This design comes from an exercise in tuning for small area and a short achievable clock period on the open sky130 flow, not from production work. RTL that was checked went through simulation tests only; none was proved equivalent to the original. Not every run is shown, and edits may drop behaviour that the tests do not exercise. Only the layout flow was run in runs 3, 4 and 7; the RTL was not checked for function there.

==> flow/design.v <==
`timescale 1ns / 1ps
module NCO_Update_Mu #(
    parameter MU_WIDTH = 10,         
    parameter MU_FRAC  = 9
)(
    input  wire                      clk,
    input  wire                      rst,
    input  wire signed [15:0]        v_k_in,       
    output reg  [MU_WIDTH-1:0]       mu,           
    output reg                       underflow
);
    localparam signed [MU_WIDTH-1:0] HALF = 10'sd256;  
    localparam        [MU_WIDTH-1:0] ONE  = 10'd512;   
    wire signed [MU_WIDTH-1:0] v_k_scaled = v_k_in >>> (15 - MU_FRAC);   
    reg signed [MU_WIDTH:0] mu_sum;
    always @(posedge clk or posedge rst) begin
    if (rst) begin
        mu         <= 10'd154;   
        underflow  <= 1'b0;
        mu_sum     <= 0;
    end else begin
        mu_sum <= $signed({1'b0, mu}) + HALF + v_k_scaled;
        if (mu_sum >= ONE) begin
            mu        <= mu_sum - ONE;
            underflow <= 1'b1;
        end else begin
            mu        <= mu_sum[MU_WIDTH-1:0];
            underflow <= 1'b0;
        end
    end
end
endmodule
`timescale 1ns / 1ps
module Loop_Filter_PI #(
    parameter DATA_WIDTH   = 16,     
    parameter COEFF_WIDTH  = 16,     
    parameter ACC_WIDTH    = 32      
)(
    input  wire                         clk,
    input  wire                         rst,
    input  wire                         zs_valid,            
    input  wire signed [DATA_WIDTH-1:0] e_k_zs,              
    output reg  signed [DATA_WIDTH-1:0] v_k                  
);
    localparam signed [COEFF_WIDTH-1:0] K1 = 16'sh0020;   
    localparam signed [COEFF_WIDTH-1:0] K2 = 16'sh0004;   
    reg signed [ACC_WIDTH-1:0] integrator_accum;
    always @(posedge clk or posedge rst) begin
        if (rst) begin
            integrator_accum <= 0;
            v_k              <= 0;
        end else begin
            if (zs_valid) begin
                integrator_accum <= integrator_accum + (e_k_zs * K2);
                v_k <= ((e_k_zs * K1) + integrator_accum) >>> 15;
            end else begin
                v_k <= v_k;
            end
        end
    end
endmodule
`timescale 1ns / 1ps
module Piecewise_Parabolic_Interpolator #(  
    parameter DATA_WIDTH = 16,
    parameter MU_WIDTH   = 10,   
    parameter MU_FRAC    = 9
)(
    input  wire                         clk,
    input  wire                         rst,
    input  wire signed [DATA_WIDTH-1:0] I_in,
    input  wire signed [DATA_WIDTH-1:0] Q_in,
    input  wire signed [MU_WIDTH-1:0]   mu,   
    output reg  signed [DATA_WIDTH-1:0] I_interp,
    output reg  signed [DATA_WIDTH-1:0] Q_interp,
    output reg                          valid_out   
);
    localparam signed [15:0] ALPHA = 16'sh4000;   
    localparam signed [15:0] BETA  = 16'sh4000;   
    reg signed [DATA_WIDTH-1:0] I_reg [0:3];
    reg signed [DATA_WIDTH-1:0] Q_reg [0:3];
    reg [1:0] warmup_counter;
    integer i;
    always @(posedge clk or posedge rst) begin
        if (rst) begin
            for (i = 0; i < 4; i = i + 1) begin
                I_reg[i] <= 0;
                Q_reg[i] <= 0;
            end
            warmup_counter <= 0;
            valid_out <= 0;
        end else begin
            I_reg[0] <= I_reg[1];
            I_reg[1] <= I_reg[2];
            I_reg[2] <= I_reg[3];
            I_reg[3] <= I_in;
            Q_reg[0] <= Q_reg[1];
            Q_reg[1] <= Q_reg[2];
            Q_reg[2] <= Q_reg[3];
            Q_reg[3] <= Q_in;
            if (warmup_counter < 3)
                warmup_counter <= warmup_counter + 1;
            valid_out <= (warmup_counter >= 3);
        end
    end
    wire signed [15:0] mu_frac = mu;   
    wire signed [31:0] mu_sq   = (mu_frac * mu_frac) >>> MU_FRAC;   
    wire signed [31:0] p21_I = ((I_reg[2] - I_reg[0]) * ALPHA) >>> 15;
    wire signed [31:0] p22_I = ((I_reg[3] - I_reg[1]) * BETA)  >>> 15;
    wire signed [31:0] parab_I = (mu_sq * (p21_I + p22_I)) >>> MU_FRAC;
    wire signed [31:0] linear_I = ((mu_frac * (I_reg[2] - I_reg[1])) >>> (MU_FRAC + 1));
    wire signed [31:0] interp_sum_I = parab_I + linear_I + (I_reg[2] <<< 15);
    wire signed [31:0] p21_Q = ((Q_reg[2] - Q_reg[0]) * ALPHA) >>> 15;
    wire signed [31:0] p22_Q = ((Q_reg[3] - Q_reg[1]) * BETA)  >>> 15;
    wire signed [31:0] parab_Q = (mu_sq * (p21_Q + p22_Q)) >>> MU_FRAC;
    wire signed [31:0] linear_Q = ((mu_frac * (Q_reg[2] - Q_reg[1])) >>> (MU_FRAC + 1));
    wire signed [31:0] interp_sum_Q = parab_Q + linear_Q + (Q_reg[2] <<< 15);
    always @(posedge clk or posedge rst) begin
        if (rst) begin
            I_interp <= 0;
            Q_interp <= 0;
        end else begin
            I_interp <= interp_sum_I[30:15];
            Q_interp <= interp_sum_Q[30:15];
        end
    end
endmodule
`timescale 1ns / 1ps
module Zero_Stuffer #(
    parameter DATA_WIDTH = 16
)(
    input  wire                         clk,
    input  wire                         rst,
    input  wire signed [DATA_WIDTH-1:0] e_k,         
    input  wire                         underflow,   
    output reg  signed [DATA_WIDTH-1:0] e_k_zs,      
    output reg                          zs_valid     
);
    always @(posedge clk or posedge rst) begin
        if (rst) begin
            e_k_zs   <= 0;
            zs_valid <= 0;
        end else begin
            if (underflow) begin
                e_k_zs   <= e_k;
                zs_valid <= 1;
            end else begin
                e_k_zs   <= 0;
                zs_valid <= e_k_zs;
            end
        end
    end
endmodule
`timescale 1ns / 1ps
module ZCTED #(
    parameter DATA_WIDTH = 16
)(
    input  wire                         clk,
    input  wire                         rst,
    input  wire                         valid_in,       
    input  wire signed [DATA_WIDTH-1:0] I_interp,       
    output reg  signed [DATA_WIDTH-1:0] e_k,            
    output reg                          zcted_valid     
);
    reg signed [DATA_WIDTH-1:0] I_d1, I_d2;
    wire signed [1:0] sgn_I_now = (I_interp > 0) ? 2'sd1 :
                                  (I_interp < 0) ? -2'sd1 : 2'sd0;
    wire signed [1:0] sgn_I_d2  = (I_d2 > 0) ? 2'sd1 :
                                  (I_d2 < 0) ? -2'sd1 : 2'sd0;
    wire signed [DATA_WIDTH-1:0] mult_error = I_d1 * (sgn_I_now - sgn_I_d2);
    reg [1:0] valid_count;
    always @(posedge clk or posedge rst) begin
        if (rst) begin
            I_d1         <= 0;
            I_d2         <= 0;
            e_k          <= 0;
            zcted_valid  <= 0;
            valid_count  <= 0;
        end else if (valid_in) begin
            I_d2 <= I_d1;
            I_d1 <= I_interp;
            e_k  <= mult_error;
            if (valid_count < 2)
                valid_count <= valid_count + 1;
            zcted_valid <= (valid_count >= 2);
        end
    end
endmodule
`timescale 1ns / 1ps
module QPSK_Symbol_Timing_Sync_Top #(
    parameter DATA_WIDTH   = 16,    
    parameter MU_WIDTH     = 10,    
    parameter MU_FRAC      = 9,
    parameter COEFF_WIDTH  = 16,    
    parameter ACC_WIDTH    = 32     
)(
    input  wire                         clk,
    input  wire                         rst,
    input  wire signed [DATA_WIDTH-1:0] I_in,
    input  wire signed [DATA_WIDTH-1:0] Q_in,
    output reg  signed [DATA_WIDTH-1:0] I_out,
    output reg  signed [DATA_WIDTH-1:0] Q_out,
    output reg                          valid_out   
);
    wire signed [DATA_WIDTH-1:0] I_interp, Q_interp;
    wire                          interp_valid;
    wire signed [DATA_WIDTH-1:0] e_k;
    wire                          zcted_valid;
    wire signed [DATA_WIDTH-1:0] e_k_zs;
    wire                          zs_valid;
    wire signed [15:0]           v_k;
    wire [MU_WIDTH-1:0]          mu;
    wire                          underflow;
    wire signed [DATA_WIDTH-1:0] I_interp_zcted = interp_valid ? I_interp : 0;
    wire signed [DATA_WIDTH-1:0] e_k_gated = (zcted_valid && underflow) ? e_k : 0;
    Piecewise_Parabolic_Interpolator #(
        .DATA_WIDTH(DATA_WIDTH),
        .MU_WIDTH(MU_WIDTH),
        .MU_FRAC(MU_FRAC)
    ) interpolator_inst (
        .clk(clk),
        .rst(rst),
        .I_in(I_in),
        .Q_in(Q_in),
        .mu(mu),
        .I_interp(I_interp),
        .Q_interp(Q_interp),
        .valid_out(interp_valid)
    );
    ZCTED #(
        .DATA_WIDTH(DATA_WIDTH)
    ) zcted_inst (
        .clk(clk),
        .rst(rst),
        .valid_in(interp_valid),
        .I_interp(I_interp_zcted),
        .e_k(e_k),
        .zcted_valid(zcted_valid)
    );
    Zero_Stuffer #(
        .DATA_WIDTH(DATA_WIDTH)
    ) zs_inst (
        .clk(clk),
        .rst(rst),
        .e_k(e_k_gated),
        .underflow(underflow),
        .e_k_zs(e_k_zs),
        .zs_valid(zs_valid)
    );
    Loop_Filter_PI #(
        .DATA_WIDTH(DATA_WIDTH),
        .COEFF_WIDTH(COEFF_WIDTH),
        .ACC_WIDTH(ACC_WIDTH)
    ) loop_filter_inst (
        .clk(clk),
        .rst(rst),
        .zs_valid(zs_valid),
        .e_k_zs(e_k_zs),
        .v_k(v_k)
    );
    NCO_Update_Mu #(
        .MU_WIDTH(MU_WIDTH),
        .MU_FRAC(MU_FRAC)
    ) nco_update_inst (
        .clk(clk),
        .rst(rst),
        .v_k_in(v_k),          
        .mu(mu),
        .underflow(underflow)
    );
reg signed [DATA_WIDTH-1:0] I_out_reg, Q_out_reg;
always @(posedge clk or posedge rst) begin
    if (rst) begin
        I_out_reg <= 0;
        Q_out_reg <= 0;
        valid_out <= 0;
    end else if (underflow) begin
        I_out_reg <= I_interp;
        Q_out_reg <= Q_interp;
        valid_out <= 1'b1;
    end else begin
        valid_out <= 1'b0;
    end
end
always @(*) begin
    I_out = I_out_reg;
    Q_out = Q_out_reg;
end
endmodule
==> flow/run.sh <==
#!/bin/bash
# synth_recipe.tcl (not shown) runs the flow's synth.tcl, then flattens the netlist and writes it again
# the make line also repeats each setting of config.mk as NAME=value (left out here)
make -C /OpenROAD-flow-scripts/flow DESIGN_CONFIG=/design/flow/config.mk WORK_HOME=/design/flow/orfs CLKGATE_MAP_FILE= SYNTH_SCRIPT=/design/flow/synth_recipe.tcl finish
==> flow/config.mk <==
export PLATFORM = sky130hd
export DESIGN_NAME = QPSK_Symbol_Timing_Sync_Top
export DESIGN_NICKNAME = QPSK_Symbol_Timing_Sync_Top
export VERILOG_FILES = /design/flow/design.v
export SDC_FILE = /design/flow/constraint.sdc
export NUM_CORES = 4
export LEC_CHECK = 0
export CAP_MARGIN = 20
export CORE_MARGIN = 2
export CORE_UTILIZATION = 40
export SLEW_MARGIN = 20
==> flow/constraint.sdc <==
create_clock -name core_clock -period 14.0 [get_ports {clk}]
set_input_delay 2.8000 -clock core_clock [delete_from_list [all_inputs] [get_ports {clk}]]
set_output_delay 2.8000 -clock core_clock [all_outputs]
set_load 0.01 [all_outputs]
==> run_1/floorplan.png <==
Scale bar: 100 um. Pins as bars on the die edge.
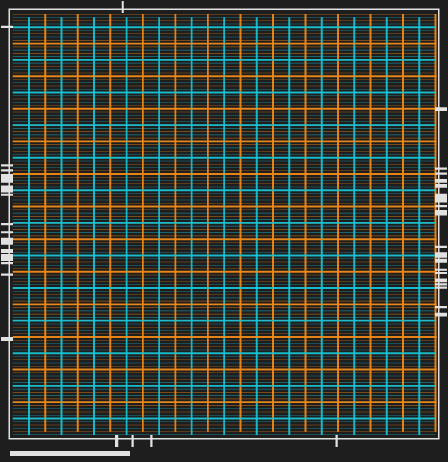
color	net
orange	VDD
cyan	VSS
met5 straps	25
signal pins	67
rows	129
die height: 357 um
die width: 357 um

==> run_1/port_trees.png <==
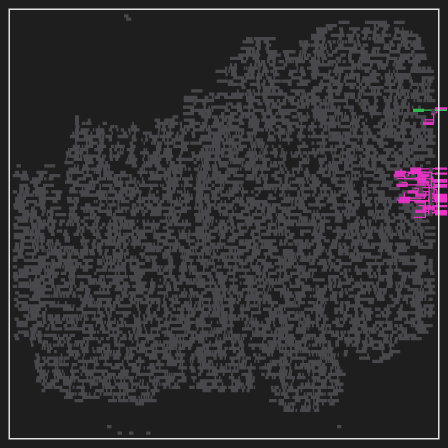
color	port	bits	direction	edge	end cells	buffers	wire
magenta	I_out	16	output	right	16	16	442 um
green	valid_out	1	output	right	1	1	8.90 um
total of buffers placed on input and output ports: 66
number of top-level design ports: 67

==> run summary, run 1 <==
Synthesis
After synthesis, the cell types taking the most area are sky130_fd_sc_hd__fa_1 30%, sky130_fd_sc_hd__dfrtp_1 16%, sky130_fd_sc_hd__ha_1 14%, sky130_fd_sc_hd__inv_1 7.4%, sky130_fd_sc_hd__xnor2_1 4.0%. The number of enable-type register cells in the synthesized netlist is 0. After synthesis, the share of cell area in mux cells is 2.43%.

In this run the mean area of a mapped cell was 9.35 um2. After synthesis, the most frequently instantiated cells are 987 x sky130_fd_sc_hd__inv_1, 737 x sky130_fd_sc_hd__fa_1, 566 x sky130_fd_sc_hd__ha_1. The cell count after synthesis is 5335.

The simple-gate area share of the yosys netlist is 13.5%. Sequential elements use 16.3% of the synthesized area. The most common cell in the netlist is sky130_fd_sc_hd__inv_1. The fraction of the mapped netlist area in adder cells is 43.8%. During synthesis, Yosys emitted a total of 8 warnings.

Floorplan
The area enclosed by the die boundary is 128000 um2.

Status
The run finished with no timing, DRC or antenna violations.

Worst hold path
The class of the most critical hold timing path is flip-flop to flip-flop.

Worst setup path
For this design, the slowest cell found on the critical path is sky130_fd_sc_hd__dfstp_2. At the worst endpoint, the required time is 14.44 ns. The count of buffering cells on the critical path with inverters included is 9. The worst reg2reg path depth is 55. The sort of element at the start of the critical path is a flip-flop. The worst setup path endpoint is interpolator_inst.I_interp[15]$_DFF_PP0_. In this design, the largest share of critical-path delay is due to adder cells.

Drt
After the first detailed-routing iteration, the DRC count stood at 2046. The final layout contains routed wiring with a total length of 125000 um. The number of vias per cell is 5.22. The post-route antenna net violation count is 0.

The detailed-routing iteration count for the pre-antenna-repair pass is 21. In the final routed layout, each cell accounts on average for 17.6 um. The total vias in the final route is 36962.

Layout
Registers take 8140 um2. The library cell used most frequently in the layout, excluding fill and tap cells, is sky130_fd_sc_hd__inv_1.

Global route
The number of global-route vias before repair was 38479. The first global-routing pass estimated 205000 um of wire. The pin count of the biggest net entering global routing is 150. The overall routing resource usage is 20.0%.

Place
Summed over all nets, the half-perimeter wirelength after detailed placement is 101000 um. At the end of routability-driven placement, the weighted congestion stood at 0.899.

Clock tree
After clock tree synthesis, the flow added hold-fix buffers numbering 0. The TritonCTS clock tree is yes.

Timing
Clock skew on the completed layout was measured at 0.0406 ns. At the pin with the least slew margin, the transition time is 1.13 ns.
==> run_1/class_map.png <==
Scale bar: 100 um. Fill, decap, tap and diode cells in gray.
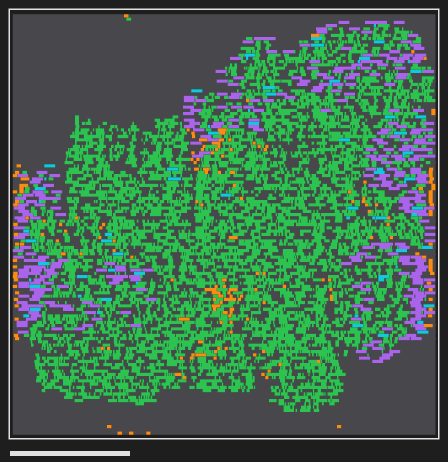
color	class	cells	share of their area
purple	registers	325	15%
orange	remaining buffers and delay cells	192	3.4%
green	remaining logic cells	4859	79%
cyan	clock drivers and dummy loads	70	2.5%
Row Count: 129
final non-filler cell area: 54900 um2

run 1: through the flow:
stage / area (um2) / hold WS, ns / setup slack (ns) / instances / utilization (%)
2_1_floorplan: 49900 / 0.331 / 0.00650 / 5335 / -
3_3_place_gp: 52900 / 0.339 / 0.149 / 6983 / 42.7
3_5_place_dp: 52900 / 0.336 / -0.213 / 6983 / 42.7
4_1_cts: 54300 / 0.349 / 0.0112 / 7053 / 43.8
5_1_grt: 54900 / 0.354 / -0.0431 / 7083 / 44.3
6_report: 54900 / 0.346 / 0.595 / 7083 / 44.3
run 1: layout make-up:
| cell class | instances | area share [%] |
|---|---|---|
| Clock buffer | 49 | 1.96 |
| Tap cell | 1637 | 3.73 |
| Clock inverter | 21 | 0.447 |
| Multi-Input combinational cell | 3866 | 68.9 |
| Sequential cell | 325 | 14.8 |
| Timing Repair Buffer | 192 | 3.28 |
| Inverter | 993 | 6.81 |
run 1: metal layers:
metal | up-vias | part of all wire (%)
li1 | 17293 | -
met2 | 905 | 49
met3 | 168 | 4.9
met1 | 18596 | 44
met4 | 0 | 2.4
met5 | - | 0
--- run 2 (changed files replaced; the others as in run 1) ---
==> flow/design.v <==
module interp_core (
    input  wire [4:0]  aone, atwo, aneg,
    input  wire [4:0]  bone, btwo, bneg,
    input  wire [16:0] S,
    input  wire [16:0] D,
    output wire [2:0]  c
);
    wire w0 = ((aone[0] & S[0]) ^ aneg[0]);
    wire w1 = (((aone[0] & S[1]) | (atwo[0] & S[0])) ^ aneg[0]);
    wire w2 = (((aone[0] & S[2]) | (atwo[0] & S[1])) ^ aneg[0]);
    wire w3 = (((aone[0] & S[3]) | (atwo[0] & S[2])) ^ aneg[0]);
    wire w4 = (((aone[0] & S[4]) | (atwo[0] & S[3])) ^ aneg[0]);
    wire w5 = (((aone[0] & S[5]) | (atwo[0] & S[4])) ^ aneg[0]);
    wire w6 = (((aone[0] & S[6]) | (atwo[0] & S[5])) ^ aneg[0]);
    wire w7 = (((aone[0] & S[7]) | (atwo[0] & S[6])) ^ aneg[0]);
    wire w8 = (((aone[0] & S[8]) | (atwo[0] & S[7])) ^ aneg[0]);
    wire w9 = (((aone[0] & S[9]) | (atwo[0] & S[8])) ^ aneg[0]);
    wire w10 = (((aone[0] & S[10]) | (atwo[0] & S[9])) ^ aneg[0]);
    wire w11 = (((aone[0] & S[11]) | (atwo[0] & S[10])) ^ aneg[0]);
    wire w12 = (((aone[0] & S[12]) | (atwo[0] & S[11])) ^ aneg[0]);
    wire w13 = (((aone[0] & S[13]) | (atwo[0] & S[12])) ^ aneg[0]);
    wire w14 = (((aone[0] & S[14]) | (atwo[0] & S[13])) ^ aneg[0]);
    wire w15 = (((aone[0] & S[15]) | (atwo[0] & S[14])) ^ aneg[0]);
    wire w16 = (((aone[0] & S[16]) | (atwo[0] & S[15])) ^ aneg[0]);
    wire w17 = ~(((aone[0] & S[16]) | (atwo[0] & S[16])) ^ aneg[0]);
    wire w18 = ((aone[1] & S[0]) ^ aneg[1]);
    wire w19 = (((aone[1] & S[1]) | (atwo[1] & S[0])) ^ aneg[1]);
    wire w20 = (((aone[1] & S[2]) | (atwo[1] & S[1])) ^ aneg[1]);
    wire w21 = (((aone[1] & S[3]) | (atwo[1] & S[2])) ^ aneg[1]);
    wire w22 = (((aone[1] & S[4]) | (atwo[1] & S[3])) ^ aneg[1]);
    wire w23 = (((aone[1] & S[5]) | (atwo[1] & S[4])) ^ aneg[1]);
    wire w24 = (((aone[1] & S[6]) | (atwo[1] & S[5])) ^ aneg[1]);
    wire w25 = (((aone[1] & S[7]) | (atwo[1] & S[6])) ^ aneg[1]);
    wire w26 = (((aone[1] & S[8]) | (atwo[1] & S[7])) ^ aneg[1]);
    wire w27 = (((aone[1] & S[9]) | (atwo[1] & S[8])) ^ aneg[1]);
    wire w28 = (((aone[1] & S[10]) | (atwo[1] & S[9])) ^ aneg[1]);
    wire w29 = (((aone[1] & S[11]) | (atwo[1] & S[10])) ^ aneg[1]);
    wire w30 = (((aone[1] & S[12]) | (atwo[1] & S[11])) ^ aneg[1]);
    wire w31 = (((aone[1] & S[13]) | (atwo[1] & S[12])) ^ aneg[1]);
    wire w32 = (((aone[1] & S[14]) | (atwo[1] & S[13])) ^ aneg[1]);
    wire w33 = (((aone[1] & S[15]) | (atwo[1] & S[14])) ^ aneg[1]);
    wire w34 = (((aone[1] & S[16]) | (atwo[1] & S[15])) ^ aneg[1]);
    wire w35 = ~(((aone[1] & S[16]) | (atwo[1] & S[16])) ^ aneg[1]);
    wire w36 = ((aone[2] & S[0]) ^ aneg[2]);
    wire w37 = (((aone[2] & S[1]) | (atwo[2] & S[0])) ^ aneg[2]);
    wire w38 = (((aone[2] & S[2]) | (atwo[2] & S[1])) ^ aneg[2]);
    wire w39 = (((aone[2] & S[3]) | (atwo[2] & S[2])) ^ aneg[2]);
    wire w40 = (((aone[2] & S[4]) | (atwo[2] & S[3])) ^ aneg[2]);
    wire w41 = (((aone[2] & S[5]) | (atwo[2] & S[4])) ^ aneg[2]);
    wire w42 = (((aone[2] & S[6]) | (atwo[2] & S[5])) ^ aneg[2]);
    wire w43 = (((aone[2] & S[7]) | (atwo[2] & S[6])) ^ aneg[2]);
    wire w44 = (((aone[2] & S[8]) | (atwo[2] & S[7])) ^ aneg[2]);
    wire w45 = (((aone[2] & S[9]) | (atwo[2] & S[8])) ^ aneg[2]);
    wire w46 = (((aone[2] & S[10]) | (atwo[2] & S[9])) ^ aneg[2]);
    wire w47 = (((aone[2] & S[11]) | (atwo[2] & S[10])) ^ aneg[2]);
    wire w48 = (((aone[2] & S[12]) | (atwo[2] & S[11])) ^ aneg[2]);
    wire w49 = (((aone[2] & S[13]) | (atwo[2] & S[12])) ^ aneg[2]);
    wire w50 = (((aone[2] & S[14]) | (atwo[2] & S[13])) ^ aneg[2]);
    wire w51 = (((aone[2] & S[15]) | (atwo[2] & S[14])) ^ aneg[2]);
    wire w52 = (((aone[2] & S[16]) | (atwo[2] & S[15])) ^ aneg[2]);
    wire w53 = ~(((aone[2] & S[16]) | (atwo[2] & S[16])) ^ aneg[2]);
    wire w54 = ((aone[3] & S[0]) ^ aneg[3]);
    wire w55 = (((aone[3] & S[1]) | (atwo[3] & S[0])) ^ aneg[3]);
    wire w56 = (((aone[3] & S[2]) | (atwo[3] & S[1])) ^ aneg[3]);
    wire w57 = (((aone[3] & S[3]) | (atwo[3] & S[2])) ^ aneg[3]);
    wire w58 = (((aone[3] & S[4]) | (atwo[3] & S[3])) ^ aneg[3]);
    wire w59 = (((aone[3] & S[5]) | (atwo[3] & S[4])) ^ aneg[3]);
    wire w60 = (((aone[3] & S[6]) | (atwo[3] & S[5])) ^ aneg[3]);
    wire w61 = (((aone[3] & S[7]) | (atwo[3] & S[6])) ^ aneg[3]);
    wire w62 = (((aone[3] & S[8]) | (atwo[3] & S[7])) ^ aneg[3]);
    wire w63 = (((aone[3] & S[9]) | (atwo[3] & S[8])) ^ aneg[3]);
    wire w64 = (((aone[3] & S[10]) | (atwo[3] & S[9])) ^ aneg[3]);
    wire w65 = (((aone[3] & S[11]) | (atwo[3] & S[10])) ^ aneg[3]);
    wire w66 = (((aone[3] & S[12]) | (atwo[3] & S[11])) ^ aneg[3]);
    wire w67 = (((aone[3] & S[13]) | (atwo[3] & S[12])) ^ aneg[3]);
    wire w68 = (((aone[3] & S[14]) | (atwo[3] & S[13])) ^ aneg[3]);
    wire w69 = (((aone[3] & S[15]) | (atwo[3] & S[14])) ^ aneg[3]);
    wire w70 = (((aone[3] & S[16]) | (atwo[3] & S[15])) ^ aneg[3]);
    wire w71 = ~(((aone[3] & S[16]) | (atwo[3] & S[16])) ^ aneg[3]);
    wire w72 = (aone[4] & S[0]);
    wire w73 = ((aone[4] & S[1]) | (atwo[4] & S[0]));
    wire w74 = ((aone[4] & S[2]) | (atwo[4] & S[1]));
    wire w75 = ((aone[4] & S[3]) | (atwo[4] & S[2]));
    wire w76 = ((aone[4] & S[4]) | (atwo[4] & S[3]));
    wire w77 = ((aone[4] & S[5]) | (atwo[4] & S[4]));
    wire w78 = ((aone[4] & S[6]) | (atwo[4] & S[5]));
    wire w79 = ((aone[4] & S[7]) | (atwo[4] & S[6]));
    wire w80 = ((aone[4] & S[8]) | (atwo[4] & S[7]));
    wire w81 = ((aone[4] & S[9]) | (atwo[4] & S[8]));
    wire w82 = ((aone[4] & S[10]) | (atwo[4] & S[9]));
    wire w83 = ((aone[4] & S[11]) | (atwo[4] & S[10]));
    wire w84 = ((aone[4] & S[12]) | (atwo[4] & S[11]));
    wire w85 = ((aone[4] & S[13]) | (atwo[4] & S[12]));
    wire w86 = ((aone[4] & S[14]) | (atwo[4] & S[13]));
    wire w87 = ((aone[4] & S[15]) | (atwo[4] & S[14]));
    wire w88 = ((aone[4] & S[16]) | (atwo[4] & S[15]));
    wire w89 = ~((aone[4] & S[16]) | (atwo[4] & S[16]));
    wire w90 = ((bone[0] & D[0]) ^ bneg[0]);
    wire w91 = (((bone[0] & D[1]) | (btwo[0] & D[0])) ^ bneg[0]);
    wire w92 = (((bone[0] & D[2]) | (btwo[0] & D[1])) ^ bneg[0]);
    wire w93 = (((bone[0] & D[3]) | (btwo[0] & D[2])) ^ bneg[0]);
    wire w94 = (((bone[0] & D[4]) | (btwo[0] & D[3])) ^ bneg[0]);
    wire w95 = (((bone[0] & D[5]) | (btwo[0] & D[4])) ^ bneg[0]);
    wire w96 = (((bone[0] & D[6]) | (btwo[0] & D[5])) ^ bneg[0]);
    wire w97 = (((bone[0] & D[7]) | (btwo[0] & D[6])) ^ bneg[0]);
    wire w98 = (((bone[0] & D[8]) | (btwo[0] & D[7])) ^ bneg[0]);
    wire w99 = (((bone[0] & D[9]) | (btwo[0] & D[8])) ^ bneg[0]);
    wire w100 = (((bone[0] & D[10]) | (btwo[0] & D[9])) ^ bneg[0]);
    wire w101 = (((bone[0] & D[11]) | (btwo[0] & D[10])) ^ bneg[0]);
    wire w102 = (((bone[0] & D[12]) | (btwo[0] & D[11])) ^ bneg[0]);
    wire w103 = (((bone[0] & D[13]) | (btwo[0] & D[12])) ^ bneg[0]);
    wire w104 = (((bone[0] & D[14]) | (btwo[0] & D[13])) ^ bneg[0]);
    wire w105 = (((bone[0] & D[15]) | (btwo[0] & D[14])) ^ bneg[0]);
    wire w106 = (((bone[0] & D[16]) | (btwo[0] & D[15])) ^ bneg[0]);
    wire w107 = ~(((bone[0] & D[16]) | (btwo[0] & D[16])) ^ bneg[0]);
    wire w108 = ((bone[1] & D[0]) ^ bneg[1]);
    wire w109 = (((bone[1] & D[1]) | (btwo[1] & D[0])) ^ bneg[1]);
    wire w110 = (((bone[1] & D[2]) | (btwo[1] & D[1])) ^ bneg[1]);
    wire w111 = (((bone[1] & D[3]) | (btwo[1] & D[2])) ^ bneg[1]);
    wire w112 = (((bone[1] & D[4]) | (btwo[1] & D[3])) ^ bneg[1]);
    wire w113 = (((bone[1] & D[5]) | (btwo[1] & D[4])) ^ bneg[1]);
    wire w114 = (((bone[1] & D[6]) | (btwo[1] & D[5])) ^ bneg[1]);
    wire w115 = (((bone[1] & D[7]) | (btwo[1] & D[6])) ^ bneg[1]);
    wire w116 = (((bone[1] & D[8]) | (btwo[1] & D[7])) ^ bneg[1]);
    wire w117 = (((bone[1] & D[9]) | (btwo[1] & D[8])) ^ bneg[1]);
    wire w118 = (((bone[1] & D[10]) | (btwo[1] & D[9])) ^ bneg[1]);
    wire w119 = (((bone[1] & D[11]) | (btwo[1] & D[10])) ^ bneg[1]);
    wire w120 = (((bone[1] & D[12]) | (btwo[1] & D[11])) ^ bneg[1]);
    wire w121 = (((bone[1] & D[13]) | (btwo[1] & D[12])) ^ bneg[1]);
    wire w122 = (((bone[1] & D[14]) | (btwo[1] & D[13])) ^ bneg[1]);
    wire w123 = (((bone[1] & D[15]) | (btwo[1] & D[14])) ^ bneg[1]);
    wire w124 = (((bone[1] & D[16]) | (btwo[1] & D[15])) ^ bneg[1]);
    wire w125 = ~(((bone[1] & D[16]) | (btwo[1] & D[16])) ^ bneg[1]);
    wire w126 = ((bone[2] & D[0]) ^ bneg[2]);
    wire w127 = (((bone[2] & D[1]) | (btwo[2] & D[0])) ^ bneg[2]);
    wire w128 = (((bone[2] & D[2]) | (btwo[2] & D[1])) ^ bneg[2]);
    wire w129 = (((bone[2] & D[3]) | (btwo[2] & D[2])) ^ bneg[2]);
    wire w130 = (((bone[2] & D[4]) | (btwo[2] & D[3])) ^ bneg[2]);
    wire w131 = (((bone[2] & D[5]) | (btwo[2] & D[4])) ^ bneg[2]);
    wire w132 = (((bone[2] & D[6]) | (btwo[2] & D[5])) ^ bneg[2]);
    wire w133 = (((bone[2] & D[7]) | (btwo[2] & D[6])) ^ bneg[2]);
    wire w134 = (((bone[2] & D[8]) | (btwo[2] & D[7])) ^ bneg[2]);
    wire w135 = (((bone[2] & D[9]) | (btwo[2] & D[8])) ^ bneg[2]);
    wire w136 = (((bone[2] & D[10]) | (btwo[2] & D[9])) ^ bneg[2]);
    wire w137 = (((bone[2] & D[11]) | (btwo[2] & D[10])) ^ bneg[2]);
    wire w138 = (((bone[2] & D[12]) | (btwo[2] & D[11])) ^ bneg[2]);
    wire w139 = (((bone[2] & D[13]) | (btwo[2] & D[12])) ^ bneg[2]);
    wire w140 = (((bone[2] & D[14]) | (btwo[2] & D[13])) ^ bneg[2]);
    wire w141 = (((bone[2] & D[15]) | (btwo[2] & D[14])) ^ bneg[2]);
    wire w142 = (((bone[2] & D[16]) | (btwo[2] & D[15])) ^ bneg[2]);
    wire w143 = ~(((bone[2] & D[16]) | (btwo[2] & D[16])) ^ bneg[2]);
    wire w144 = ((bone[3] & D[0]) ^ bneg[3]);
    wire w145 = (((bone[3] & D[1]) | (btwo[3] & D[0])) ^ bneg[3]);
    wire w146 = (((bone[3] & D[2]) | (btwo[3] & D[1])) ^ bneg[3]);
    wire w147 = (((bone[3] & D[3]) | (btwo[3] & D[2])) ^ bneg[3]);
    wire w148 = (((bone[3] & D[4]) | (btwo[3] & D[3])) ^ bneg[3]);
    wire w149 = (((bone[3] & D[5]) | (btwo[3] & D[4])) ^ bneg[3]);
    wire w150 = (((bone[3] & D[6]) | (btwo[3] & D[5])) ^ bneg[3]);
    wire w151 = (((bone[3] & D[7]) | (btwo[3] & D[6])) ^ bneg[3]);
    wire w152 = (((bone[3] & D[8]) | (btwo[3] & D[7])) ^ bneg[3]);
    wire w153 = (((bone[3] & D[9]) | (btwo[3] & D[8])) ^ bneg[3]);
    wire w154 = (((bone[3] & D[10]) | (btwo[3] & D[9])) ^ bneg[3]);
    wire w155 = (((bone[3] & D[11]) | (btwo[3] & D[10])) ^ bneg[3]);
    wire w156 = (((bone[3] & D[12]) | (btwo[3] & D[11])) ^ bneg[3]);
    wire w157 = (((bone[3] & D[13]) | (btwo[3] & D[12])) ^ bneg[3]);
    wire w158 = (((bone[3] & D[14]) | (btwo[3] & D[13])) ^ bneg[3]);
    wire w159 = (((bone[3] & D[15]) | (btwo[3] & D[14])) ^ bneg[3]);
    wire w160 = (((bone[3] & D[16]) | (btwo[3] & D[15])) ^ bneg[3]);
    wire w161 = ~(((bone[3] & D[16]) | (btwo[3] & D[16])) ^ bneg[3]);
    wire w162 = ((bone[4] & D[0]) ^ bneg[4]);
    wire w163 = (((bone[4] & D[1]) | (btwo[4] & D[0])) ^ bneg[4]);
    wire w164 = (((bone[4] & D[2]) | (btwo[4] & D[1])) ^ bneg[4]);
    wire w165 = (((bone[4] & D[3]) | (btwo[4] & D[2])) ^ bneg[4]);
    wire w166 = (((bone[4] & D[4]) | (btwo[4] & D[3])) ^ bneg[4]);
    wire w167 = (((bone[4] & D[5]) | (btwo[4] & D[4])) ^ bneg[4]);
    wire w168 = (((bone[4] & D[6]) | (btwo[4] & D[5])) ^ bneg[4]);
    wire w169 = (((bone[4] & D[7]) | (btwo[4] & D[6])) ^ bneg[4]);
    wire w170 = (((bone[4] & D[8]) | (btwo[4] & D[7])) ^ bneg[4]);
    wire w171 = (((bone[4] & D[9]) | (btwo[4] & D[8])) ^ bneg[4]);
    wire w172 = (((bone[4] & D[10]) | (btwo[4] & D[9])) ^ bneg[4]);
    wire w173 = (((bone[4] & D[11]) | (btwo[4] & D[10])) ^ bneg[4]);
    wire w174 = (((bone[4] & D[12]) | (btwo[4] & D[11])) ^ bneg[4]);
    wire w175 = (((bone[4] & D[13]) | (btwo[4] & D[12])) ^ bneg[4]);
    wire w176 = (((bone[4] & D[14]) | (btwo[4] & D[13])) ^ bneg[4]);
    wire w177 = (((bone[4] & D[15]) | (btwo[4] & D[14])) ^ bneg[4]);
    wire w178 = (((bone[4] & D[16]) | (btwo[4] & D[15])) ^ bneg[4]);
    wire w179 = ~(((bone[4] & D[16]) | (btwo[4] & D[16])) ^ bneg[4]);
    wire s0 = w2 ^ w18 ^ aneg[1];
    wire k0 = (w2 & w18) | (aneg[1] & (w2 ^ w18));
    wire s1 = w3 ^ w19 ^ k0;
    wire k1 = (w3 & w19) | (k0 & (w3 ^ w19));
    wire s2 = w4 ^ w20 ^ w36;
    wire k2 = (w4 & w20) | (w36 & (w4 ^ w20));
    wire s3 = aneg[2] ^ s2 ^ k1;
    wire k3 = (aneg[2] & s2) | (k1 & (aneg[2] ^ s2));
    wire s4 = w5 ^ w21 ^ w37;
    wire k4 = (w5 & w21) | (w37 & (w5 ^ w21));
    wire s5 = k2 ^ s4 ^ k3;
    wire k5 = (k2 & s4) | (k3 & (k2 ^ s4));
    wire s6 = w6 ^ w22 ^ w38;
    wire k6 = (w6 & w22) | (w38 & (w6 ^ w22));
    wire s7 = w54 ^ aneg[3] ^ k4;
    wire k7 = (w54 & aneg[3]) | (k4 & (w54 ^ aneg[3]));
    wire s8 = s6 ^ s7 ^ k5;
    wire k8 = (s6 & s7) | (k5 & (s6 ^ s7));
    wire s9 = w7 ^ w23 ^ w39;
    wire k9 = (w7 & w23) | (w39 & (w7 ^ w23));
    wire s10 = w55 ^ k6 ^ s9;
    wire k10 = (w55 & k6) | (s9 & (w55 ^ k6));
    wire s11 = k7 ^ s10 ^ k8;
    wire k11 = (k7 & s10) | (k8 & (k7 ^ s10));
    wire s12 = w8 ^ w24 ^ w40;
    wire k12 = (w8 & w24) | (w40 & (w8 ^ w24));
    wire s13 = w56 ^ w72 ^ k9;
    wire k13 = (w56 & w72) | (k9 & (w56 ^ w72));
    wire s14 = s12 ^ k10 ^ s13;
    wire k14 = (s12 & k10) | (s13 & (s12 ^ k10));
    wire s15 = w92 ^ w108 ^ bneg[1];
    wire k15 = (w92 & w108) | (bneg[1] & (w92 ^ w108));
    wire s16 = w93 ^ w109 ^ k15;
    wire k16 = (w93 & w109) | (k15 & (w93 ^ w109));
    wire s17 = w94 ^ w110 ^ w126;
    wire k17 = (w94 & w110) | (w126 & (w94 ^ w110));
    wire s18 = bneg[2] ^ s17 ^ k16;
    wire k18 = (bneg[2] & s17) | (k16 & (bneg[2] ^ s17));
    wire s19 = w95 ^ w111 ^ w127;
    wire k19 = (w95 & w111) | (w127 & (w95 ^ w111));
    wire s20 = k17 ^ s19 ^ k18;
    wire k20 = (k17 & s19) | (k18 & (k17 ^ s19));
    wire s21 = w96 ^ w112 ^ w128;
    wire k21 = (w96 & w112) | (w128 & (w96 ^ w112));
    wire s22 = w144 ^ bneg[3] ^ k19;
    wire k22 = (w144 & bneg[3]) | (k19 & (w144 ^ bneg[3]));
    wire s23 = s21 ^ s22 ^ k20;
    wire k23 = (s21 & s22) | (k20 & (s21 ^ s22));
    wire s24 = w97 ^ w113 ^ w129;
    wire k24 = (w97 & w113) | (w129 & (w97 ^ w113));
    wire s25 = w145 ^ k21 ^ s24;
    wire k25 = (w145 & k21) | (s24 & (w145 ^ k21));
    wire s26 = k22 ^ s25 ^ k23;
    wire k26 = (k22 & s25) | (k23 & (k22 ^ s25));
    wire s27 = w98 ^ w114 ^ w130;
    wire k27 = (w98 & w114) | (w130 & (w98 ^ w114));
    wire s28 = w146 ^ w162 ^ bneg[4];
    wire k28 = (w146 & w162) | (bneg[4] & (w146 ^ w162));
    wire s29 = k24 ^ s27 ^ s28;
    wire k29 = (k24 & s27) | (s28 & (k24 ^ s27));
    wire s30 = k25 ^ s29 ^ k26;
    wire k30 = (k25 & s29) | (k26 & (k25 ^ s29));
    wire s31 = w99 ^ w115 ^ w131;
    wire k31 = (w99 & w115) | (w131 & (w99 ^ w115));
    wire s32 = w147 ^ w163 ^ k27;
    wire k32 = (w147 & w163) | (k27 & (w147 ^ w163));
    wire s33 = k28 ^ s31 ^ k29;
    wire k33 = (k28 & s31) | (k29 & (k28 ^ s31));
    wire s34 = s32 ^ s33 ^ k30;
    wire k34 = (s32 & s33) | (k30 & (s32 ^ s33));
    wire [10:0] cpa_a = {1'b0, k11, s11, s8, s5, s3, s1, s0, w1, w0, 1'b0} + {1'b0, s14, 1'b0, 1'b0, 1'b0, 1'b0, 1'b0, 1'b0, 1'b0, aneg[0], 1'b0};
    wire [10:0] cpa_b = {1'b0, s34, s30, s26, s23, s20, s18, s16, s15, w91, w90} + {1'b0, 1'b0, 1'b0, 1'b0, 1'b0, 1'b0, 1'b0, 1'b0, 1'b0, 1'b0, bneg[0]};
    wire s35 = w9 ^ w25 ^ w41;
    wire k35 = (w9 & w25) | (w41 & (w9 ^ w25));
    wire s36 = w57 ^ w73 ^ w100;
    wire k36 = (w57 & w73) | (w100 & (w57 ^ w73));
    wire s37 = w116 ^ w132 ^ w148;
    wire k37 = (w116 & w132) | (w148 & (w116 ^ w132));
    wire s38 = w164 ^ k12 ^ k31;
    wire k38 = (w164 & k12) | (k31 & (w164 ^ k12));
    wire s39 = s35 ^ s36 ^ s37;
    wire k39 = (s35 & s36) | (s37 & (s35 ^ s36));
    wire s40 = k13 ^ k32 ^ s38;
    wire k40 = (k13 & k32) | (s38 & (k13 ^ k32));
    wire s41 = s39 ^ k14 ^ k33;
    wire k41 = (s39 & k14) | (k33 & (s39 ^ k14));
    wire s42 = s40 ^ s41 ^ k34;
    wire k42 = (s40 & s41) | (k34 & (s40 ^ s41));
    wire s43 = cpa_a[10] ^ s42 ^ cpa_b[10];
    wire k43 = (cpa_a[10] & s42) | (cpa_b[10] & (cpa_a[10] ^ s42));
    wire s44 = w10 ^ w26 ^ w42;
    wire k44 = (w10 & w26) | (w42 & (w10 ^ w26));
    wire s45 = w58 ^ w74 ^ w101;
    wire k45 = (w58 & w74) | (w101 & (w58 ^ w74));
    wire s46 = w117 ^ w133 ^ w149;
    wire k46 = (w117 & w133) | (w149 & (w117 ^ w133));
    wire s47 = w165 ^ k35 ^ k36;
    wire k47 = (w165 & k35) | (k36 & (w165 ^ k35));
    wire s48 = k37 ^ s44 ^ s45;
    wire k48 = (k37 & s44) | (s45 & (k37 ^ s44));
    wire s49 = s46 ^ k38 ^ k39;
    wire k49 = (s46 & k38) | (k39 & (s46 ^ k38));
    wire s50 = s47 ^ s48 ^ k40;
    wire k50 = (s47 & s48) | (k40 & (s47 ^ s48));
    wire s51 = s49 ^ k41 ^ s50;
    wire k51 = (s49 & k41) | (s50 & (s49 ^ k41));
    wire s52 = s51 ^ k42 ^ k43;
    wire k52 = (s51 & k42) | (k43 & (s51 ^ k42));
    wire s53 = w11 ^ w27 ^ w43;
    wire k53 = (w11 & w27) | (w43 & (w11 ^ w27));
    wire s54 = w59 ^ w75 ^ w102;
    wire k54 = (w59 & w75) | (w102 & (w59 ^ w75));
    wire s55 = w118 ^ w134 ^ w150;
    wire k55 = (w118 & w134) | (w150 & (w118 ^ w134));
    wire s56 = w166 ^ k44 ^ k45;
    wire k56 = (w166 & k44) | (k45 & (w166 ^ k44));
    wire s57 = k46 ^ s53 ^ s54;
    wire k57 = (k46 & s53) | (s54 & (k46 ^ s53));
    wire s58 = s55 ^ k47 ^ k48;
    wire k58 = (s55 & k47) | (k48 & (s55 ^ k47));
    wire s59 = s56 ^ s57 ^ k49;
    wire k59 = (s56 & s57) | (k49 & (s56 ^ s57));
    wire s60 = s58 ^ k50 ^ s59;
    wire k60 = (s58 & k50) | (s59 & (s58 ^ k50));
    wire s61 = k51 ^ s60 ^ k52;
    wire k61 = (k51 & s60) | (k52 & (k51 ^ s60));
    wire s62 = w12 ^ w28 ^ w44;
    wire k62 = (w12 & w28) | (w44 & (w12 ^ w28));
    wire s63 = w60 ^ w76 ^ w103;
    wire k63 = (w60 & w76) | (w103 & (w60 ^ w76));
    wire s64 = w119 ^ w135 ^ w151;
    wire k64 = (w119 & w135) | (w151 & (w119 ^ w135));
    wire s65 = w167 ^ k53 ^ k54;
    wire k65 = (w167 & k53) | (k54 & (w167 ^ k53));
    wire s66 = k55 ^ s62 ^ s63;
    wire k66 = (k55 & s62) | (s63 & (k55 ^ s62));
    wire s67 = s64 ^ k56 ^ k57;
    wire k67 = (s64 & k56) | (k57 & (s64 ^ k56));
    wire s68 = s65 ^ s66 ^ k58;
    wire k68 = (s65 & s66) | (k58 & (s65 ^ s66));
    wire s69 = s67 ^ k59 ^ s68;
    wire k69 = (s67 & k59) | (s68 & (s67 ^ k59));
    wire s70 = k60 ^ s69 ^ k61;
    wire k70 = (k60 & s69) | (k61 & (k60 ^ s69));
    wire s71 = w13 ^ w29 ^ w45;
    wire k71 = (w13 & w29) | (w45 & (w13 ^ w29));
    wire s72 = w61 ^ w77 ^ w104;
    wire k72 = (w61 & w77) | (w104 & (w61 ^ w77));
    wire s73 = w120 ^ w136 ^ w152;
    wire k73 = (w120 & w136) | (w152 & (w120 ^ w136));
    wire s74 = w168 ^ k62 ^ k63;
    wire k74 = (w168 & k62) | (k63 & (w168 ^ k62));
    wire s75 = k64 ^ s71 ^ s72;
    wire k75 = (k64 & s71) | (s72 & (k64 ^ s71));
    wire s76 = s73 ^ k65 ^ k66;
    wire k76 = (s73 & k65) | (k66 & (s73 ^ k65));
    wire s77 = s74 ^ s75 ^ k67;
    wire k77 = (s74 & s75) | (k67 & (s74 ^ s75));
    wire s78 = s76 ^ k68 ^ s77;
    wire k78 = (s76 & k68) | (s77 & (s76 ^ k68));
    wire s79 = k69 ^ s78 ^ k70;
    wire k79 = (k69 & s78) | (k70 & (k69 ^ s78));
    wire s80 = w14 ^ w30 ^ w46;
    wire k80 = (w14 & w30) | (w46 & (w14 ^ w30));
    wire s81 = w62 ^ w78 ^ w105;
    wire k81 = (w62 & w78) | (w105 & (w62 ^ w78));
    wire s82 = w121 ^ w137 ^ w153;
    wire k82 = (w121 & w137) | (w153 & (w121 ^ w137));
    wire s83 = w169 ^ k71 ^ k72;
    wire k83 = (w169 & k71) | (k72 & (w169 ^ k71));
    wire s84 = k73 ^ s80 ^ s81;
    wire k84 = (k73 & s80) | (s81 & (k73 ^ s80));
    wire s85 = s82 ^ k74 ^ k75;
    wire k85 = (s82 & k74) | (k75 & (s82 ^ k74));
    wire s86 = s83 ^ s84 ^ k76;
    wire k86 = (s83 & s84) | (k76 & (s83 ^ s84));
    wire s87 = s85 ^ k77 ^ s86;
    wire k87 = (s85 & k77) | (s86 & (s85 ^ k77));
    wire s88 = k78 ^ s87 ^ k79;
    wire k88 = (k78 & s87) | (k79 & (k78 ^ s87));
    wire s89 = w15 ^ w31 ^ w47;
    wire k89 = (w15 & w31) | (w47 & (w15 ^ w31));
    wire s90 = w63 ^ w79 ^ w106;
    wire k90 = (w63 & w79) | (w106 & (w63 ^ w79));
    wire s91 = w122 ^ w138 ^ w154;
    wire k91 = (w122 & w138) | (w154 & (w122 ^ w138));
    wire s92 = w170 ^ k80 ^ k81;
    wire k92 = (w170 & k80) | (k81 & (w170 ^ k80));
    wire s93 = k82 ^ s89 ^ s90;
    wire k93 = (k82 & s89) | (s90 & (k82 ^ s89));
    wire s94 = s91 ^ k83 ^ k84;
    wire k94 = (s91 & k83) | (k84 & (s91 ^ k83));
    wire s95 = s92 ^ s93 ^ k85;
    wire k95 = (s92 & s93) | (k85 & (s92 ^ s93));
    wire s96 = s94 ^ k86 ^ s95;
    wire k96 = (s94 & k86) | (s95 & (s94 ^ k86));
    wire s97 = k87 ^ s96 ^ k88;
    wire k97 = (k87 & s96) | (k88 & (k87 ^ s96));
    wire s98 = w16 ^ w32 ^ w48;
    wire k98 = (w16 & w32) | (w48 & (w16 ^ w32));
    wire s99 = w64 ^ w80 ^ w107;
    wire k99 = (w64 & w80) | (w107 & (w64 ^ w80));
    wire s100 = w123 ^ w139 ^ w155;
    wire k100 = (w123 & w139) | (w155 & (w123 ^ w139));
    wire s101 = w171 ^ k89 ^ k90;
    wire k101 = (w171 & k89) | (k90 & (w171 ^ k89));
    wire s102 = k91 ^ s98 ^ s99;
    wire k102 = (k91 & s98) | (s99 & (k91 ^ s98));
    wire s103 = s100 ^ k92 ^ k93;
    wire k103 = (s100 & k92) | (k93 & (s100 ^ k92));
    wire s104 = s101 ^ s102 ^ k94;
    wire k104 = (s101 & s102) | (k94 & (s101 ^ s102));
    wire s105 = s103 ^ k95 ^ s104;
    wire k105 = (s103 & k95) | (s104 & (s103 ^ k95));
    wire s106 = k96 ^ s105 ^ k97;
    wire k106 = (k96 & s105) | (k97 & (k96 ^ s105));
    wire s107 = w17 ^ w33 ^ w49;
    wire k107 = (w17 & w33) | (w49 & (w17 ^ w33));
    wire s108 = w65 ^ w81 ^ w124;
    wire k108 = (w65 & w81) | (w124 & (w65 ^ w81));
    wire s109 = w140 ^ w156 ^ w172;
    wire k109 = (w140 & w156) | (w172 & (w140 ^ w156));
    wire s110 = k98 ^ k99 ^ k100;
    wire k110 = (k98 & k99) | (k100 & (k98 ^ k99));
    wire s111 = s107 ^ s108 ^ s109;
    wire k111 = (s107 & s108) | (s109 & (s107 ^ s108));
    wire s112 = k101 ^ k102 ^ s110;
    wire k112 = (k101 & k102) | (s110 & (k101 ^ k102));
    wire s113 = s111 ^ k103 ^ s112;
    wire k113 = (s111 & k103) | (s112 & (s111 ^ k103));
    wire s114 = k104 ^ s113 ^ k105;
    wire k114 = (k104 & s113) | (k105 & (k104 ^ s113));
    wire s115 = w34 ^ w50 ^ w66;
    wire k115 = (w34 & w50) | (w66 & (w34 ^ w50));
    wire s116 = w82 ^ w125 ^ w141;
    wire k116 = (w82 & w125) | (w141 & (w82 ^ w125));
    wire s117 = w157 ^ w173 ^ k107;
    wire k117 = (w157 & w173) | (k107 & (w157 ^ w173));
    wire s118 = k108 ^ k109 ^ s115;
    wire k118 = (k108 & k109) | (s115 & (k108 ^ k109));
    wire s119 = s116 ^ k110 ^ k111;
    wire k119 = (s116 & k110) | (k111 & (s116 ^ k110));
    wire s120 = s117 ^ s118 ^ k112;
    wire k120 = (s117 & s118) | (k112 & (s117 ^ s118));
    wire s121 = s119 ^ k113 ^ s120;
    wire k121 = (s119 & k113) | (s120 & (s119 ^ k113));
    wire s122 = w35 ^ w51 ^ w67;
    wire k122 = (w35 & w51) | (w67 & (w35 ^ w51));
    wire s123 = w83 ^ w142 ^ w158;
    wire k123 = (w83 & w142) | (w158 & (w83 ^ w142));
    wire s124 = w174 ^ k115 ^ k116;
    wire k124 = (w174 & k115) | (k116 & (w174 ^ k115));
    wire s125 = s122 ^ s123 ^ k117;
    wire k125 = (s122 & s123) | (k117 & (s122 ^ s123));
    wire s126 = k118 ^ s124 ^ k119;
    wire k126 = (k118 & s124) | (k119 & (k118 ^ s124));
    wire s127 = s125 ^ k120 ^ s126;
    wire k127 = (s125 & k120) | (s126 & (s125 ^ k120));
    wire s128 = w52 ^ w68 ^ w84;
    wire k128 = (w52 & w68) | (w84 & (w52 ^ w68));
    wire s129 = w143 ^ w159 ^ w175;
    wire k129 = (w143 & w159) | (w175 & (w143 ^ w159));
    wire s130 = k122 ^ k123 ^ s128;
    wire k130 = (k122 & k123) | (s128 & (k122 ^ k123));
    wire s131 = s129 ^ k124 ^ s130;
    wire k131 = (s129 & k124) | (s130 & (s129 ^ k124));
    wire s132 = k125 ^ s131 ^ k126;
    wire k132 = (k125 & s131) | (k126 & (k125 ^ s131));
    wire s133 = w53 ^ w69 ^ w85;
    wire k133 = (w53 & w69) | (w85 & (w53 ^ w69));
    wire s134 = w160 ^ w176 ^ k128;
    wire k134 = (w160 & w176) | (k128 & (w160 ^ w176));
    wire s135 = k129 ^ s133 ^ k130;
    wire k135 = (k129 & s133) | (k130 & (k129 ^ s133));
    wire s136 = s134 ^ k131 ^ s135;
    wire k136 = (s134 & k131) | (s135 & (s134 ^ k131));
    wire s137 = w70 ^ w86 ^ w161;
    wire k137 = (w70 & w86) | (w161 & (w70 ^ w86));
    wire s138 = w177 ^ k133 ^ s137;
    wire k138 = (w177 & k133) | (s137 & (w177 ^ k133));
    wire s139 = k134 ^ s138 ^ k135;
    wire k139 = (k134 & s138) | (k135 & (k134 ^ s138));
    wire s140 = w71 ^ w87 ^ w178;
    wire k140 = (w71 & w87) | (w178 & (w71 ^ w87));
    wire s141 = k137 ^ s140 ^ k138;
    wire k141 = (k137 & s140) | (k138 & (k137 ^ s140));
    wire s142 = w88 ^ w179 ^ k140;
    wire k142 = (w88 & w179) | (k140 & (w88 ^ w179));
    wire [17:0] hsum = {1'b0, w89, k141, k139, k136, k132, k127, k121, k114, k106, s106, s97, s88, s79, s70, s61, s52, s43} + {1'b0, k142, s142, s141, s139, s136, s132, s127, s121, s114, 1'b0, 1'b0, 1'b0, 1'b0, 1'b0, 1'b0, 1'b0, 1'b0} + 18'd131200;
    assign c = hsum[17:15];
endmodule
`timescale 1ns / 1ps
module QPSK_Symbol_Timing_Sync_Top #(
    parameter DATA_WIDTH   = 16,
    parameter MU_WIDTH     = 10,
    parameter MU_FRAC      = 9,
    parameter COEFF_WIDTH  = 16,
    parameter ACC_WIDTH    = 32
)(
    input  wire                         clk,
    input  wire                         rst,
    input  wire signed [DATA_WIDTH-1:0] I_in,
    input  wire signed [DATA_WIDTH-1:0] Q_in,
    output wire signed [DATA_WIDTH-1:0] I_out,
    output wire signed [DATA_WIDTH-1:0] Q_out,
    output reg                          valid_out
);
    reg        [9:0]  mu;
    reg signed [10:0] mu_sum;
    reg               uf;
    reg signed [9:0]  vk;        
    wire [9:0] mu_next = {mu_sum[10] & ~mu_sum[9], mu_sum[8:0]};
    always @(posedge clk or posedge rst) begin
        if (rst) begin
            mu     <= 10'd154;
            mu_sum <= 11'sd0;
            uf     <= 1'b0;
        end else begin
            mu_sum <= $signed({1'b0, mu}) + 11'sd256 + vk;
            uf     <= mu_sum[10] | mu_sum[9];
            mu     <= mu_next;
        end
    end
    wire [10:0] mx = {mu, 1'b0};
    wire [4:0]  bone, btwo, bneg;
    genvar k;
    generate for (k = 0; k < 5; k = k + 1) begin : benc
        assign bneg[k] = mx[2*k+2];
        assign bone[k] = mx[2*k+1] ^ mx[2*k];
        assign btwo[k] = (mx[2*k+2] & ~mx[2*k+1] & ~mx[2*k]) | (~mx[2*k+2] & mx[2*k+1] & mx[2*k]);
    end endgenerate
    wire signed [9:0]  musn = mu_next;
    wire        [18:0] mu2n = musn * musn;
    wire        [9:0]  q    = mu2n[18:9];            
    wire        [10:0] qx   = {q, 1'b0};
    reg  [4:0] aone, atwo, aneg;
    integer j;
    always @(posedge clk) begin
        for (j = 0; j < 4; j = j + 1) begin
            aneg[j] <= qx[2*j+2];
            aone[j] <= qx[2*j+1] ^ qx[2*j];
            atwo[j] <= (qx[2*j+2] & ~qx[2*j+1] & ~qx[2*j]) | (~qx[2*j+2] & qx[2*j+1] & qx[2*j]);
        end
        aneg[4] <= 1'b0;
        aone[4] <= q[8] ^ q[7];
        atwo[4] <= q[9] | (q[8] & q[7]);
    end
    reg signed [15:0] xi1, xi2, xi3, pi22;
    reg signed [15:0] xq1, xq2, xq3, pq22;
    reg signed [16:0] si, di, sq, dq;
    reg signed [2:0]  ci, cq;
    wire signed [16:0] hi_full = $signed({I_in[15], I_in}) - $signed({xi2[15], xi2});
    wire signed [16:0] hq_full = $signed({Q_in[15], Q_in}) - $signed({xq2[15], xq2});
    wire signed [15:0] hi = hi_full[16:1];
    wire signed [15:0] hq = hq_full[16:1];
    always @(posedge clk or posedge rst) begin
        if (rst) begin
            xi3 <= 16'sd0;
            xq3 <= 16'sd0;
        end else begin
            xi3 <= I_in;
            xq3 <= Q_in;
        end
    end
    always @(posedge clk) begin
        xi2  <= xi3;  xi1 <= xi2;
        xq2  <= xq3;  xq1 <= xq2;
        pi22 <= hi;
        pq22 <= hq;
        si   <= pi22 + hi;
        sq   <= pq22 + hq;
        di   <= xi3 - xi2;
        dq   <= xq3 - xq2;
    end
    wire [2:0] ci_n, cq_n;
    interp_core core_i (.aone(aone), .atwo(atwo), .aneg(aneg),
                        .bone(bone), .btwo(btwo), .bneg(bneg),
                        .S(si), .D(di), .c(ci_n));
    interp_core core_q (.aone(aone), .atwo(atwo), .aneg(aneg),
                        .bone(bone), .btwo(btwo), .bneg(bneg),
                        .S(sq), .D(dq), .c(cq_n));
    always @(posedge clk) begin
        ci <= ci_n;
        cq <= cq_n;
    end
    wire signed [15:0] I_interp = xi1 + ci;
    wire signed [15:0] Q_interp = xq1 + cq;
    reg signed [15:0] i_d1;      
    reg        [1:0]  s2;        
    reg signed [15:0] e_k;
    reg signed [15:0] q_o;
    reg        [2:0]  cnt;       
    wire now_p = ~I_interp[15] & (|I_interp);
    wire now_n = I_interp[15];
    wire signed [2:0] d = $signed({1'b0, now_p}) - $signed({1'b0, now_n})
                        - $signed({1'b0, s2[1]}) + $signed({1'b0, s2[0]});
    always @(posedge clk) begin
        i_d1 <= I_interp;
        q_o  <= Q_interp;
        s2   <= {~i_d1[15] & (|i_d1), i_d1[15]};
        e_k  <= i_d1 * d;
    end
    always @(posedge clk or posedge rst) begin
        if (rst)
            cnt <= 3'd0;
        else if (cnt != 3'd7)
            cnt <= cnt + 3'd1;
    end
    wire zcted_valid = (cnt == 3'd7);
    reg signed [15:0] e_k_zs;
    reg               zs_valid;
    always @(posedge clk)
        e_k_zs <= (uf & zcted_valid) ? e_k : 16'sd0;
    always @(posedge clk or posedge rst) begin
        if (rst)
            zs_valid <= 1'b0;
        else
            zs_valid <= uf | e_k_zs[0];
    end
    reg signed [28:0] integ;     
    wire signed [25:0] vsum = $signed(integ[28:3]) + e_k_zs;
    always @(posedge clk or posedge rst) begin
        if (rst) begin
            integ <= 29'sd0;
            vk    <= 10'sd0;
        end else if (zs_valid) begin
            integ <= integ + e_k_zs;
            vk    <= vsum[25:16];
        end
    end
    always @(posedge clk or posedge rst) begin
        if (rst)
            valid_out <= 1'b0;
        else
            valid_out <= uf;
    end
    assign I_out = i_d1;
    assign Q_out = q_o;
endmodule
==> run summary, run 2 <==
Synthesis
Yosys attributes the largest share of cell area to sky130_fd_sc_hd__fa_1 20%, sky130_fd_sc_hd__dfxtp_1 14%, sky130_fd_sc_hd__ha_1 10%, sky130_fd_sc_hd__dfrtp_1 6.5%, sky130_fd_sc_hd__xnor2_1 5.8%. The post-synthesis sequential area ratio was 20.6% (+4.3 points). The simple-gate area share of the yosys netlist was 12.3% (-1.2 points).

The per-instance average area after synthesis is 8.80 um2 (-5.9%). The number of enable-type register cells in the synthesized netlist was 0 (unchanged). The warning count from the yosys run is 1 (-7).

The cell count after synthesis was 4117 (-23%). The portion of netlist area occupied by mux cells is 1.50% (-0.93 points).

Clock tree
TritonCTS built the clock tree.

Worst setup path
The worst reg2reg path depth is 32 (-42%). The highest-delay cell along the critical path is sky130_fd_sc_hd__and2_1. The endpoint required time on the critical path is 14.52 ns (+0.08 ns).

The family with the most delay on the worst path is adder cells. Following the worst setup path forward leads to its endpoint at ci[1]$_DFF_P_.

Drt
The wire length on met3 is 4810 um (-22%). The number of vias per cell is 5.56 (+6.6%). The iteration-0 DRC count of the detailed router was 2263 (+11%). The amount of wire on met2 after detailed routing came to 41100 um (-32%). The highest metal layer with signal wires is met4. The wire length per cell is 17.5 um (-0.46%). The aggregate routed wire length is 90900 um (-27%).

Timing
The least setup slack across all paths after layout is 4.72 ns (+4.12 ns). The worst hold margin is 0.350 ns (+0.00403 ns). The transition at the pin with the smallest max-transition slack is 0.951 ns (-0.176 ns).

Global route
The number of global-route vias before repair is 27687 (-28%). The overall routing resource usage is 19.7% (-0.33 points). The pin count of the biggest net entering global routing is 95 (-37%).

The first-pass GRT wire length was 151000 um (-26%).

Status
The run finished with no timing, DRC or antenna violations.

Place
The placer's final routability congestion estimate was 0.827 (-8.0%). The total of buffers placed on input and output ports is 66 (unchanged). The post-detailed-placement cell area was 37700 um2 (-29%).

Layout
The most common library cell in the layout ignoring fill and taps is sky130_fd_sc_hd__inv_1. The post-layout utilization of the core is 43.6% (-0.72 points).

Floorplan
The area enclosed by the die boundary was 93000 um2 (-27%).
[run 2: cell types whose count changed after synthesis, sizes merged, moves of 65 or more]
| cell | previous run | this run |
|---|---|---|
| dfxtp | 0 | 250 |
| ha | 566 | 292 |
| o22ai | 7 | 126 |
| a22oi | 0 | 178 |
| clkbuf | 127 | 283 |
| fa | 737 | 363 |
| nor2 | 376 | 302 |
| and2 | 131 | 52 |
| inv | 987 | 386 |
| mux2 | 102 | 34 |
| nand2 | 456 | 184 |
| a21oi | 191 | 279 |
| dfrtp | 321 | 94 |
| a221oi | 6 | 71 |
[run 2: cell type report]
class                           count  area [um2]
Multi-Input combinational cell   3066       26100
Antenna cell                        1        2.50
Timing Repair Buffer              130        1140
Fill cell                        8780       50700
Clock inverter                     18         284
Tap cell                         1176        1470
Clock buffer                       59        1220
Inverter                          388        1460
Sequential cell                   348        7480
[run 2: logic make-up (layout without fill, tap and decap cells)]
family | count (synthesis) | after routing
xor+xnor | 315 | 315
compound gates | 1090 | 1090
buf+inv | 703 | 595
mux | 50 | 50
fa+ha+maj | 687 | 687
flops | 348 | 348
simple gates | 924 | 924
other cells | 0 | 1
==> run_2/placed.png <==
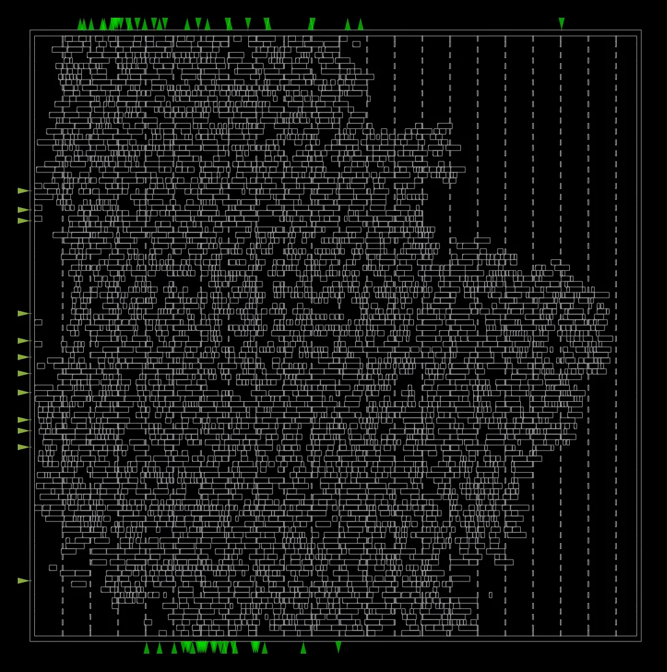
fillcell total: 8780
Row Count: 110
final standard cell count with taps included and fillers excluded: 5186

==> run_2/pinout.png <==
Scale bar: 100 um. Pins as bars across the die edge, other pins in gray.
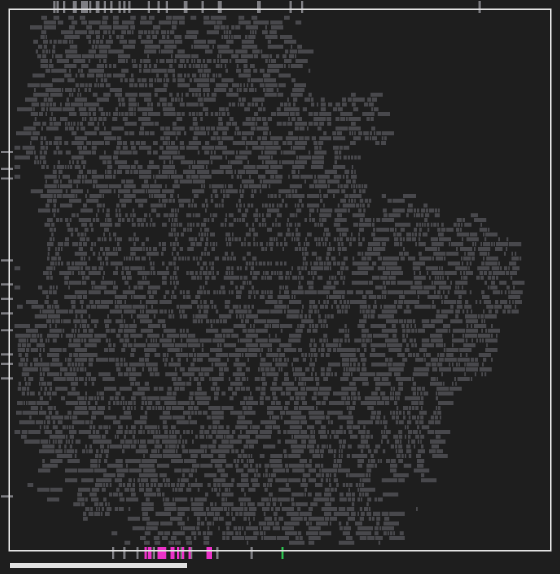
color	port	pins	direction	edge
green	valid_out	1	output	bottom
magenta	I_out	16	output	bottom
all pins by edge	30 top, 25 bottom, 12 left
die height: 305 um
die width: 305 um

==> run_2/floorplan.png <==
Scale bar: 100 um. Pins as bars on the die edge.
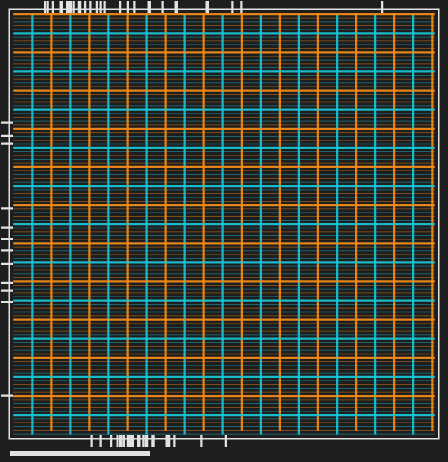
core outline area: 89900 um2

==> run_2/port_trees.png <==
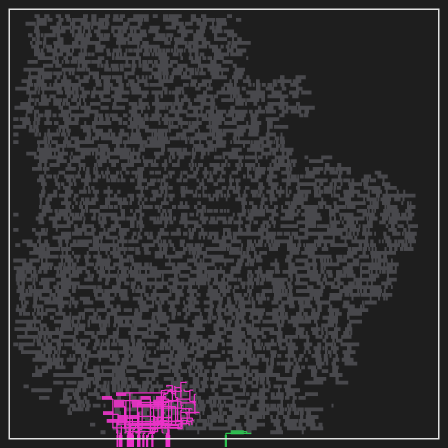

--- run 3: outline of the changes from run 2 ---
flow/design.v: 626 -> 853 lines; modules unchanged: 0
  add_sk: new, 41 lines
  interp_core: edited, 478 -> 642 lines
  interp_chan: new, 42 lines
  QPSK_Symbol_Timing_Sync_Top: edited, 147 -> 125 lines
==> module QPSK_Symbol_Timing_Sync_Top as of run 3 <==
module QPSK_Symbol_Timing_Sync_Top #(
    parameter DATA_WIDTH   = 16,
    parameter MU_WIDTH     = 10,
    parameter MU_FRAC      = 9,
    parameter COEFF_WIDTH  = 16,
    parameter ACC_WIDTH    = 32
)(
    input  wire                         clk,
    input  wire                         rst,
    input  wire signed [DATA_WIDTH-1:0] I_in,
    input  wire signed [DATA_WIDTH-1:0] Q_in,
    output wire signed [DATA_WIDTH-1:0] I_out,
    output wire signed [DATA_WIDTH-1:0] Q_out,
    output reg                          valid_out
);
    reg        [9:0]  mu;
    reg signed [10:0] mu_sum;
    reg               uf;
    reg signed [9:0]  vk;        
    wire [9:0]  mu_next = {mu_sum[10] & ~mu_sum[9], mu_sum[8:0]};
    wire [10:0] mu_half = {1'b0, mu} + 11'd256;
    wire [10:0] ms_n;
    add_sk #(11) u_ms (.a(mu_half), .b({vk[9], vk}), .ci(1'b0), .s(ms_n), .co());
    always @(posedge clk or posedge rst) begin
        if (rst) begin
            mu     <= 10'd154;
            mu_sum <= 11'sd0;
            uf     <= 1'b0;
        end else begin
            mu_sum <= ms_n;
            uf     <= mu_sum[10] | mu_sum[9];
            mu     <= mu_next;
        end
    end
    wire [10:0] mx = {mu, 1'b0};
    wire [4:0]  bone, btwo, bneg;
    genvar k;
    generate for (k = 0; k < 5; k = k + 1) begin : benc
        assign bneg[k] = mx[2*k+2];
        assign bone[k] = mx[2*k+1] ^ mx[2*k];
        assign btwo[k] = (mx[2*k+2] & ~mx[2*k+1] & ~mx[2*k]) | (~mx[2*k+2] & mx[2*k+1] & mx[2*k]);
    end endgenerate
    wire signed [9:0]  musn = mu_next;
    wire        [18:0] mu2n = musn * musn;
    wire        [9:0]  q    = mu2n[18:9];            
    wire        [10:0] qx   = {q, 1'b0};
    reg  [4:0] aone, atwo, aneg;
    integer j;
    always @(posedge clk) begin
        for (j = 0; j < 4; j = j + 1) begin
            aneg[j] <= qx[2*j+2];
            aone[j] <= qx[2*j+1] ^ qx[2*j];
            atwo[j] <= (qx[2*j+2] & ~qx[2*j+1] & ~qx[2*j]) | (~qx[2*j+2] & qx[2*j+1] & qx[2*j]);
        end
        aneg[4] <= 1'b0;
        aone[4] <= q[8] ^ q[7];
        atwo[4] <= q[9] | (q[8] & q[7]);
    end
    wire signed [15:0] I_interp, Q_interp;
    interp_chan u_chi (.clk(clk), .rst(rst), .x_in(I_in),
                       .aone(aone), .atwo(atwo), .aneg(aneg),
                       .bone(bone), .btwo(btwo), .bneg(bneg), .x_interp(I_interp));
    interp_chan u_chq (.clk(clk), .rst(rst), .x_in(Q_in),
                       .aone(aone), .atwo(atwo), .aneg(aneg),
                       .bone(bone), .btwo(btwo), .bneg(bneg), .x_interp(Q_interp));
    reg signed [15:0] i_d1;      
    reg               s2p, s2n;  
    reg signed [15:0] e_k;
    reg signed [15:0] q_o;
    reg        [2:0]  cnt;       
    wire now_p = ~I_interp[15] & (|I_interp);
    wire now_n = I_interp[15];
    wire d_two  = (now_p & s2n) | (now_n & s2p);
    wire d_one  = ((now_p | now_n) & ~s2p & ~s2n) | (~now_p & ~now_n & (s2p | s2n));
    wire d_neg  = (now_n & ~s2n) | (~now_p & ~now_n & s2p);
    wire [15:0] e_mag = d_two ? {i_d1[14:0], 1'b0} : (d_one ? i_d1 : 16'd0);
    wire [15:0] e_n;
    add_sk #(16) u_e (.a(e_mag ^ {16{d_neg}}), .b(16'd0), .ci(d_neg), .s(e_n), .co());
    always @(posedge clk) begin
        i_d1 <= I_interp;
        q_o  <= Q_interp;
        s2p  <= ~i_d1[15] & (|i_d1);
        s2n  <= i_d1[15];
        e_k  <= e_n;
    end
    always @(posedge clk or posedge rst) begin
        if (rst)
            cnt <= 3'd0;
        else if (cnt != 3'd7)
            cnt <= cnt + 3'd1;
    end
    wire zcted_valid = (cnt == 3'd7);
    reg signed [15:0] e_k_zs;
    reg               zs_valid;
    always @(posedge clk)
        e_k_zs <= (uf & zcted_valid) ? e_k : 16'sd0;
    always @(posedge clk or posedge rst) begin
        if (rst)
            zs_valid <= 1'b0;
        else
            zs_valid <= uf | e_k_zs[0];
    end
    reg  [28:0] integ;           
    wire [28:0] integ_n;
    wire [25:0] vsum;
    add_sk #(29) u_int (.a(integ), .b({{13{e_k_zs[15]}}, e_k_zs}), .ci(1'b0), .s(integ_n), .co());
    add_sk #(26) u_v   (.a(integ[28:3]), .b({{10{e_k_zs[15]}}, e_k_zs}), .ci(1'b0), .s(vsum), .co());
    always @(posedge clk or posedge rst) begin
        if (rst) begin
            integ <= 29'd0;
            vk    <= 10'sd0;
        end else if (zs_valid) begin
            integ <= integ_n;
            vk    <= vsum[25:16];
        end
    end
    always @(posedge clk or posedge rst) begin
        if (rst)
            valid_out <= 1'b0;
        else
            valid_out <= uf;
    end
    assign I_out = i_d1;
    assign Q_out = q_o;
endmodule
==> module add_sk as of run 3 <==
module add_sk #(
    parameter N = 16
)(
    input  wire [N-1:0] a,
    input  wire [N-1:0] b,
    input  wire         ci,
    output wire [N-1:0] s,
    output wire         co
);
    localparam L = (N > 1) ? $clog2(N) : 1;
    wire [N-1:0] p  = a ^ b;
    wire [N-1:0] g  = a & b;
    wire [N-1:0] g0 = {g[N-1:1], g[0] | (p[0] & ci)};
    wire [N-1:0] p0 = {p[N-1:1], 1'b0};
    genvar l, i;
    generate
        for (l = 0; l < L; l = l + 1) begin : lv
            wire [N-1:0] gi, pi, go, po;
            if (l == 0) begin : first
                assign gi = g0;
                assign pi = p0;
            end else begin : next
                assign gi = lv[l-1].go;
                assign pi = lv[l-1].po;
            end
            for (i = 0; i < N; i = i + 1) begin : bt
                if ((i >> l) & 1) begin : cmb
                    assign go[i] = gi[i] | (pi[i] & gi[((i >> l) << l) - 1]);
                    assign po[i] = pi[i] & pi[((i >> l) << l) - 1];
                end else begin : pas
                    assign go[i] = gi[i];
                    assign po[i] = pi[i];
                end
            end
        end
    endgenerate
    wire [N-1:0] gl = lv[L-1].go;
    wire [N-1:0] c  = {gl[N-2:0], ci};
    assign s  = p ^ c;
    assign co = gl[N-1];
endmodule
==> module interp_chan as of run 3 <==
module interp_chan (
    input  wire               clk,
    input  wire               rst,
    input  wire signed [15:0] x_in,
    input  wire [4:0]         aone, atwo, aneg,    
    input  wire [4:0]         bone, btwo, bneg,    
    output wire signed [15:0] x_interp
);
    reg signed [15:0] x3, x2, x1;    
    reg signed [15:0] h;             
    reg signed [16:0] S;             
    reg signed [16:0] D;             
    reg        [2:0]  c;
    always @(posedge clk or posedge rst) begin
        if (rst)
            x3 <= 16'sd0;
        else
            x3 <= x_in;
    end
    wire [15:0] inh = {x_in[15], x_in[15:1]};
    wire [15:0] x2h = {x2[15], x2[15:1]};
    wire        hci = x_in[0] | ~x2[0];
    wire [15:0] h_n;
    wire [16:0] zm, s_n, d_n;
    wire [2:0]  c_n;
    add_sk #(16) u_h (.a(inh), .b(~x2h), .ci(hci), .s(h_n), .co());
    add_sk #(17) u_z (.a({h[15], h}), .b(~{x2h[15], x2h}), .ci(1'b0), .s(zm), .co());
    add_sk #(17) u_s (.a(zm), .b({inh[15], inh}), .ci(hci), .s(s_n), .co());
    add_sk #(17) u_d (.a({x3[15], x3}), .b(~{x2[15], x2}), .ci(1'b1), .s(d_n), .co());
    interp_core u_core (.aone(aone), .atwo(atwo), .aneg(aneg),
                        .bone(bone), .btwo(btwo), .bneg(bneg),
                        .S(S), .D(D), .c(c_n));
    always @(posedge clk) begin
        x2 <= x3;
        x1 <= x2;
        h  <= h_n;
        S  <= s_n;
        D  <= d_n;
        c  <= c_n;
    end
    add_sk #(16) u_i (.a(x1), .b({{13{c[2]}}, c}), .ci(1'b0), .s(x_interp), .co());
endmodule
==> run summary, run 3 <==
Global route
The overall routing resource usage is 19.8% (+0.097 points). The number of global-route vias before repair is 27722 (+0.13%). The pin count of the biggest net entering global routing is 78 (-18%).

The first-pass GRT wire length was 150000 um (-0.84%).

Layout
The fraction of area in clock buffers and inverters is 3.61% (-0.22 points). The proportion of cell area occupied by multi-input gates came to 65.5% (-1.1 points). The multi-input gate area in the final layout is 25500 um2 (-2.4%). The multi-input logic cell count is 2869 (-6.4%). The register cell area after layout is 7470 um2 (about the same).

Of the cells placed in the final design, the portion with a size suffix greater than 1 is 4.65%. The buffering overhead is 2.55% (-0.37 points). The number of fill cells in the layout is 8854 (+0.84%). The most common library cell in the layout ignoring fill and taps is sky130_fd_sc_hd__inv_1. The antenna diode instance count is 0 (-1). The number of inverters outside the clock class in the layout is 551 (+42%). The non-clock buffer instance count of the final layout came to 110 (-15%). The total of clock buffers placed in the layout came to 56 (-5.1%).

The number of sequential cells is 348 (unchanged).

Drt
The iteration-0 DRC count of the detailed router is 2044 (-9.7%). The wire length per cell is 17.7 um (+0.86%). The aggregate routed wire length is 90700 um (-0.23%).

Worst setup path
The family with the most delay on the worst path is adder cells. The critical path ends at u_chi.c[0]$_DFF_P_. The worst reg2reg path depth is 22 (-31%). The highest-delay cell along the critical path is sky130_fd_sc_hd__clkinv_1. Counting stages on the worst path, the most repeated cell is sky130_fd_sc_hd__fa_1. The endpoint required time on the critical path is 14.43 ns (-0.09 ns).

Status
The run finished with no timing, DRC or antenna violations.

Synthesis
The cell count after synthesis is 4061 (-1.4%). In the synthesized netlist the dominant register cell turns out to be sky130_fd_sc_hd__dfxtp_1. The number of enable-type register cells in the synthesized netlist is 0 (unchanged). The warning count from the yosys run is 2 (+1). In this run, distinct cell masters in the synthesized netlist total 92.

In the post-synthesis netlist, the cell with the most instances is sky130_fd_sc_hd__inv_1. After synthesis, the cell types taking the most area are sky130_fd_sc_hd__fa_1 20%, sky130_fd_sc_hd__dfxtp_1 14%, sky130_fd_sc_hd__ha_1 11%, sky130_fd_sc_hd__dfrtp_1 6.5%, sky130_fd_sc_hd__xnor2_1 5.8%. The post-synthesis sequential area ratio is 20.7% (+0.053 points).

Timing
Counting I/O delays and the setup requirement, the final critical path takes 7.19 ns. The worst hold margin is 0.351 ns (+0.000404 ns). The transition at the pin with the smallest max-transition slack was 1.01 ns (+0.0594 ns).

Place
The placer's final routability congestion estimate is 0.856 (+3.5%). The post-detailed-placement cell area is 37500 um2 (-0.43%). The total of buffers placed on input and output ports is 66 (unchanged).

Floorplan
The area enclosed by the die boundary is 92700 um2 (-0.25%). The tap cell count is 1176 (unchanged). The number of rows in the core area is 110 (unchanged).

Clock tree
Counting the buffers created by CTS gives 41. TritonCTS built the clock tree. The sink count of the clock tree is 348.

Worst hold path
The number of instances on the worst hold path is 0. The startpoint identified for the worst hold timing path is u_chq.x2[14]$_DFF_P_.
run 3: routing by layer:
metal	track usage (%)	up-vias	wire [um]
met5	0	-	0
met4	4.86	0	2020
met3	2.57	115	5080
met2	33.2	751	42800
met1	27.0	13635	40900
li1	-	13451	-
run 3: cell families after synthesis:
kind of cell | after synthesis | synth area share, %
buf+inv | 844 | 8.78
fa+ha+maj | 705 | 31.9
flops | 348 | 20.7
mux | 48 | 1.50
xor+xnor | 340 | 8.32
compound gates | 973 | 18.4
simple gates | 803 | 10.5
run 3: through the flow:
| stage | cells | util [%] | setup WS, ns |
|---|---|---|---|
| 2_1_floorplan | 4061 | - | 8.12 |
| 3_3_place_gp | 5054 | 41.8 | 6.95 |
| 3_5_place_dp | 5054 | 41.8 | 6.89 |
| 4_1_cts | 5130 | 43.4 | 6.86 |
| 5_1_grt | 5130 | 43.4 | 6.33 |
| 6_report | 5130 | 43.4 | 6.81 |
==> run_3/class_map.png <==
Scale bar: 100 um. Fill, decap, tap and diode cells in gray.
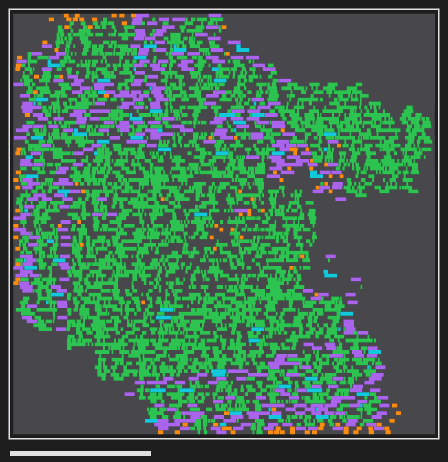
color	class	cells	share of their area
cyan	clock drivers and dummy loads	76	3.8%
green	remaining logic cells	3420	74%
orange	remaining buffers and delay cells	110	2.6%
purple	registers	348	20%
Seq/total area: 19.2%
final non-filler cell area: 38900 um2

==> run_3/floorplan.png <==
Scale bar: 100 um. Pins as bars on the die edge.
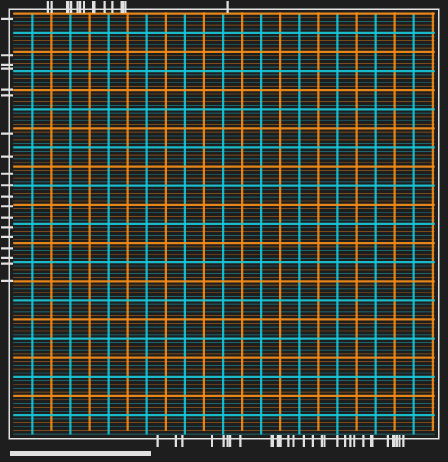
color	net
cyan	VSS
orange	VDD
met1 rails	111
met4 straps	22
signal pins	67
rows	110
die height: 305 um
die width: 305 um
core outline area: 89700 um2

==> run_3/pinout.png <==
Scale bar: 100 um. Pins as bars across the die edge, other pins in gray.
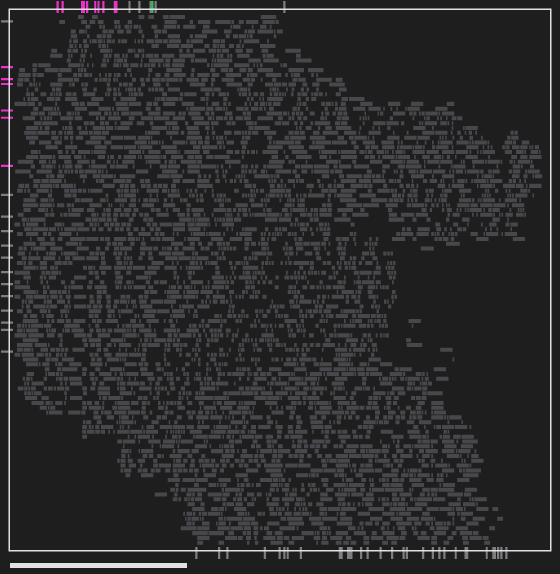

==> run_3/port_trees.png <==
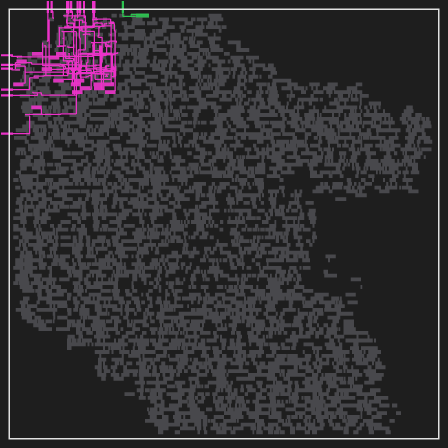
color	port	bits	direction	edge	end cells	buffers	wire
green	valid_out	1	output	top	1	1	26.5 um
magenta	I_out	16	output	10 top, 6 left	16	16	1750 um

## Run 4: what changed since run 3
--- a/flow/design.v
+++ b/flow/design.v
@@ -1 +1,221 @@
+module mu_square (
+    input  wire [9:0] m,
+    output wire [9:0] q
+);
+    wire w0 = m[0] & m[1];
+    wire w1 = m[0] & m[2];
+    wire w2 = m[0] & m[3];
+    wire w3 = m[0] & m[4];
+    wire w4 = m[0] & m[5];
+    wire w5 = m[0] & m[6];
+    wire w6 = m[0] & m[7];
+    wire w7 = m[0] & m[8];
+    wire w8 = ~(m[9] & m[0]);
+    wire w9 = m[1] & m[2];
+    wire w10 = m[1] & m[3];
+    wire w11 = m[1] & m[4];
+    wire w12 = m[1] & m[5];
+    wire w13 = m[1] & m[6];
+    wire w14 = m[1] & m[7];
+    wire w15 = m[1] & m[8];
+    wire w16 = ~(m[9] & m[1]);
+    wire w17 = m[2] & m[3];
+    wire w18 = m[2] & m[4];
+    wire w19 = m[2] & m[5];
+    wire w20 = m[2] & m[6];
+    wire w21 = m[2] & m[7];
+    wire w22 = m[2] & m[8];
+    wire w23 = ~(m[9] & m[2]);
+    wire w24 = m[3] & m[4];
+    wire w25 = m[3] & m[5];
+    wire w26 = m[3] & m[6];
+    wire w27 = m[3] & m[7];
+    wire w28 = m[3] & m[8];
+    wire w29 = ~(m[9] & m[3]);
+    wire w30 = m[4] & m[5];
+    wire w31 = m[4] & m[6];
+    wire w32 = m[4] & m[7];
+    wire w33 = m[4] & m[8];
+    wire w34 = ~(m[9] & m[4]);
+    wire w35 = m[5] & m[6];
+    wire w36 = m[5] & m[7];
+    wire w37 = m[5] & m[8];
+    wire w38 = ~(m[9] & m[5]);
+    wire w39 = m[6] & m[7];
+    wire w40 = m[6] & m[8];
+    wire w41 = ~(m[9] & m[6]);
+    wire w42 = m[7] & m[8];
+    wire w43 = ~(m[9] & m[7]);
+    wire w44 = ~(m[9] & m[8]);
+    wire hs0 = w8 ^ w15;
+    wire hk0 = w8 & w15;
+    wire hs1 = w6 ^ w13;
+    wire hk1 = w6 & w13;
+    wire hs2 = w7 ^ w14;
+    wire hk2 = w7 & w14;
+    wire s0 = w21 ^ w26 ^ w30;
+    wire k0 = (w21 & w26) | (w30 & (w21 ^ w26));
+    wire hs3 = m[5] ^ 1'b1;
+    wire hk3 = m[5] & 1'b1;
+    wire s1 = w16 ^ w22 ^ w27;
+    wire k1 = (w16 & w22) | (w27 & (w16 ^ w22));
+    wire hs4 = w31 ^ hk0;
+    wire hk4 = w31 & hk0;
+    wire s2 = w23 ^ w28 ^ w32;
+    wire k2 = (w23 & w28) | (w32 & (w23 ^ w28));
+    wire hs5 = w35 ^ m[6];
+    wire hk5 = w35 & m[6];
+    wire hs6 = w29 ^ w33;
+    wire hk6 = w29 & w33;
+    wire hs7 = w34 ^ w37;
+    wire hk7 = w34 & w37;
+    wire hs8 = w4 ^ w11;
+    wire hk8 = w4 & w11;
+    wire hs9 = w5 ^ w12;
+    wire hk9 = w5 & w12;
+    wire s3 = w19 ^ w24 ^ m[4];
+    wire k3 = (w19 & w24) | (m[4] & (w19 ^ w24));
+    wire s4 = w20 ^ w25 ^ hk1;
+    wire k4 = (w20 & w25) | (hk1 & (w20 ^ w25));
+    wire s5 = hk2 ^ hs3 ^ hs0;
+    wire k5 = (hk2 & hs3) | (hs0 & (hk2 ^ hs3));
+    wire s6 = hk3 ^ k0 ^ s1;
+    wire k6 = (hk3 & k0) | (s1 & (hk3 ^ k0));
+    wire s7 = hs5 ^ k1 ^ hk4;
+    wire k7 = (hs5 & k1) | (hk4 & (hs5 ^ k1));
+    wire s8 = w36 ^ hk5 ^ hs6;
+    wire k8 = (w36 & hk5) | (hs6 & (w36 ^ hk5));
+    wire s9 = w39 ^ m[7] ^ hk6;
+    wire k9 = (w39 & m[7]) | (hk6 & (w39 ^ m[7]));
+    wire hs10 = w38 ^ w40;
+    wire hk10 = w38 & w40;
+    wire hs11 = w41 ^ w42;
+    wire hk11 = w41 & w42;
+    wire hs12 = w2 ^ w9;
+    wire hk12 = w2 & w9;
+    wire hs13 = w3 ^ w10;
+    wire hk13 = w3 & w10;
+    wire s10 = w17 ^ m[3] ^ hs8;
+    wire k10 = (w17 & m[3]) | (hs8 & (w17 ^ m[3]));
+    wire s11 = w18 ^ hk8 ^ hs9;
+    wire k11 = (w18 & hk8) | (hs9 & (w18 ^ hk8));
+    wire s12 = hk9 ^ hs1 ^ s3;
+    wire k12 = (hk9 & hs1) | (s3 & (hk9 ^ hs1));
+    wire s13 = hs2 ^ k3 ^ s4;
+    wire k13 = (hs2 & k3) | (s4 & (hs2 ^ k3));
+    wire s14 = s0 ^ k4 ^ s5;
+    wire k14 = (s0 & k4) | (s5 & (s0 ^ k4));
+    wire s15 = hs4 ^ k5 ^ s6;
+    wire k15 = (hs4 & k5) | (s6 & (hs4 ^ k5));
+    wire s16 = s2 ^ k6 ^ s7;
+    wire k16 = (s2 & k6) | (s7 & (s2 ^ k6));
+    wire s17 = k2 ^ s8 ^ k7;
+    wire k17 = (k2 & s8) | (k7 & (k2 ^ s8));
+    wire s18 = hs7 ^ k8 ^ s9;
+    wire k18 = (hs7 & k8) | (s9 & (hs7 ^ k8));
+    wire s19 = hk7 ^ hs10 ^ k9;
+    wire k19 = (hk7 & hs10) | (k9 & (hk7 ^ hs10));
+    wire s20 = m[8] ^ hk10 ^ hs11;
+    wire k20 = (m[8] & hk10) | (hs11 & (m[8] ^ hk10));
+    wire hs14 = w43 ^ hk11;
+    wire hk14 = w43 & hk11;
+    wire hs15 = w44 ^ m[9];
+    wire hk15 = w44 & m[9];
+    wire w45 = m[0] & 1'b0;
+    wire w46 = 1'b0 & 1'b0;
+    wire w47 = w0 & m[1];
+    wire w48 = w1 & 1'b0;
+    wire w49 = hs12 & m[2];
+    wire w50 = hk12 & hs13;
+    wire w51 = hk13 & s10;
+    wire w52 = k10 & s11;
+    wire w53 = k11 & s12;
+    wire w54 = m[0] | 1'b0;
+    wire w55 = 1'b0 | 1'b0;
+    wire w56 = w0 | m[1];
+    wire w57 = w1 | 1'b0;
+    wire w58 = hs12 | m[2];
+    wire w59 = hk12 | hs13;
+    wire w60 = hk13 | s10;
+    wire w61 = k10 | s11;
+    wire w62 = k11 | s12;
+    wire w63 = w46 | (w55 & w45);
+    wire w64 = w55 & w54;
+    wire w65 = w48 | (w57 & w47);
+    wire w66 = w57 & w56;
+    wire w67 = w50 | (w59 & w49);
+    wire w68 = w59 & w58;
+    wire w69 = w52 | (w61 & w51);
+    wire w70 = w61 & w60;
+    wire w71 = w65 | (w66 & w63);
+    wire w72 = w66 & w64;
+    wire w73 = w69 | (w70 & w67);
+    wire w74 = w70 & w68;
+    wire w75 = w73 | (w74 & w71);
+    wire w76 = w74 & w72;
+    wire w77 = w53 | (w62 & w75);
+    wire w78 = w62 & w76;
+    wire w79 = k12 & s13;
+    wire w80 = k13 & s14;
+    wire w81 = k14 & s15;
+    wire w82 = k15 & s16;
+    wire w83 = k16 & s17;
+    wire w84 = k17 & s18;
+    wire w85 = k18 & s19;
+    wire w86 = k19 & s20;
+    wire w87 = k20 & hs14;
+    wire w88 = hk14 & hs15;
+    wire w89 = k12 ^ s13;
+    wire w90 = k13 ^ s14;
+    wire w91 = k14 ^ s15;
+    wire w92 = k15 ^ s16;
+    wire w93 = k16 ^ s17;
+    wire w94 = k17 ^ s18;
+    wire w95 = k18 ^ s19;
+    wire w96 = k19 ^ s20;
+    wire w97 = k20 ^ hs14;
+    wire w98 = hk14 ^ hs15;
+    wire w99 = w79 | (w89 & w77);
+    wire w100 = w80 | (w90 & w99);
+    wire w101 = w90 & 1'b0;
+    wire w102 = w82 | (w92 & w81);
+    wire w103 = w92 & w91;
+    wire w104 = w84 | (w94 & w83);
+    wire w105 = w94 & w93;
+    wire w106 = w86 | (w96 & w85);
+    wire w107 = w96 & w95;
+    wire w108 = w88 | (w98 & w87);
+    wire w109 = w98 & w97;
+    wire w110 = w81 | (w91 & w100);
+    wire w111 = w91 & w101;
+    wire w112 = w102 | (w103 & w100);
+    wire w113 = w103 & w101;
+    wire w114 = w85 | (w95 & w104);
+    wire w115 = w95 & w105;
+    wire w116 = w106 | (w107 & w104);
+    wire w117 = w107 & w105;
+    wire w118 = w83 | (w93 & w112);
+    wire w119 = w93 & w113;
+    wire w120 = w104 | (w105 & w112);
+    wire w121 = w105 & w113;
+    wire w122 = w114 | (w115 & w112);
+    wire w123 = w115 & w113;
+    wire w124 = w116 | (w117 & w112);
+    wire w125 = w117 & w113;
+    wire w126 = w87 | (w97 & w124);
+    wire w127 = w97 & w125;
+    wire w128 = w108 | (w109 & w124);
+    wire w129 = w109 & w125;
+    wire w130 = w89 ^ w77;
+    wire w131 = w90 ^ w99;
+    wire w132 = w91 ^ w100;
+    wire w133 = w92 ^ w110;
+    wire w134 = w93 ^ w112;
+    wire w135 = w94 ^ w118;
+    wire w136 = w95 ^ w120;
+    wire w137 = w96 ^ w122;
+    wire w138 = w97 ^ w124;
+    wire w139 = w98 ^ w126;
+    assign q = {w139, w138, w137, w136, w135, w134, w133, w132, w131, w130};
+endmodule
 `timescale 1ns / 1ps
@@ -691,3 +911,5 @@
     input  wire [4:0]         bone, btwo, bneg,    
-    output wire signed [15:0] x_interp
+    output wire signed [15:0] x_interp,
+    output wire signed [15:0] x1_o,
+    output wire        [2:0]  c_o
 );
@@ -726,2 +948,4 @@
     add_sk #(16) u_i (.a(x1), .b({{13{c[2]}}, c}), .ci(1'b0), .s(x_interp), .co());
+    assign x1_o = x1;
+    assign c_o  = c;
 endmodule
@@ -748,2 +972,3 @@
     wire [9:0]  mu_next = {mu_sum[10] & ~mu_sum[9], mu_sum[8:0]};
+    integer j;
     wire [10:0] mu_half = {1'b0, mu} + 11'd256;
@@ -762,16 +987,15 @@
     end
-    wire [10:0] mx = {mu, 1'b0};
-    wire [4:0]  bone, btwo, bneg;
-    genvar k;
-    generate for (k = 0; k < 5; k = k + 1) begin : benc
-        assign bneg[k] = mx[2*k+2];
-        assign bone[k] = mx[2*k+1] ^ mx[2*k];
-        assign btwo[k] = (mx[2*k+2] & ~mx[2*k+1] & ~mx[2*k]) | (~mx[2*k+2] & mx[2*k+1] & mx[2*k]);
-    end endgenerate
-    wire signed [9:0]  musn = mu_next;
-    wire        [18:0] mu2n = musn * musn;
-    wire        [9:0]  q    = mu2n[18:9];            
+    wire [10:0] mx = {mu_next, 1'b0};
+    reg  [4:0]  bone, btwo, bneg;
+    always @(posedge clk) begin
+        for (j = 0; j < 5; j = j + 1) begin
+            bneg[j] <= mx[2*j+2];
+            bone[j] <= mx[2*j+1] ^ mx[2*j];
+            btwo[j] <= (mx[2*j+2] & ~mx[2*j+1] & ~mx[2*j]) | (~mx[2*j+2] & mx[2*j+1] & mx[2*j]);
+        end
+    end
+    wire        [9:0]  q;                            
+    mu_square u_sq (.m(mu_next), .q(q));
     wire        [10:0] qx   = {q, 1'b0};
     reg  [4:0] aone, atwo, aneg;
-    integer j;
     always @(posedge clk) begin
@@ -786,16 +1010,25 @@
     end
-    wire signed [15:0] I_interp, Q_interp;
+    wire signed [15:0] I_interp, Q_interp, xi1;
+    wire        [2:0]  ci;
     interp_chan u_chi (.clk(clk), .rst(rst), .x_in(I_in),
                        .aone(aone), .atwo(atwo), .aneg(aneg),
-                       .bone(bone), .btwo(btwo), .bneg(bneg), .x_interp(I_interp));
+                       .bone(bone), .btwo(btwo), .bneg(bneg), .x_interp(I_interp),
+                       .x1_o(xi1), .c_o(ci));
     interp_chan u_chq (.clk(clk), .rst(rst), .x_in(Q_in),
                        .aone(aone), .atwo(atwo), .aneg(aneg),
-                       .bone(bone), .btwo(btwo), .bneg(bneg), .x_interp(Q_interp));
+                       .bone(bone), .btwo(btwo), .bneg(bneg), .x_interp(Q_interp),
+                       .x1_o(), .c_o());
     reg signed [15:0] i_d1;      
     reg               s2p, s2n;  
-    reg signed [15:0] e_k;
+    reg        [15:0] e_k;       
+    reg               e_kn;
     reg signed [15:0] q_o;
     reg        [2:0]  cnt;       
-    wire now_p = ~I_interp[15] & (|I_interp);
-    wire now_n = I_interp[15];
+    wire       x1_small = (xi1[15:3] == 13'd0) | (xi1[15:3] == 13'h1fff);
+    wire [3:0] y4    = xi1[3:0] + {ci[2], ci};
+    wire       now_z = x1_small & (y4 == 4'd0);
+    wire [2:0] lo2   = {1'b0, xi1[1:0]} + {1'b0, ci[1:0]};
+    wire       c15   = ci[2] ? ~((xi1[14:2] == 13'd0) & ~lo2[2]) : (lo2[2] & (&xi1[14:2]));
+    wire       now_n = xi1[15] ^ ci[2] ^ c15;
+    wire       now_p = ~now_n & ~now_z;
     wire d_two  = (now_p & s2n) | (now_n & s2p);
@@ -804,4 +1037,4 @@
     wire [15:0] e_mag = d_two ? {i_d1[14:0], 1'b0} : (d_one ? i_d1 : 16'd0);
-    wire [15:0] e_n;
-    add_sk #(16) u_e (.a(e_mag ^ {16{d_neg}}), .b(16'd0), .ci(d_neg), .s(e_n), .co());
+    wire e_min = d_two ? (i_d1[14:0] == 15'h4000) : (i_d1 == 16'h8000);
+    wire e_neg = d_neg & ~e_min;
     always @(posedge clk) begin
@@ -811,3 +1044,4 @@
         s2n  <= i_d1[15];
-        e_k  <= e_n;
+        e_k  <= e_mag ^ {16{e_neg}};
+        e_kn <= e_neg;
     end
@@ -820,6 +1054,9 @@
     wire zcted_valid = (cnt == 3'd7);
-    reg signed [15:0] e_k_zs;
+    reg        [15:0] e_k_zs;    
+    reg               zneg;
     reg               zs_valid;
-    always @(posedge clk)
-        e_k_zs <= (uf & zcted_valid) ? e_k : 16'sd0;
+    always @(posedge clk) begin
+        e_k_zs <= (uf & zcted_valid) ? e_k : 16'd0;
+        zneg   <= uf & zcted_valid & e_kn;
+    end
     always @(posedge clk or posedge rst) begin
@@ -828,3 +1065,3 @@
         else
-            zs_valid <= uf | e_k_zs[0];
+            zs_valid <= uf | (e_k_zs[0] ^ zneg);
     end
@@ -833,4 +1070,4 @@
     wire [25:0] vsum;
-    add_sk #(29) u_int (.a(integ), .b({{13{e_k_zs[15]}}, e_k_zs}), .ci(1'b0), .s(integ_n), .co());
-    add_sk #(26) u_v   (.a(integ[28:3]), .b({{10{e_k_zs[15]}}, e_k_zs}), .ci(1'b0), .s(vsum), .co());
+    add_sk #(29) u_int (.a(integ), .b({{13{e_k_zs[15]}}, e_k_zs}), .ci(zneg), .s(integ_n), .co());
+    add_sk #(26) u_v   (.a(integ[28:3]), .b({{10{e_k_zs[15]}}, e_k_zs}), .ci(zneg), .s(vsum), .co());
     always @(posedge clk or posedge rst) begin
--- a/flow/config.mk
+++ b/flow/config.mk
@@ -7,2 +7,3 @@
 export LEC_CHECK = 0
+export ABC_AREA = 1
 export CAP_MARGIN = 20
==> run summary, run 4 <==
Status
The run finished with no timing, DRC or antenna violations.

Synthesis
By area, the combinational part of the netlist is dominated by adder cells. Yosys attributes the largest share of cell area to sky130_fd_sc_hd__fa_1 19%, sky130_fd_sc_hd__dfxtp_1 16%, sky130_fd_sc_hd__ha_1 12%, sky130_fd_sc_hd__xor2_1 10%, sky130_fd_sc_hd__inv_1 8.1%. The number of distinct standard cells referenced by the synthesized netlist is 49 (-47%). The warning count from the yosys run is 2 (unchanged). The portion of netlist area occupied by mux cells came to 0.170% (-1.3 points). The fraction of the mapped netlist area in compound gates is 11.2% (-7.1 points). The number of enable-type register cells in the synthesized netlist is 0 (unchanged).

The share of the synthesized netlist area taken by xor and xnor gates is 12.2% (+3.8 points). The cell count after synthesis was 3799 (-6.5%). The most common cell in the synthesized netlist is sky130_fd_sc_hd__inv_1. The simple-gate area share of the yosys netlist is 11.0% (+0.56 points). The fraction of the mapped netlist area in adder cells is 31.0% (-0.89 points). The most used flip-flop cell after synthesis is sky130_fd_sc_hd__dfxtp_1.

Worst setup path
In this run the worst setup path terminates at u_chq.c[2]$_DFF_P_. The worst reg2reg path depth is 23 (+4.5%). The endpoint required time on the critical path was 14.49 ns (+0.06 ns). The highest-delay cell along the critical path is sky130_fd_sc_hd__clkinv_1. The family with the most delay on the worst path is adder cells. The most common cell type on the critical path is sky130_fd_sc_hd__nand2_1.

Timing
The post-layout minimum cycle time came to 5.74 ns (-1.45 ns). The least setup slack across all paths after layout is 8.26 ns (+1.45 ns). The transition at the pin with the smallest max-transition slack is 0.883 ns (-0.128 ns).

Worst hold path
The number of instances on the worst hold path was 0 (unchanged). The startpoint identified for the worst hold timing path is u_chi.x3[0]$_DFF_PP0_.

Drt
After detailed routing, no signal wire sits above met4. The wire length on met3 is 4870 um (-4.1%). The iteration-0 DRC count of the detailed router came to 1719 (-16%). The amount of wire on met2 after detailed routing was 37700 um (-12%). The wire length per cell is 16.7 um (-5.8%).

The total routed wire length on the met1 layer is 36800 um (-9.9%).

Layout
The antenna diode instance count is 0 (unchanged). The fraction of layout instances using a drive strength above 1 came to 3.86% (-0.79 points). The number of fill cells in the layout came to 7938 (-10%). The number of standard cells in the final layout excluding fillers is 4916 (-4.2%).

Global route
The number of global-route vias before repair is 24875 (-10%). The pin count of the biggest net entering global routing is 53 (-32%). The first-pass GRT wire length is 133000 um (-11%). The overall routing resource usage is 20.0% (+0.24 points).

Place
The worst slack after detailed placement came to 7.66 ns (+0.769 ns). The number of instances in the placed design was 4837 (-4.3%). The post-detailed-placement cell area is 34200 um2 (-8.9%). The total of buffers placed on input and output ports is 66 (unchanged).

Clock tree
The TritonCTS clock tree is yes. The number of buffers created by CTS is 43 (+4.9%). The sink count of the clock tree is 365 (+4.9%).

Floorplan
The area enclosed by the die boundary came to 83300 um2 (-10%).
run 4: cell types whose count changed in the layout (fill, tap and decap cells not counted), sizes merged, moves of 51 or more:
cell and delta:
a22oi -209, clkinv +60, o22ai +230, xor2 +284
xnor2 -172, a21oi -57, o21a -53, nand2 +407
a221oi -68, nor2 -175, nand3 +59, fa -51
inv +155
run 4: worst reg2reg max path: cells and delay by family (launching register included):
family	cells	cell delay [ns]
fa+ha+maj	6	2.53
compound gates	1	0.19
simple gates	10	0.74
xor+xnor	1	0.43
flops	1	0.31
buf+inv	5	1.43
run 4: area by class of cell:
class                   instances  area, um2  share of cell area (%)
clock buffers                  53       1170                    3.28
flip-flops and latches        365       7810                    21.8
clock inverters                26        440                    1.23
well taps                    1060       1330                    3.71
repair buffers                 97        893                    2.50
multi-input cells            2550      21300                    59.4
inverters                     765       2870                    8.03
run 4: routing by layer:
metal,track usage [%],vias up
met5,0.0568,-
met4,6.57,0
met3,2.71,159
met2,32.9,688
met1,27.3,11798
li1,-,12163
==> run_4/floorplan.png <==
Scale bar: 100 um. Pins as bars on the die edge.
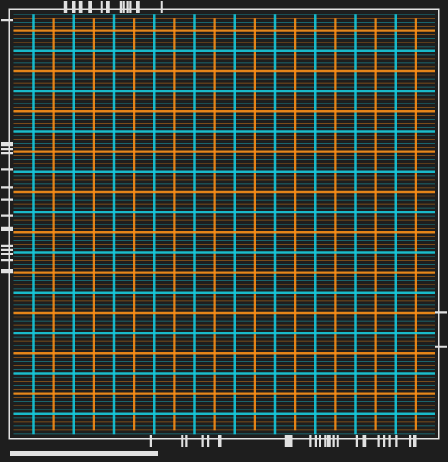
color	net
cyan	VSS
orange	VDD
met1 rails	105
signal pins	67
die height: 289 um
die width: 289 um
core outline area: 80400 um2

==> run_4/class_map.png <==
Scale bar: 100 um. Fill, decap, tap and diode cells in gray.
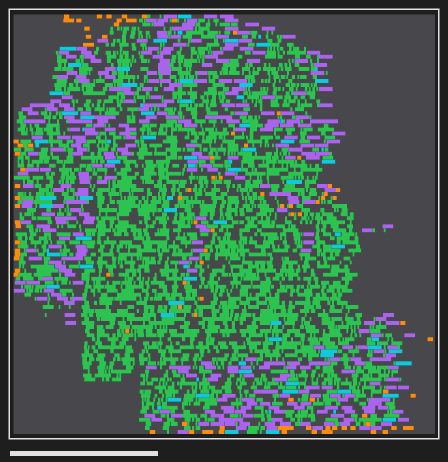
color	class	cells	share of their area
green	remaining logic cells	3315	70%
orange	remaining buffers and delay cells	97	2.6%
cyan	clock drivers and dummy loads	79	4.7%
purple	registers	365	23%
Row Count: 104
final non-filler cell area: 35800 um2
Core Util, Final: 44.5%
Seq/total area: 21.8%

==> run_4/pinout.png <==
Scale bar: 100 um. Pins as bars across the die edge, other pins in gray.
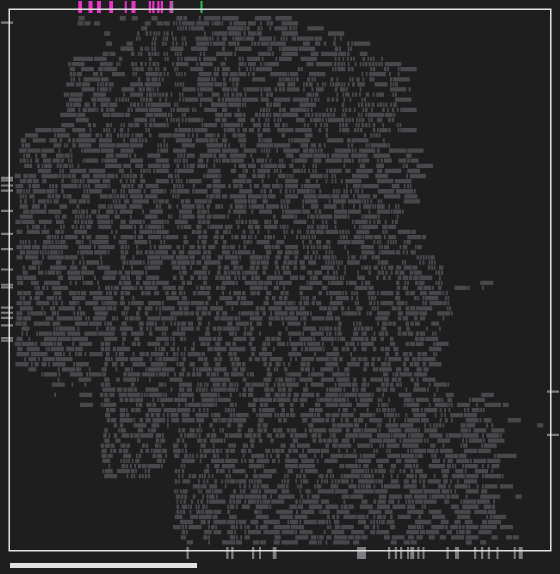

==> run_4/port_trees.png <==
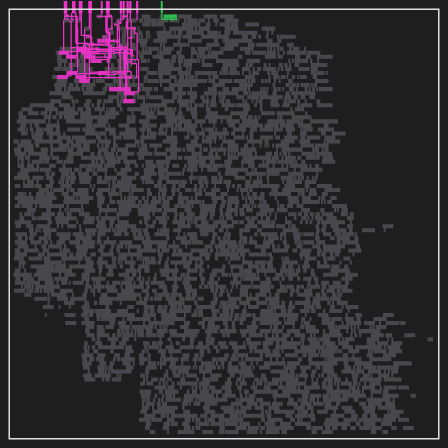
color	port	bits	direction	edge	end cells	buffers	wire
green	valid_out	1	output	top	1	1	23.1 um
magenta	I_out	16	output	top	16	16	1210 um

## Run 5: what changed since run 4
--- a/flow/design.v
+++ b/flow/design.v
@@ -230,3 +230,3 @@
 );
-    localparam L = (N > 1) ? $clog2(N) : 1;
+    localparam L = (N > 16) ? 5 : (N > 8) ? 4 : (N > 4) ? 3 : (N > 2) ? 2 : 1;
     wire [N-1:0] p  = a ^ b;
==> run summary, run 5 <==
Layout
The fraction of layout instances using a drive strength above 1 is 3.86% (unchanged). The register cell area after layout is 7810 um2 (unchanged). The multi-input gate area in the final layout is 21300 um2 (unchanged).

Clock tree
The sink count of the clock tree is 365 (unchanged). The number of buffers created by CTS is 43 (unchanged).

Global route
The met2 track utilization from global routing is 32.9% (unchanged). The number of global-route vias before repair is 24875 (unchanged). The global routing met1 resource utilization is 27.3% (unchanged).

Place
The total of buffers placed on input and output ports is 66 (unchanged). The worst slack after detailed placement came to 7.66 ns (unchanged). The post-detailed-placement cell area came to 34200 um2 (unchanged).

Worst setup path
The worst reg2reg path depth is 23 (unchanged). The endpoint required time on the critical path came to 14.49 ns (about the same). The kind of cell with the highest combined delay along the critical path is adder cells.

Synthesis
The number of enable-type register cells in the synthesized netlist came to 0 (unchanged). The simple-gate area share of the yosys netlist is 11.0% (unchanged). The number of distinct standard cells referenced by the synthesized netlist is 49 (unchanged).

The portion of netlist area occupied by mux cells is 0.170% (unchanged). The warning count from the yosys run came to 2 (unchanged).

Drt
The iteration-0 DRC count of the detailed router was 1719 (unchanged). The wire length per cell is 16.7 um (unchanged).

Floorplan
The area of the placeable core came to 80400 um2 (unchanged).

Status
The run finished with no timing, DRC or antenna violations.

Worst hold path
The launch instance of the worst min-delay path is u_chi.x3[0]$_DFF_PP0_.

Timing
The transition at the pin with the smallest max-transition slack came to 0.883 ns (unchanged). The post-layout minimum cycle time is 5.74 ns (unchanged).
==> run 5: cell counts after synthesis <==
No cell type changed its count.
==> run 5: final cells by class <==
cell class / instances / area share, %
clock buffers: 53 / 3.28
inverters: 765 / 8.03
multi-input cells: 2550 / 59.4
repair buffers: 97 / 2.50
flip-flops and latches: 365 / 21.8
clock inverters: 26 / 1.23
well taps: 1060 / 3.71
==> run 5: worst max-delay path by stage <==
stage               cells past startpoint                  to             from
floorplan                               1  cnt[0]$_DFFE_PP0P_              rst
global placement                       12  u_chq.h[8]$_DFF_P_          Q_in[0]
detailed placement                     12  u_chq.h[9]$_DFF_P_          Q_in[0]
CTS                                    17  u_chq.c[0]$_DFF_P_  aneg[1]$_DFF_P_
global route                           17  u_chq.c[2]$_DFF_P_  aneg[1]$_DFF_P_
finish                                 23  u_chq.c[2]$_DFF_P_  aneg[1]$_DFF_P_
==> run 5: stage by stage <==
stage,instances,hold slack (ns)
after floorplan,3799,0.331
after global placement,4837,0.334
after detailed placement,4837,0.336
after CTS,4916,0.339
after global routing,4916,0.353
final,4916,0.348
==> run_5/placed.png <==
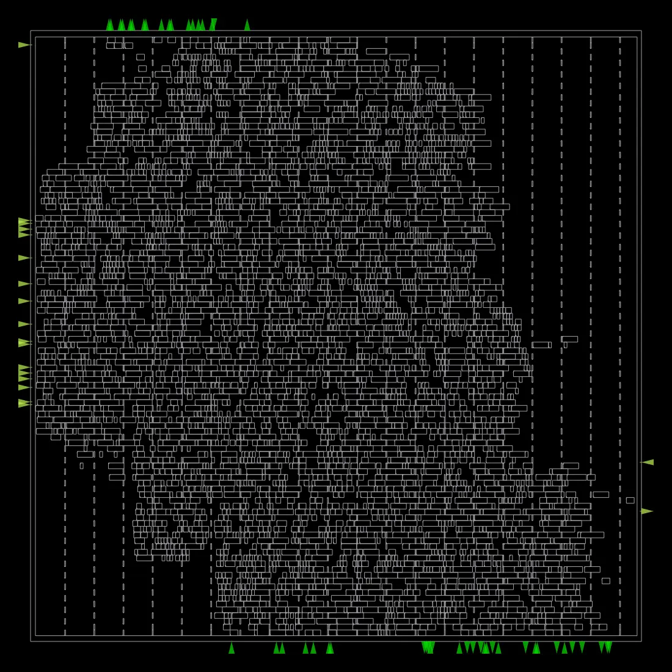
number of sequential storage elements: 365
fillcell total: 7938

## Run 6: what changed since run 5
==> flow/flow/run.sh (new file) <==
#!/bin/bash
# Standard synthesis and layout, with timing repair aimed at a shorter
# period than the clock (the constraints themselves are unchanged).
set -euo pipefail
bash standard.sh synth > synth.log 2>&1
bash standard.sh SETUP_SLACK_MARGIN=9 finish > layout.log 2>&1
==> flow/standard.sh (new file) <==
#!/bin/bash
# synth_recipe.tcl (not shown) runs the flow's synth.tcl, then flattens the netlist and writes it again
# the make line also repeats each setting of config.mk as NAME=value (left out here)
make -C /OpenROAD-flow-scripts/flow DESIGN_CONFIG=/design/flow/config.mk WORK_HOME=/design/flow/orfs CLKGATE_MAP_FILE= SYNTH_SCRIPT=/design/flow/synth_recipe.tcl "${@:-finish}"
removed: flow/run.sh
==> run summary, run 6 <==
Status
The flow ran to the end and the layout has no timing, DRC or antenna violations.

Layout
The number of antenna diodes in the final layout is 0. The register cell area after layout is 7830 um2 (+0.24%). The post-layout utilization of the core is 45.3%. The library cell used most frequently in the layout, excluding fill and tap cells, is sky130_fd_sc_hd__inv_1. The number of fill cells in the layout came to 7934 (-0.050%). The multi-input gate area in the final layout is 21400 um2 (+0.68%). The fraction of layout instances using a drive strength above 1 is 6.74% (+2.9 points).

Clock tree
Clock-pin slew was measured on the worst setup and hold paths at 0.06 ns. The sink count of the clock tree is 365 (unchanged). The number of buffers created by CTS is 45 (+4.7%). After clock tree synthesis, the setup repair step added 24 buffers.

Floorplan
The floorplan has 104 rows. Measured along the x axis, the die boundary spans 289 um. The area of the placeable core was 80400 um2 (unchanged).

Synthesis
The number of distinct standard cells referenced by the synthesized netlist was 49 (unchanged). The number of enable-type register cells in the synthesized netlist was 0 (unchanged). Yosys attributes the largest share of cell area to sky130_fd_sc_hd__fa_1 19%, sky130_fd_sc_hd__dfxtp_1 16%, sky130_fd_sc_hd__ha_1 12%, sky130_fd_sc_hd__xor2_1 10%, sky130_fd_sc_hd__inv_1 8.1%. For this run, the leading register cell type out of synthesis is sky130_fd_sc_hd__dfxtp_1.

The warning count from the yosys run is 2 (unchanged). Summing the sequential cell areas from Yosys gives 24.1% of the chip area. Synthesis produced a netlist whose cell count is 3799. The mapped netlist covers 32400 um2.

Place
The post-detailed-placement cell area is 34200 um2 (+0.23%). The number of instances in the placed design is 4839 (+0.041%). The worst slack after detailed placement was 7.87 ns (+0.206 ns).

The total of buffers placed on input and output ports is 66 (unchanged). At the end of routability-driven placement, the weighted congestion stood at 0.875.

Worst setup path
The count of buffering cells on the critical path with inverters included is 5. The endpoint required time on the critical path was 14.49 ns (about the same). The highest-delay cell along the critical path is sky130_fd_sc_hd__fa_1. The family with the most delay on the worst path is adder cells. The largest single stage delay on the critical path is 0.50 ns. The worst register-to-register path begins at aone[1]$_DFF_P_. The origin of the worst setup path is aone[1]$_DFF_P_. In this run the worst path has a maximum fanout of 8.

Drt
The wire length per cell is 16.8 um (+0.76%). The final layout contains routed wiring with a total length of 83300 um. The wire length on met3 is 5480 um. The iteration-0 DRC count of the detailed router is 1835 (+6.7%). The number of vias per cell is 5.04.

Timing
The transition at the pin with the smallest max-transition slack was 0.905 ns (+0.0228 ns). The worst hold margin is 0.350 ns (+0.00228 ns). The post-layout minimum cycle time came to 4.87 ns (-0.864 ns). Clock skew on the completed layout was measured at 0.0334 ns.

Global route
For met3 alone, demand over resource in global routing was 3.55%. After global routing the overflow that remains totals 0. The number of global-route vias before repair came to 25062 (+0.75%). The met2 track utilization from global routing was 33.4% (+0.58 points). The global routing met1 resource utilization was 26.8% (-0.50 points). The pin count of the biggest net entering global routing is 59.

Worst hold path
The startpoint identified for the worst hold timing path is u_chi.x2[15]$_DFF_P_.
==> run 6: cell counts after synthesis <==
No cell type changed its count.
==> run 6: logic make-up (layout without fill, tap and decap cells) <==
kind of cell    count (synthesis)  count (layout)  synth area share [%]
xor+xnor                      450             450                  12.2
simple gates                  869             869                  11.0
flops                         365             365                  24.1
mux                             5               5                 0.170
buf+inv                       884             988                  10.3
compound gates                612             612                  11.2
fa+ha+maj                     614             614                  31.0
==> run 6: final cells by class <==
cell class,count,area share [%]
Tap cell,1060,3.64
Clock inverter,16,0.591
Sequential cell,365,21.5
Clock buffer,68,3.71
Inverter,765,8.17
Multi-Input combinational cell,2550,58.8
Timing Repair Buffer,139,3.66
==> run 6: worst paths after layout <==
kind | to | slack, ns | depth (start not counted)
setup / recovery | u_chi.c[1]$_DFF_P_ | 9.13 | 25
hold / removal | u_chi.x1[15]$_DFF_P_ | 0.35 | 0
setup reg to reg | u_chi.c[1]$_DFF_P_ | 9.13 | 25
hold reg to reg | u_chi.x1[15]$_DFF_P_ | 0.35 | 0
max in group asynchronous | mu_sum[4]$_DFF_PP0_ | 9.93 | 4
min in group asynchronous | integ[6]$_DFFE_PP0P_ | 2.84 | 3
==> run_6/placed.png <==
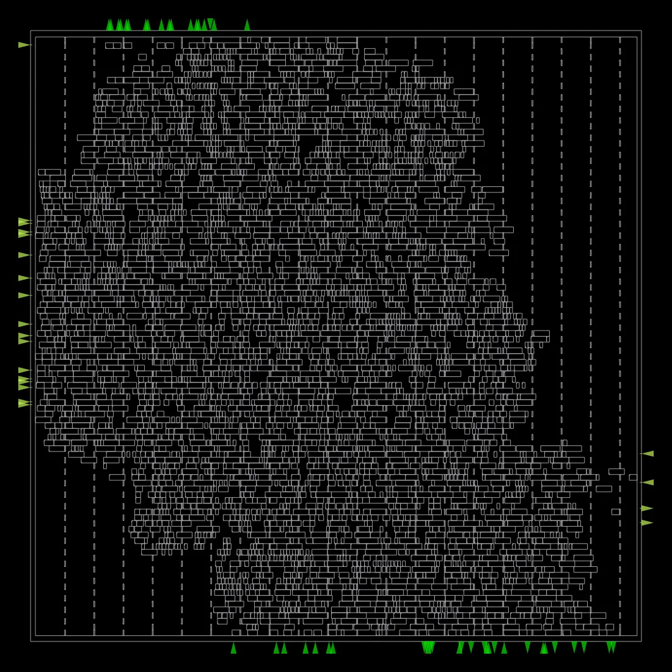
Tap Cells: 1060
final standard cell count with taps included and fillers excluded: 4963
Seq/total area: 21.5%

==> run_6/port_trees.png <==
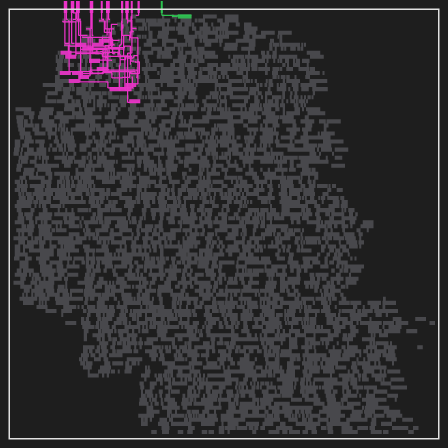
color	port	bits	direction	edge	end cells	buffers	wire
green	valid_out	1	output	top	1	1	27.3 um
magenta	I_out	16	output	top	16	16	1230 um

==> run_6/floorplan.png <==
Scale bar: 100 um. Pins as bars on the die edge.
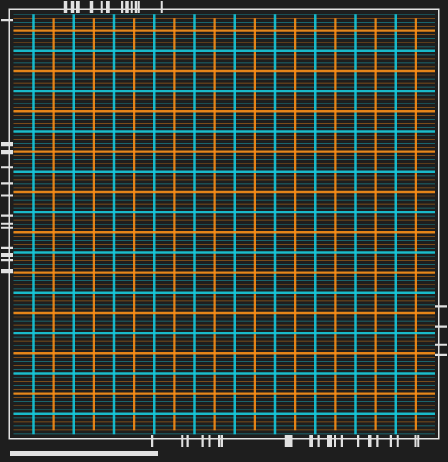
color	net
orange	VDD
cyan	VSS
rows	104
signal pins	67
met4 straps	20

==> run_6/pinout.png <==
Scale bar: 100 um. Pins as bars across the die edge, other pins in gray.
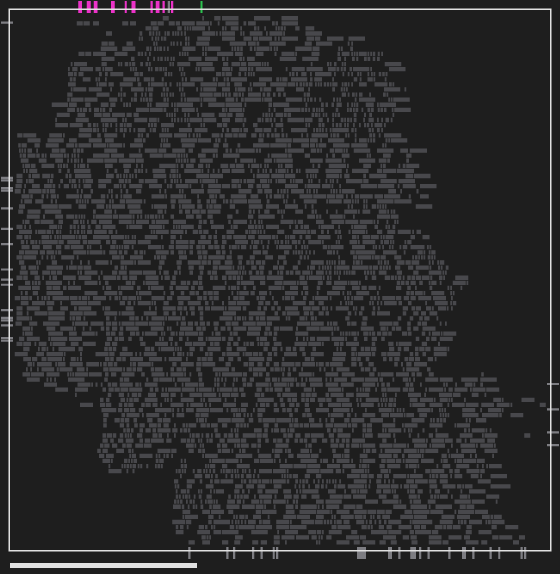
color	port	pins	direction	edge
green	valid_out	1	output	top
magenta	I_out	16	output	top

## Run 7: what changed since run 6
--- a/flow/design.v
+++ b/flow/design.v
@@ -234,3 +234,2 @@
     wire [N-1:0] g0 = {g[N-1:1], g[0] | (p[0] & ci)};
-    wire [N-1:0] p0 = {p[N-1:1], 1'b0};
     genvar l, i;
@@ -241,3 +240,3 @@
                 assign gi = g0;
-                assign pi = p0;
+                assign pi = p;
             end else begin : next
@@ -247,3 +246,9 @@
             for (i = 0; i < N; i = i + 1) begin : bt
-                if ((i >> l) & 1) begin : cmb
+                if (i == 1 && l == 0) begin : one
+                    assign go[i] = g[1] | (p[1] & g[0]) | (p[1] & p[0] & ci);
+                    assign po[i] = 1'b0;
+                end else if (i == (1 << l) && l > 0) begin : pow
+                    assign go[i] = g[i] | (p[i] & g[i-1]) | (p[i] & p[i-1] & gi[i-2]);
+                    assign po[i] = 1'b0;
+                end else if ((i >> l) & 1) begin : cmb
                     assign go[i] = gi[i] | (pi[i] & gi[((i >> l) << l) - 1]);
@@ -262,2 +267,20 @@
 endmodule
+module add_c3 (
+    input  wire [15:0] x,
+    input  wire [2:0]  c,
+    output wire [15:0] s
+);
+    wire [2:0] lo  = {1'b0, x[1:0]} + {1'b0, c[1:0]};
+    wire       inc = lo[2] & ~c[2];
+    wire       dec = ~lo[2] & c[2];
+    assign s[1:0] = lo[1:0];
+    genvar i;
+    generate for (i = 2; i < 16; i = i + 1) begin : up
+        if (i == 2) begin : b0
+            assign s[i] = x[i] ^ (inc | dec);
+        end else begin : bn
+            assign s[i] = x[i] ^ ((inc & (&x[i-1:2])) | (dec & ~(|x[i-1:2])));
+        end
+    end endgenerate
+endmodule
 module interp_core (
@@ -916,3 +939,2 @@
     reg signed [15:0] x3, x2, x1;    
-    reg signed [15:0] h;             
     reg signed [16:0] S;             
@@ -927,9 +949,11 @@
     wire [15:0] inh = {x_in[15], x_in[15:1]};
-    wire [15:0] x2h = {x2[15], x2[15:1]};
+    wire [16:0] x1h = {x1[15], x1[15], x1[15:1]};
+    wire [16:0] x2h = {x2[15], x2[15], x2[15:1]};
+    wire [16:0] x3h = {x3[15], x3[15], x3[15:1]};
+    wire [16:0] za  = x3h ^ ~x1h ^ ~x2h;
+    wire [16:0] zb  = (x3h & ~x1h) | (~x2h & (x3h ^ ~x1h));
     wire        hci = x_in[0] | ~x2[0];
-    wire [15:0] h_n;
     wire [16:0] zm, s_n, d_n;
     wire [2:0]  c_n;
-    add_sk #(16) u_h (.a(inh), .b(~x2h), .ci(hci), .s(h_n), .co());
-    add_sk #(17) u_z (.a({h[15], h}), .b(~{x2h[15], x2h}), .ci(1'b0), .s(zm), .co());
+    add_sk #(17) u_z (.a(za), .b({zb[15:0], 1'b0}), .ci(x3[0] | ~x1[0]), .s(zm), .co());
     add_sk #(17) u_s (.a(zm), .b({inh[15], inh}), .ci(hci), .s(s_n), .co());
@@ -942,3 +966,2 @@
         x1 <= x2;
-        h  <= h_n;
         S  <= s_n;
@@ -947,3 +970,3 @@
     end
-    add_sk #(16) u_i (.a(x1), .b({{13{c[2]}}, c}), .ci(1'b0), .s(x_interp), .co());
+    add_c3 u_i (.x(x1), .c(c), .s(x_interp));
     assign x1_o = x1;
--- a/flow/flow/run.sh
+++ b/flow/flow/run.sh
@@ -5,2 +5,2 @@
 bash standard.sh synth > synth.log 2>&1
-bash standard.sh SETUP_SLACK_MARGIN=9 finish > layout.log 2>&1
+bash standard.sh SETUP_SLACK_MARGIN=9.5 finish > layout.log 2>&1
==> run summary, run 7 <==
Drt
The number of vias per cell was 5.11 (+1.4%). The iteration-0 DRC count of the detailed router was 1728 (-5.8%).

Timing
The worst hold margin is 0.389 ns (+0.0390 ns). The post-layout minimum cycle time is 4.67 ns (-0.200 ns).

Worst setup path
The worst setup path endpoint is u_chq.c[1]$_DFF_P_. The maximum single-stage delay on the critical path was 0.53 ns (+0.03 ns). The startpoint identified for the worst register-to-register timing path is aone[1]$_DFF_P_. The reg-to-reg critical path endpoint is u_chq.c[1]$_DFF_P_. The family with the most delay on the worst path is adder cells.

The number of stages on the worst setup path is 25 (unchanged). The count of buffering cells on the critical path with inverters included is 6 (+1).

Worst hold path
The worst hold path begins at u_chq.x3[0]$_DFF_PP0_.

Synthesis
The cell count after synthesis is 3856 (+1.5%). By area, the combinational part of the netlist is dominated by adder cells. The simple-gate area share of the yosys netlist is 12.4% (+1.3 points). The netlist area before placement is 31700 um2 (-2.2%). The post-synthesis sequential area ratio came to 22.6% (-1.5 points).

Place
The number of instances in the placed design is 4877 (+0.79%). The worst slack after detailed placement was 8.36 ns (+0.489 ns).

Status
The flow ran to the end and the layout has no timing, DRC or antenna violations.

Global route
The pin count of the biggest net entering global routing is 62 (+5.1%).

Clock tree
The clock transition at the registers of the reported paths is 0.06 ns (about the same).
[run 7: cell types whose count changed after synthesis, moves of 13 or more]
cell                      change
sky130_fd_sc_hd__dfxtp_1     -32
sky130_fd_sc_hd__fa_1        -19
sky130_fd_sc_hd__ha_1        -34
sky130_fd_sc_hd__inv_1       +40
sky130_fd_sc_hd__nand3_1     +26
sky130_fd_sc_hd__nor2_1      +21
sky130_fd_sc_hd__xnor2_1     -13
sky130_fd_sc_hd__xor2_1      +25
[run 7: area by class of cell]
class	instances	area [um2]	share of cell area, %
Clock buffer	51	1050	2.88
Clock inverter	17	190	0.521
Inverter	811	3220	8.81
Multi-Input combinational cell	2589	21500	58.8
Sequential cell	333	7240	19.8
Tap cell	1050	1310	3.60
Timing Repair Buffer	191	1990	5.44
Timing Repair inverter	4	30.0	0.0822
[run 7: per-layer routing]
metal | up-vias | wire [um] | global-route usage [%] | part of all wire [%]
li1 | 12458 | - | - | -
met1 | 12286 | 38900 | 29.3 | 44
met2 | 810 | 40500 | 35.8 | 46
met3 | 216 | 5890 | 3.72 | 6.6
met4 | 10 | 3310 | 8.25 | 3.7
met5 | - | 61 | 0 | 0.069
==> run_7/class_map.png <==
Scale bar: 100 um. Fill, decap, tap and diode cells in gray.
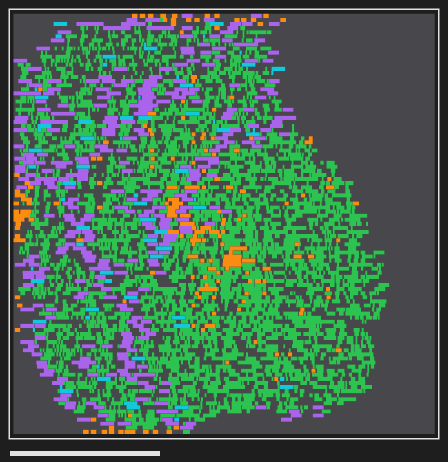
color	class	cells	share of their area
green	remaining logic cells	3404	70%
orange	remaining buffers and delay cells	191	5.6%
purple	registers	333	21%
cyan	clock drivers and dummy loads	68	3.5%
Core Util, Final: 46.4%
Seq/total area: 19.8%
core outline area: 78700 um2

==> run_7/port_trees.png <==
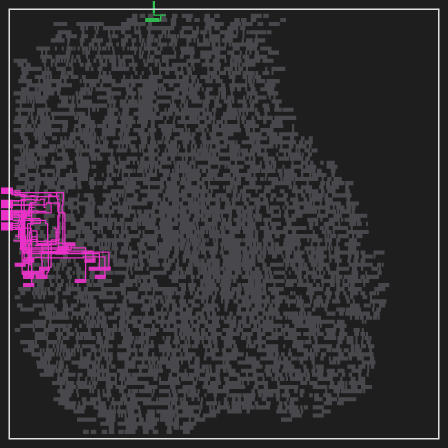
color	port	bits	direction	edge	end cells	buffers	wire
green	valid_out	1	output	top	1	1	15.5 um
magenta	I_out	16	output	left	16	16	1560 um

==> run_7/pinout.png <==
Scale bar: 100 um. Pins as bars across the die edge, other pins in gray.
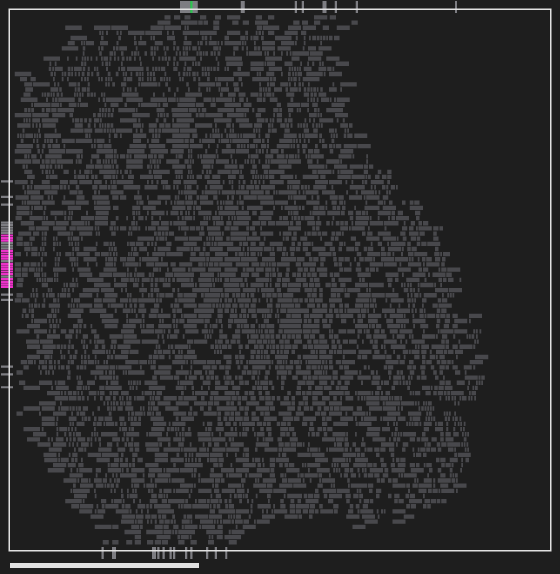
color	port	pins	direction	edge
magenta	I_out	16	output	left
green	valid_out	1	output	top
all pins by edge	34 left, 19 top, 14 bottom
die height: 285 um
die width: 285 um

==> run_7/placed.png <==
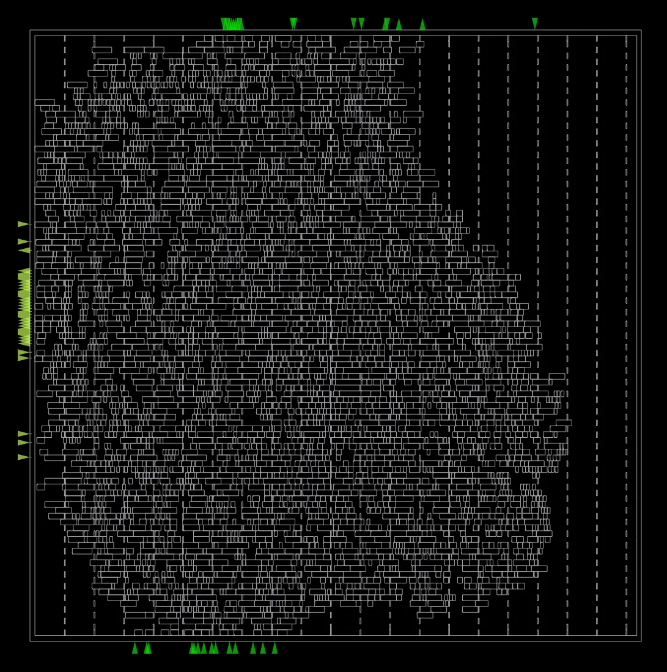
final standard cell count with taps included and fillers excluded: 5046
fillcell total: 7593
Row Count: 103
Tap Cells: 1050

==> re-timing with driven ports <==
The results above use ideal ports. As a check the final layouts listed here were re-extracted and re-timed, cells and wires unchanged. Step 1 (the two cells are an assumption about what drives the block):
set clk [get_ports {clk}]
set_driving_cell -lib_cell sky130_fd_sc_hd__clkbuf_16 $clk
set_driving_cell -lib_cell sky130_fd_sc_hd__buf_2 [delete_from_list [all_inputs] $clk]
Step 2 also shifts input and output timing later by t, the mid clock arrival at the registers, as if the neighbouring blocks saw the same clock. Slacks: no drivers / after step 1 / after step 2; pairs: no drivers / after step 1.
run	t, ns	slack for setup (ns)	hold slack, ns	slew at the worst register clock pin (ns)
run 1	0.644	0.595 / 0.595 / 0.595	0.346 / 0.346 / 0.346	0.07 / 0.07
run 2	0.635	4.717 / 4.717 / 4.717	0.350 / 0.350 / 0.350	0.06 / 0.06
run 3	0.641	6.811 / 6.811 / 6.811	0.351 / 0.351 / 0.351	0.07 / 0.07
run 4	0.657	8.262 / 8.262 / 7.666	0.348 / 0.348 / 0.348	0.07 / 0.07
run 5	0.657	8.262 / 8.262 / 7.666	0.348 / 0.348 / 0.348	0.07 / 0.07
run 6	0.649	9.126 / 9.126 / 8.627	0.350 / 0.350 / 0.350	0.06 / 0.06
run 7	0.623	9.326 / 9.326 / 9.027	0.389 / 0.389 / 0.389	0.08 / 0.08
After both steps setup and hold are still met in every run listed.
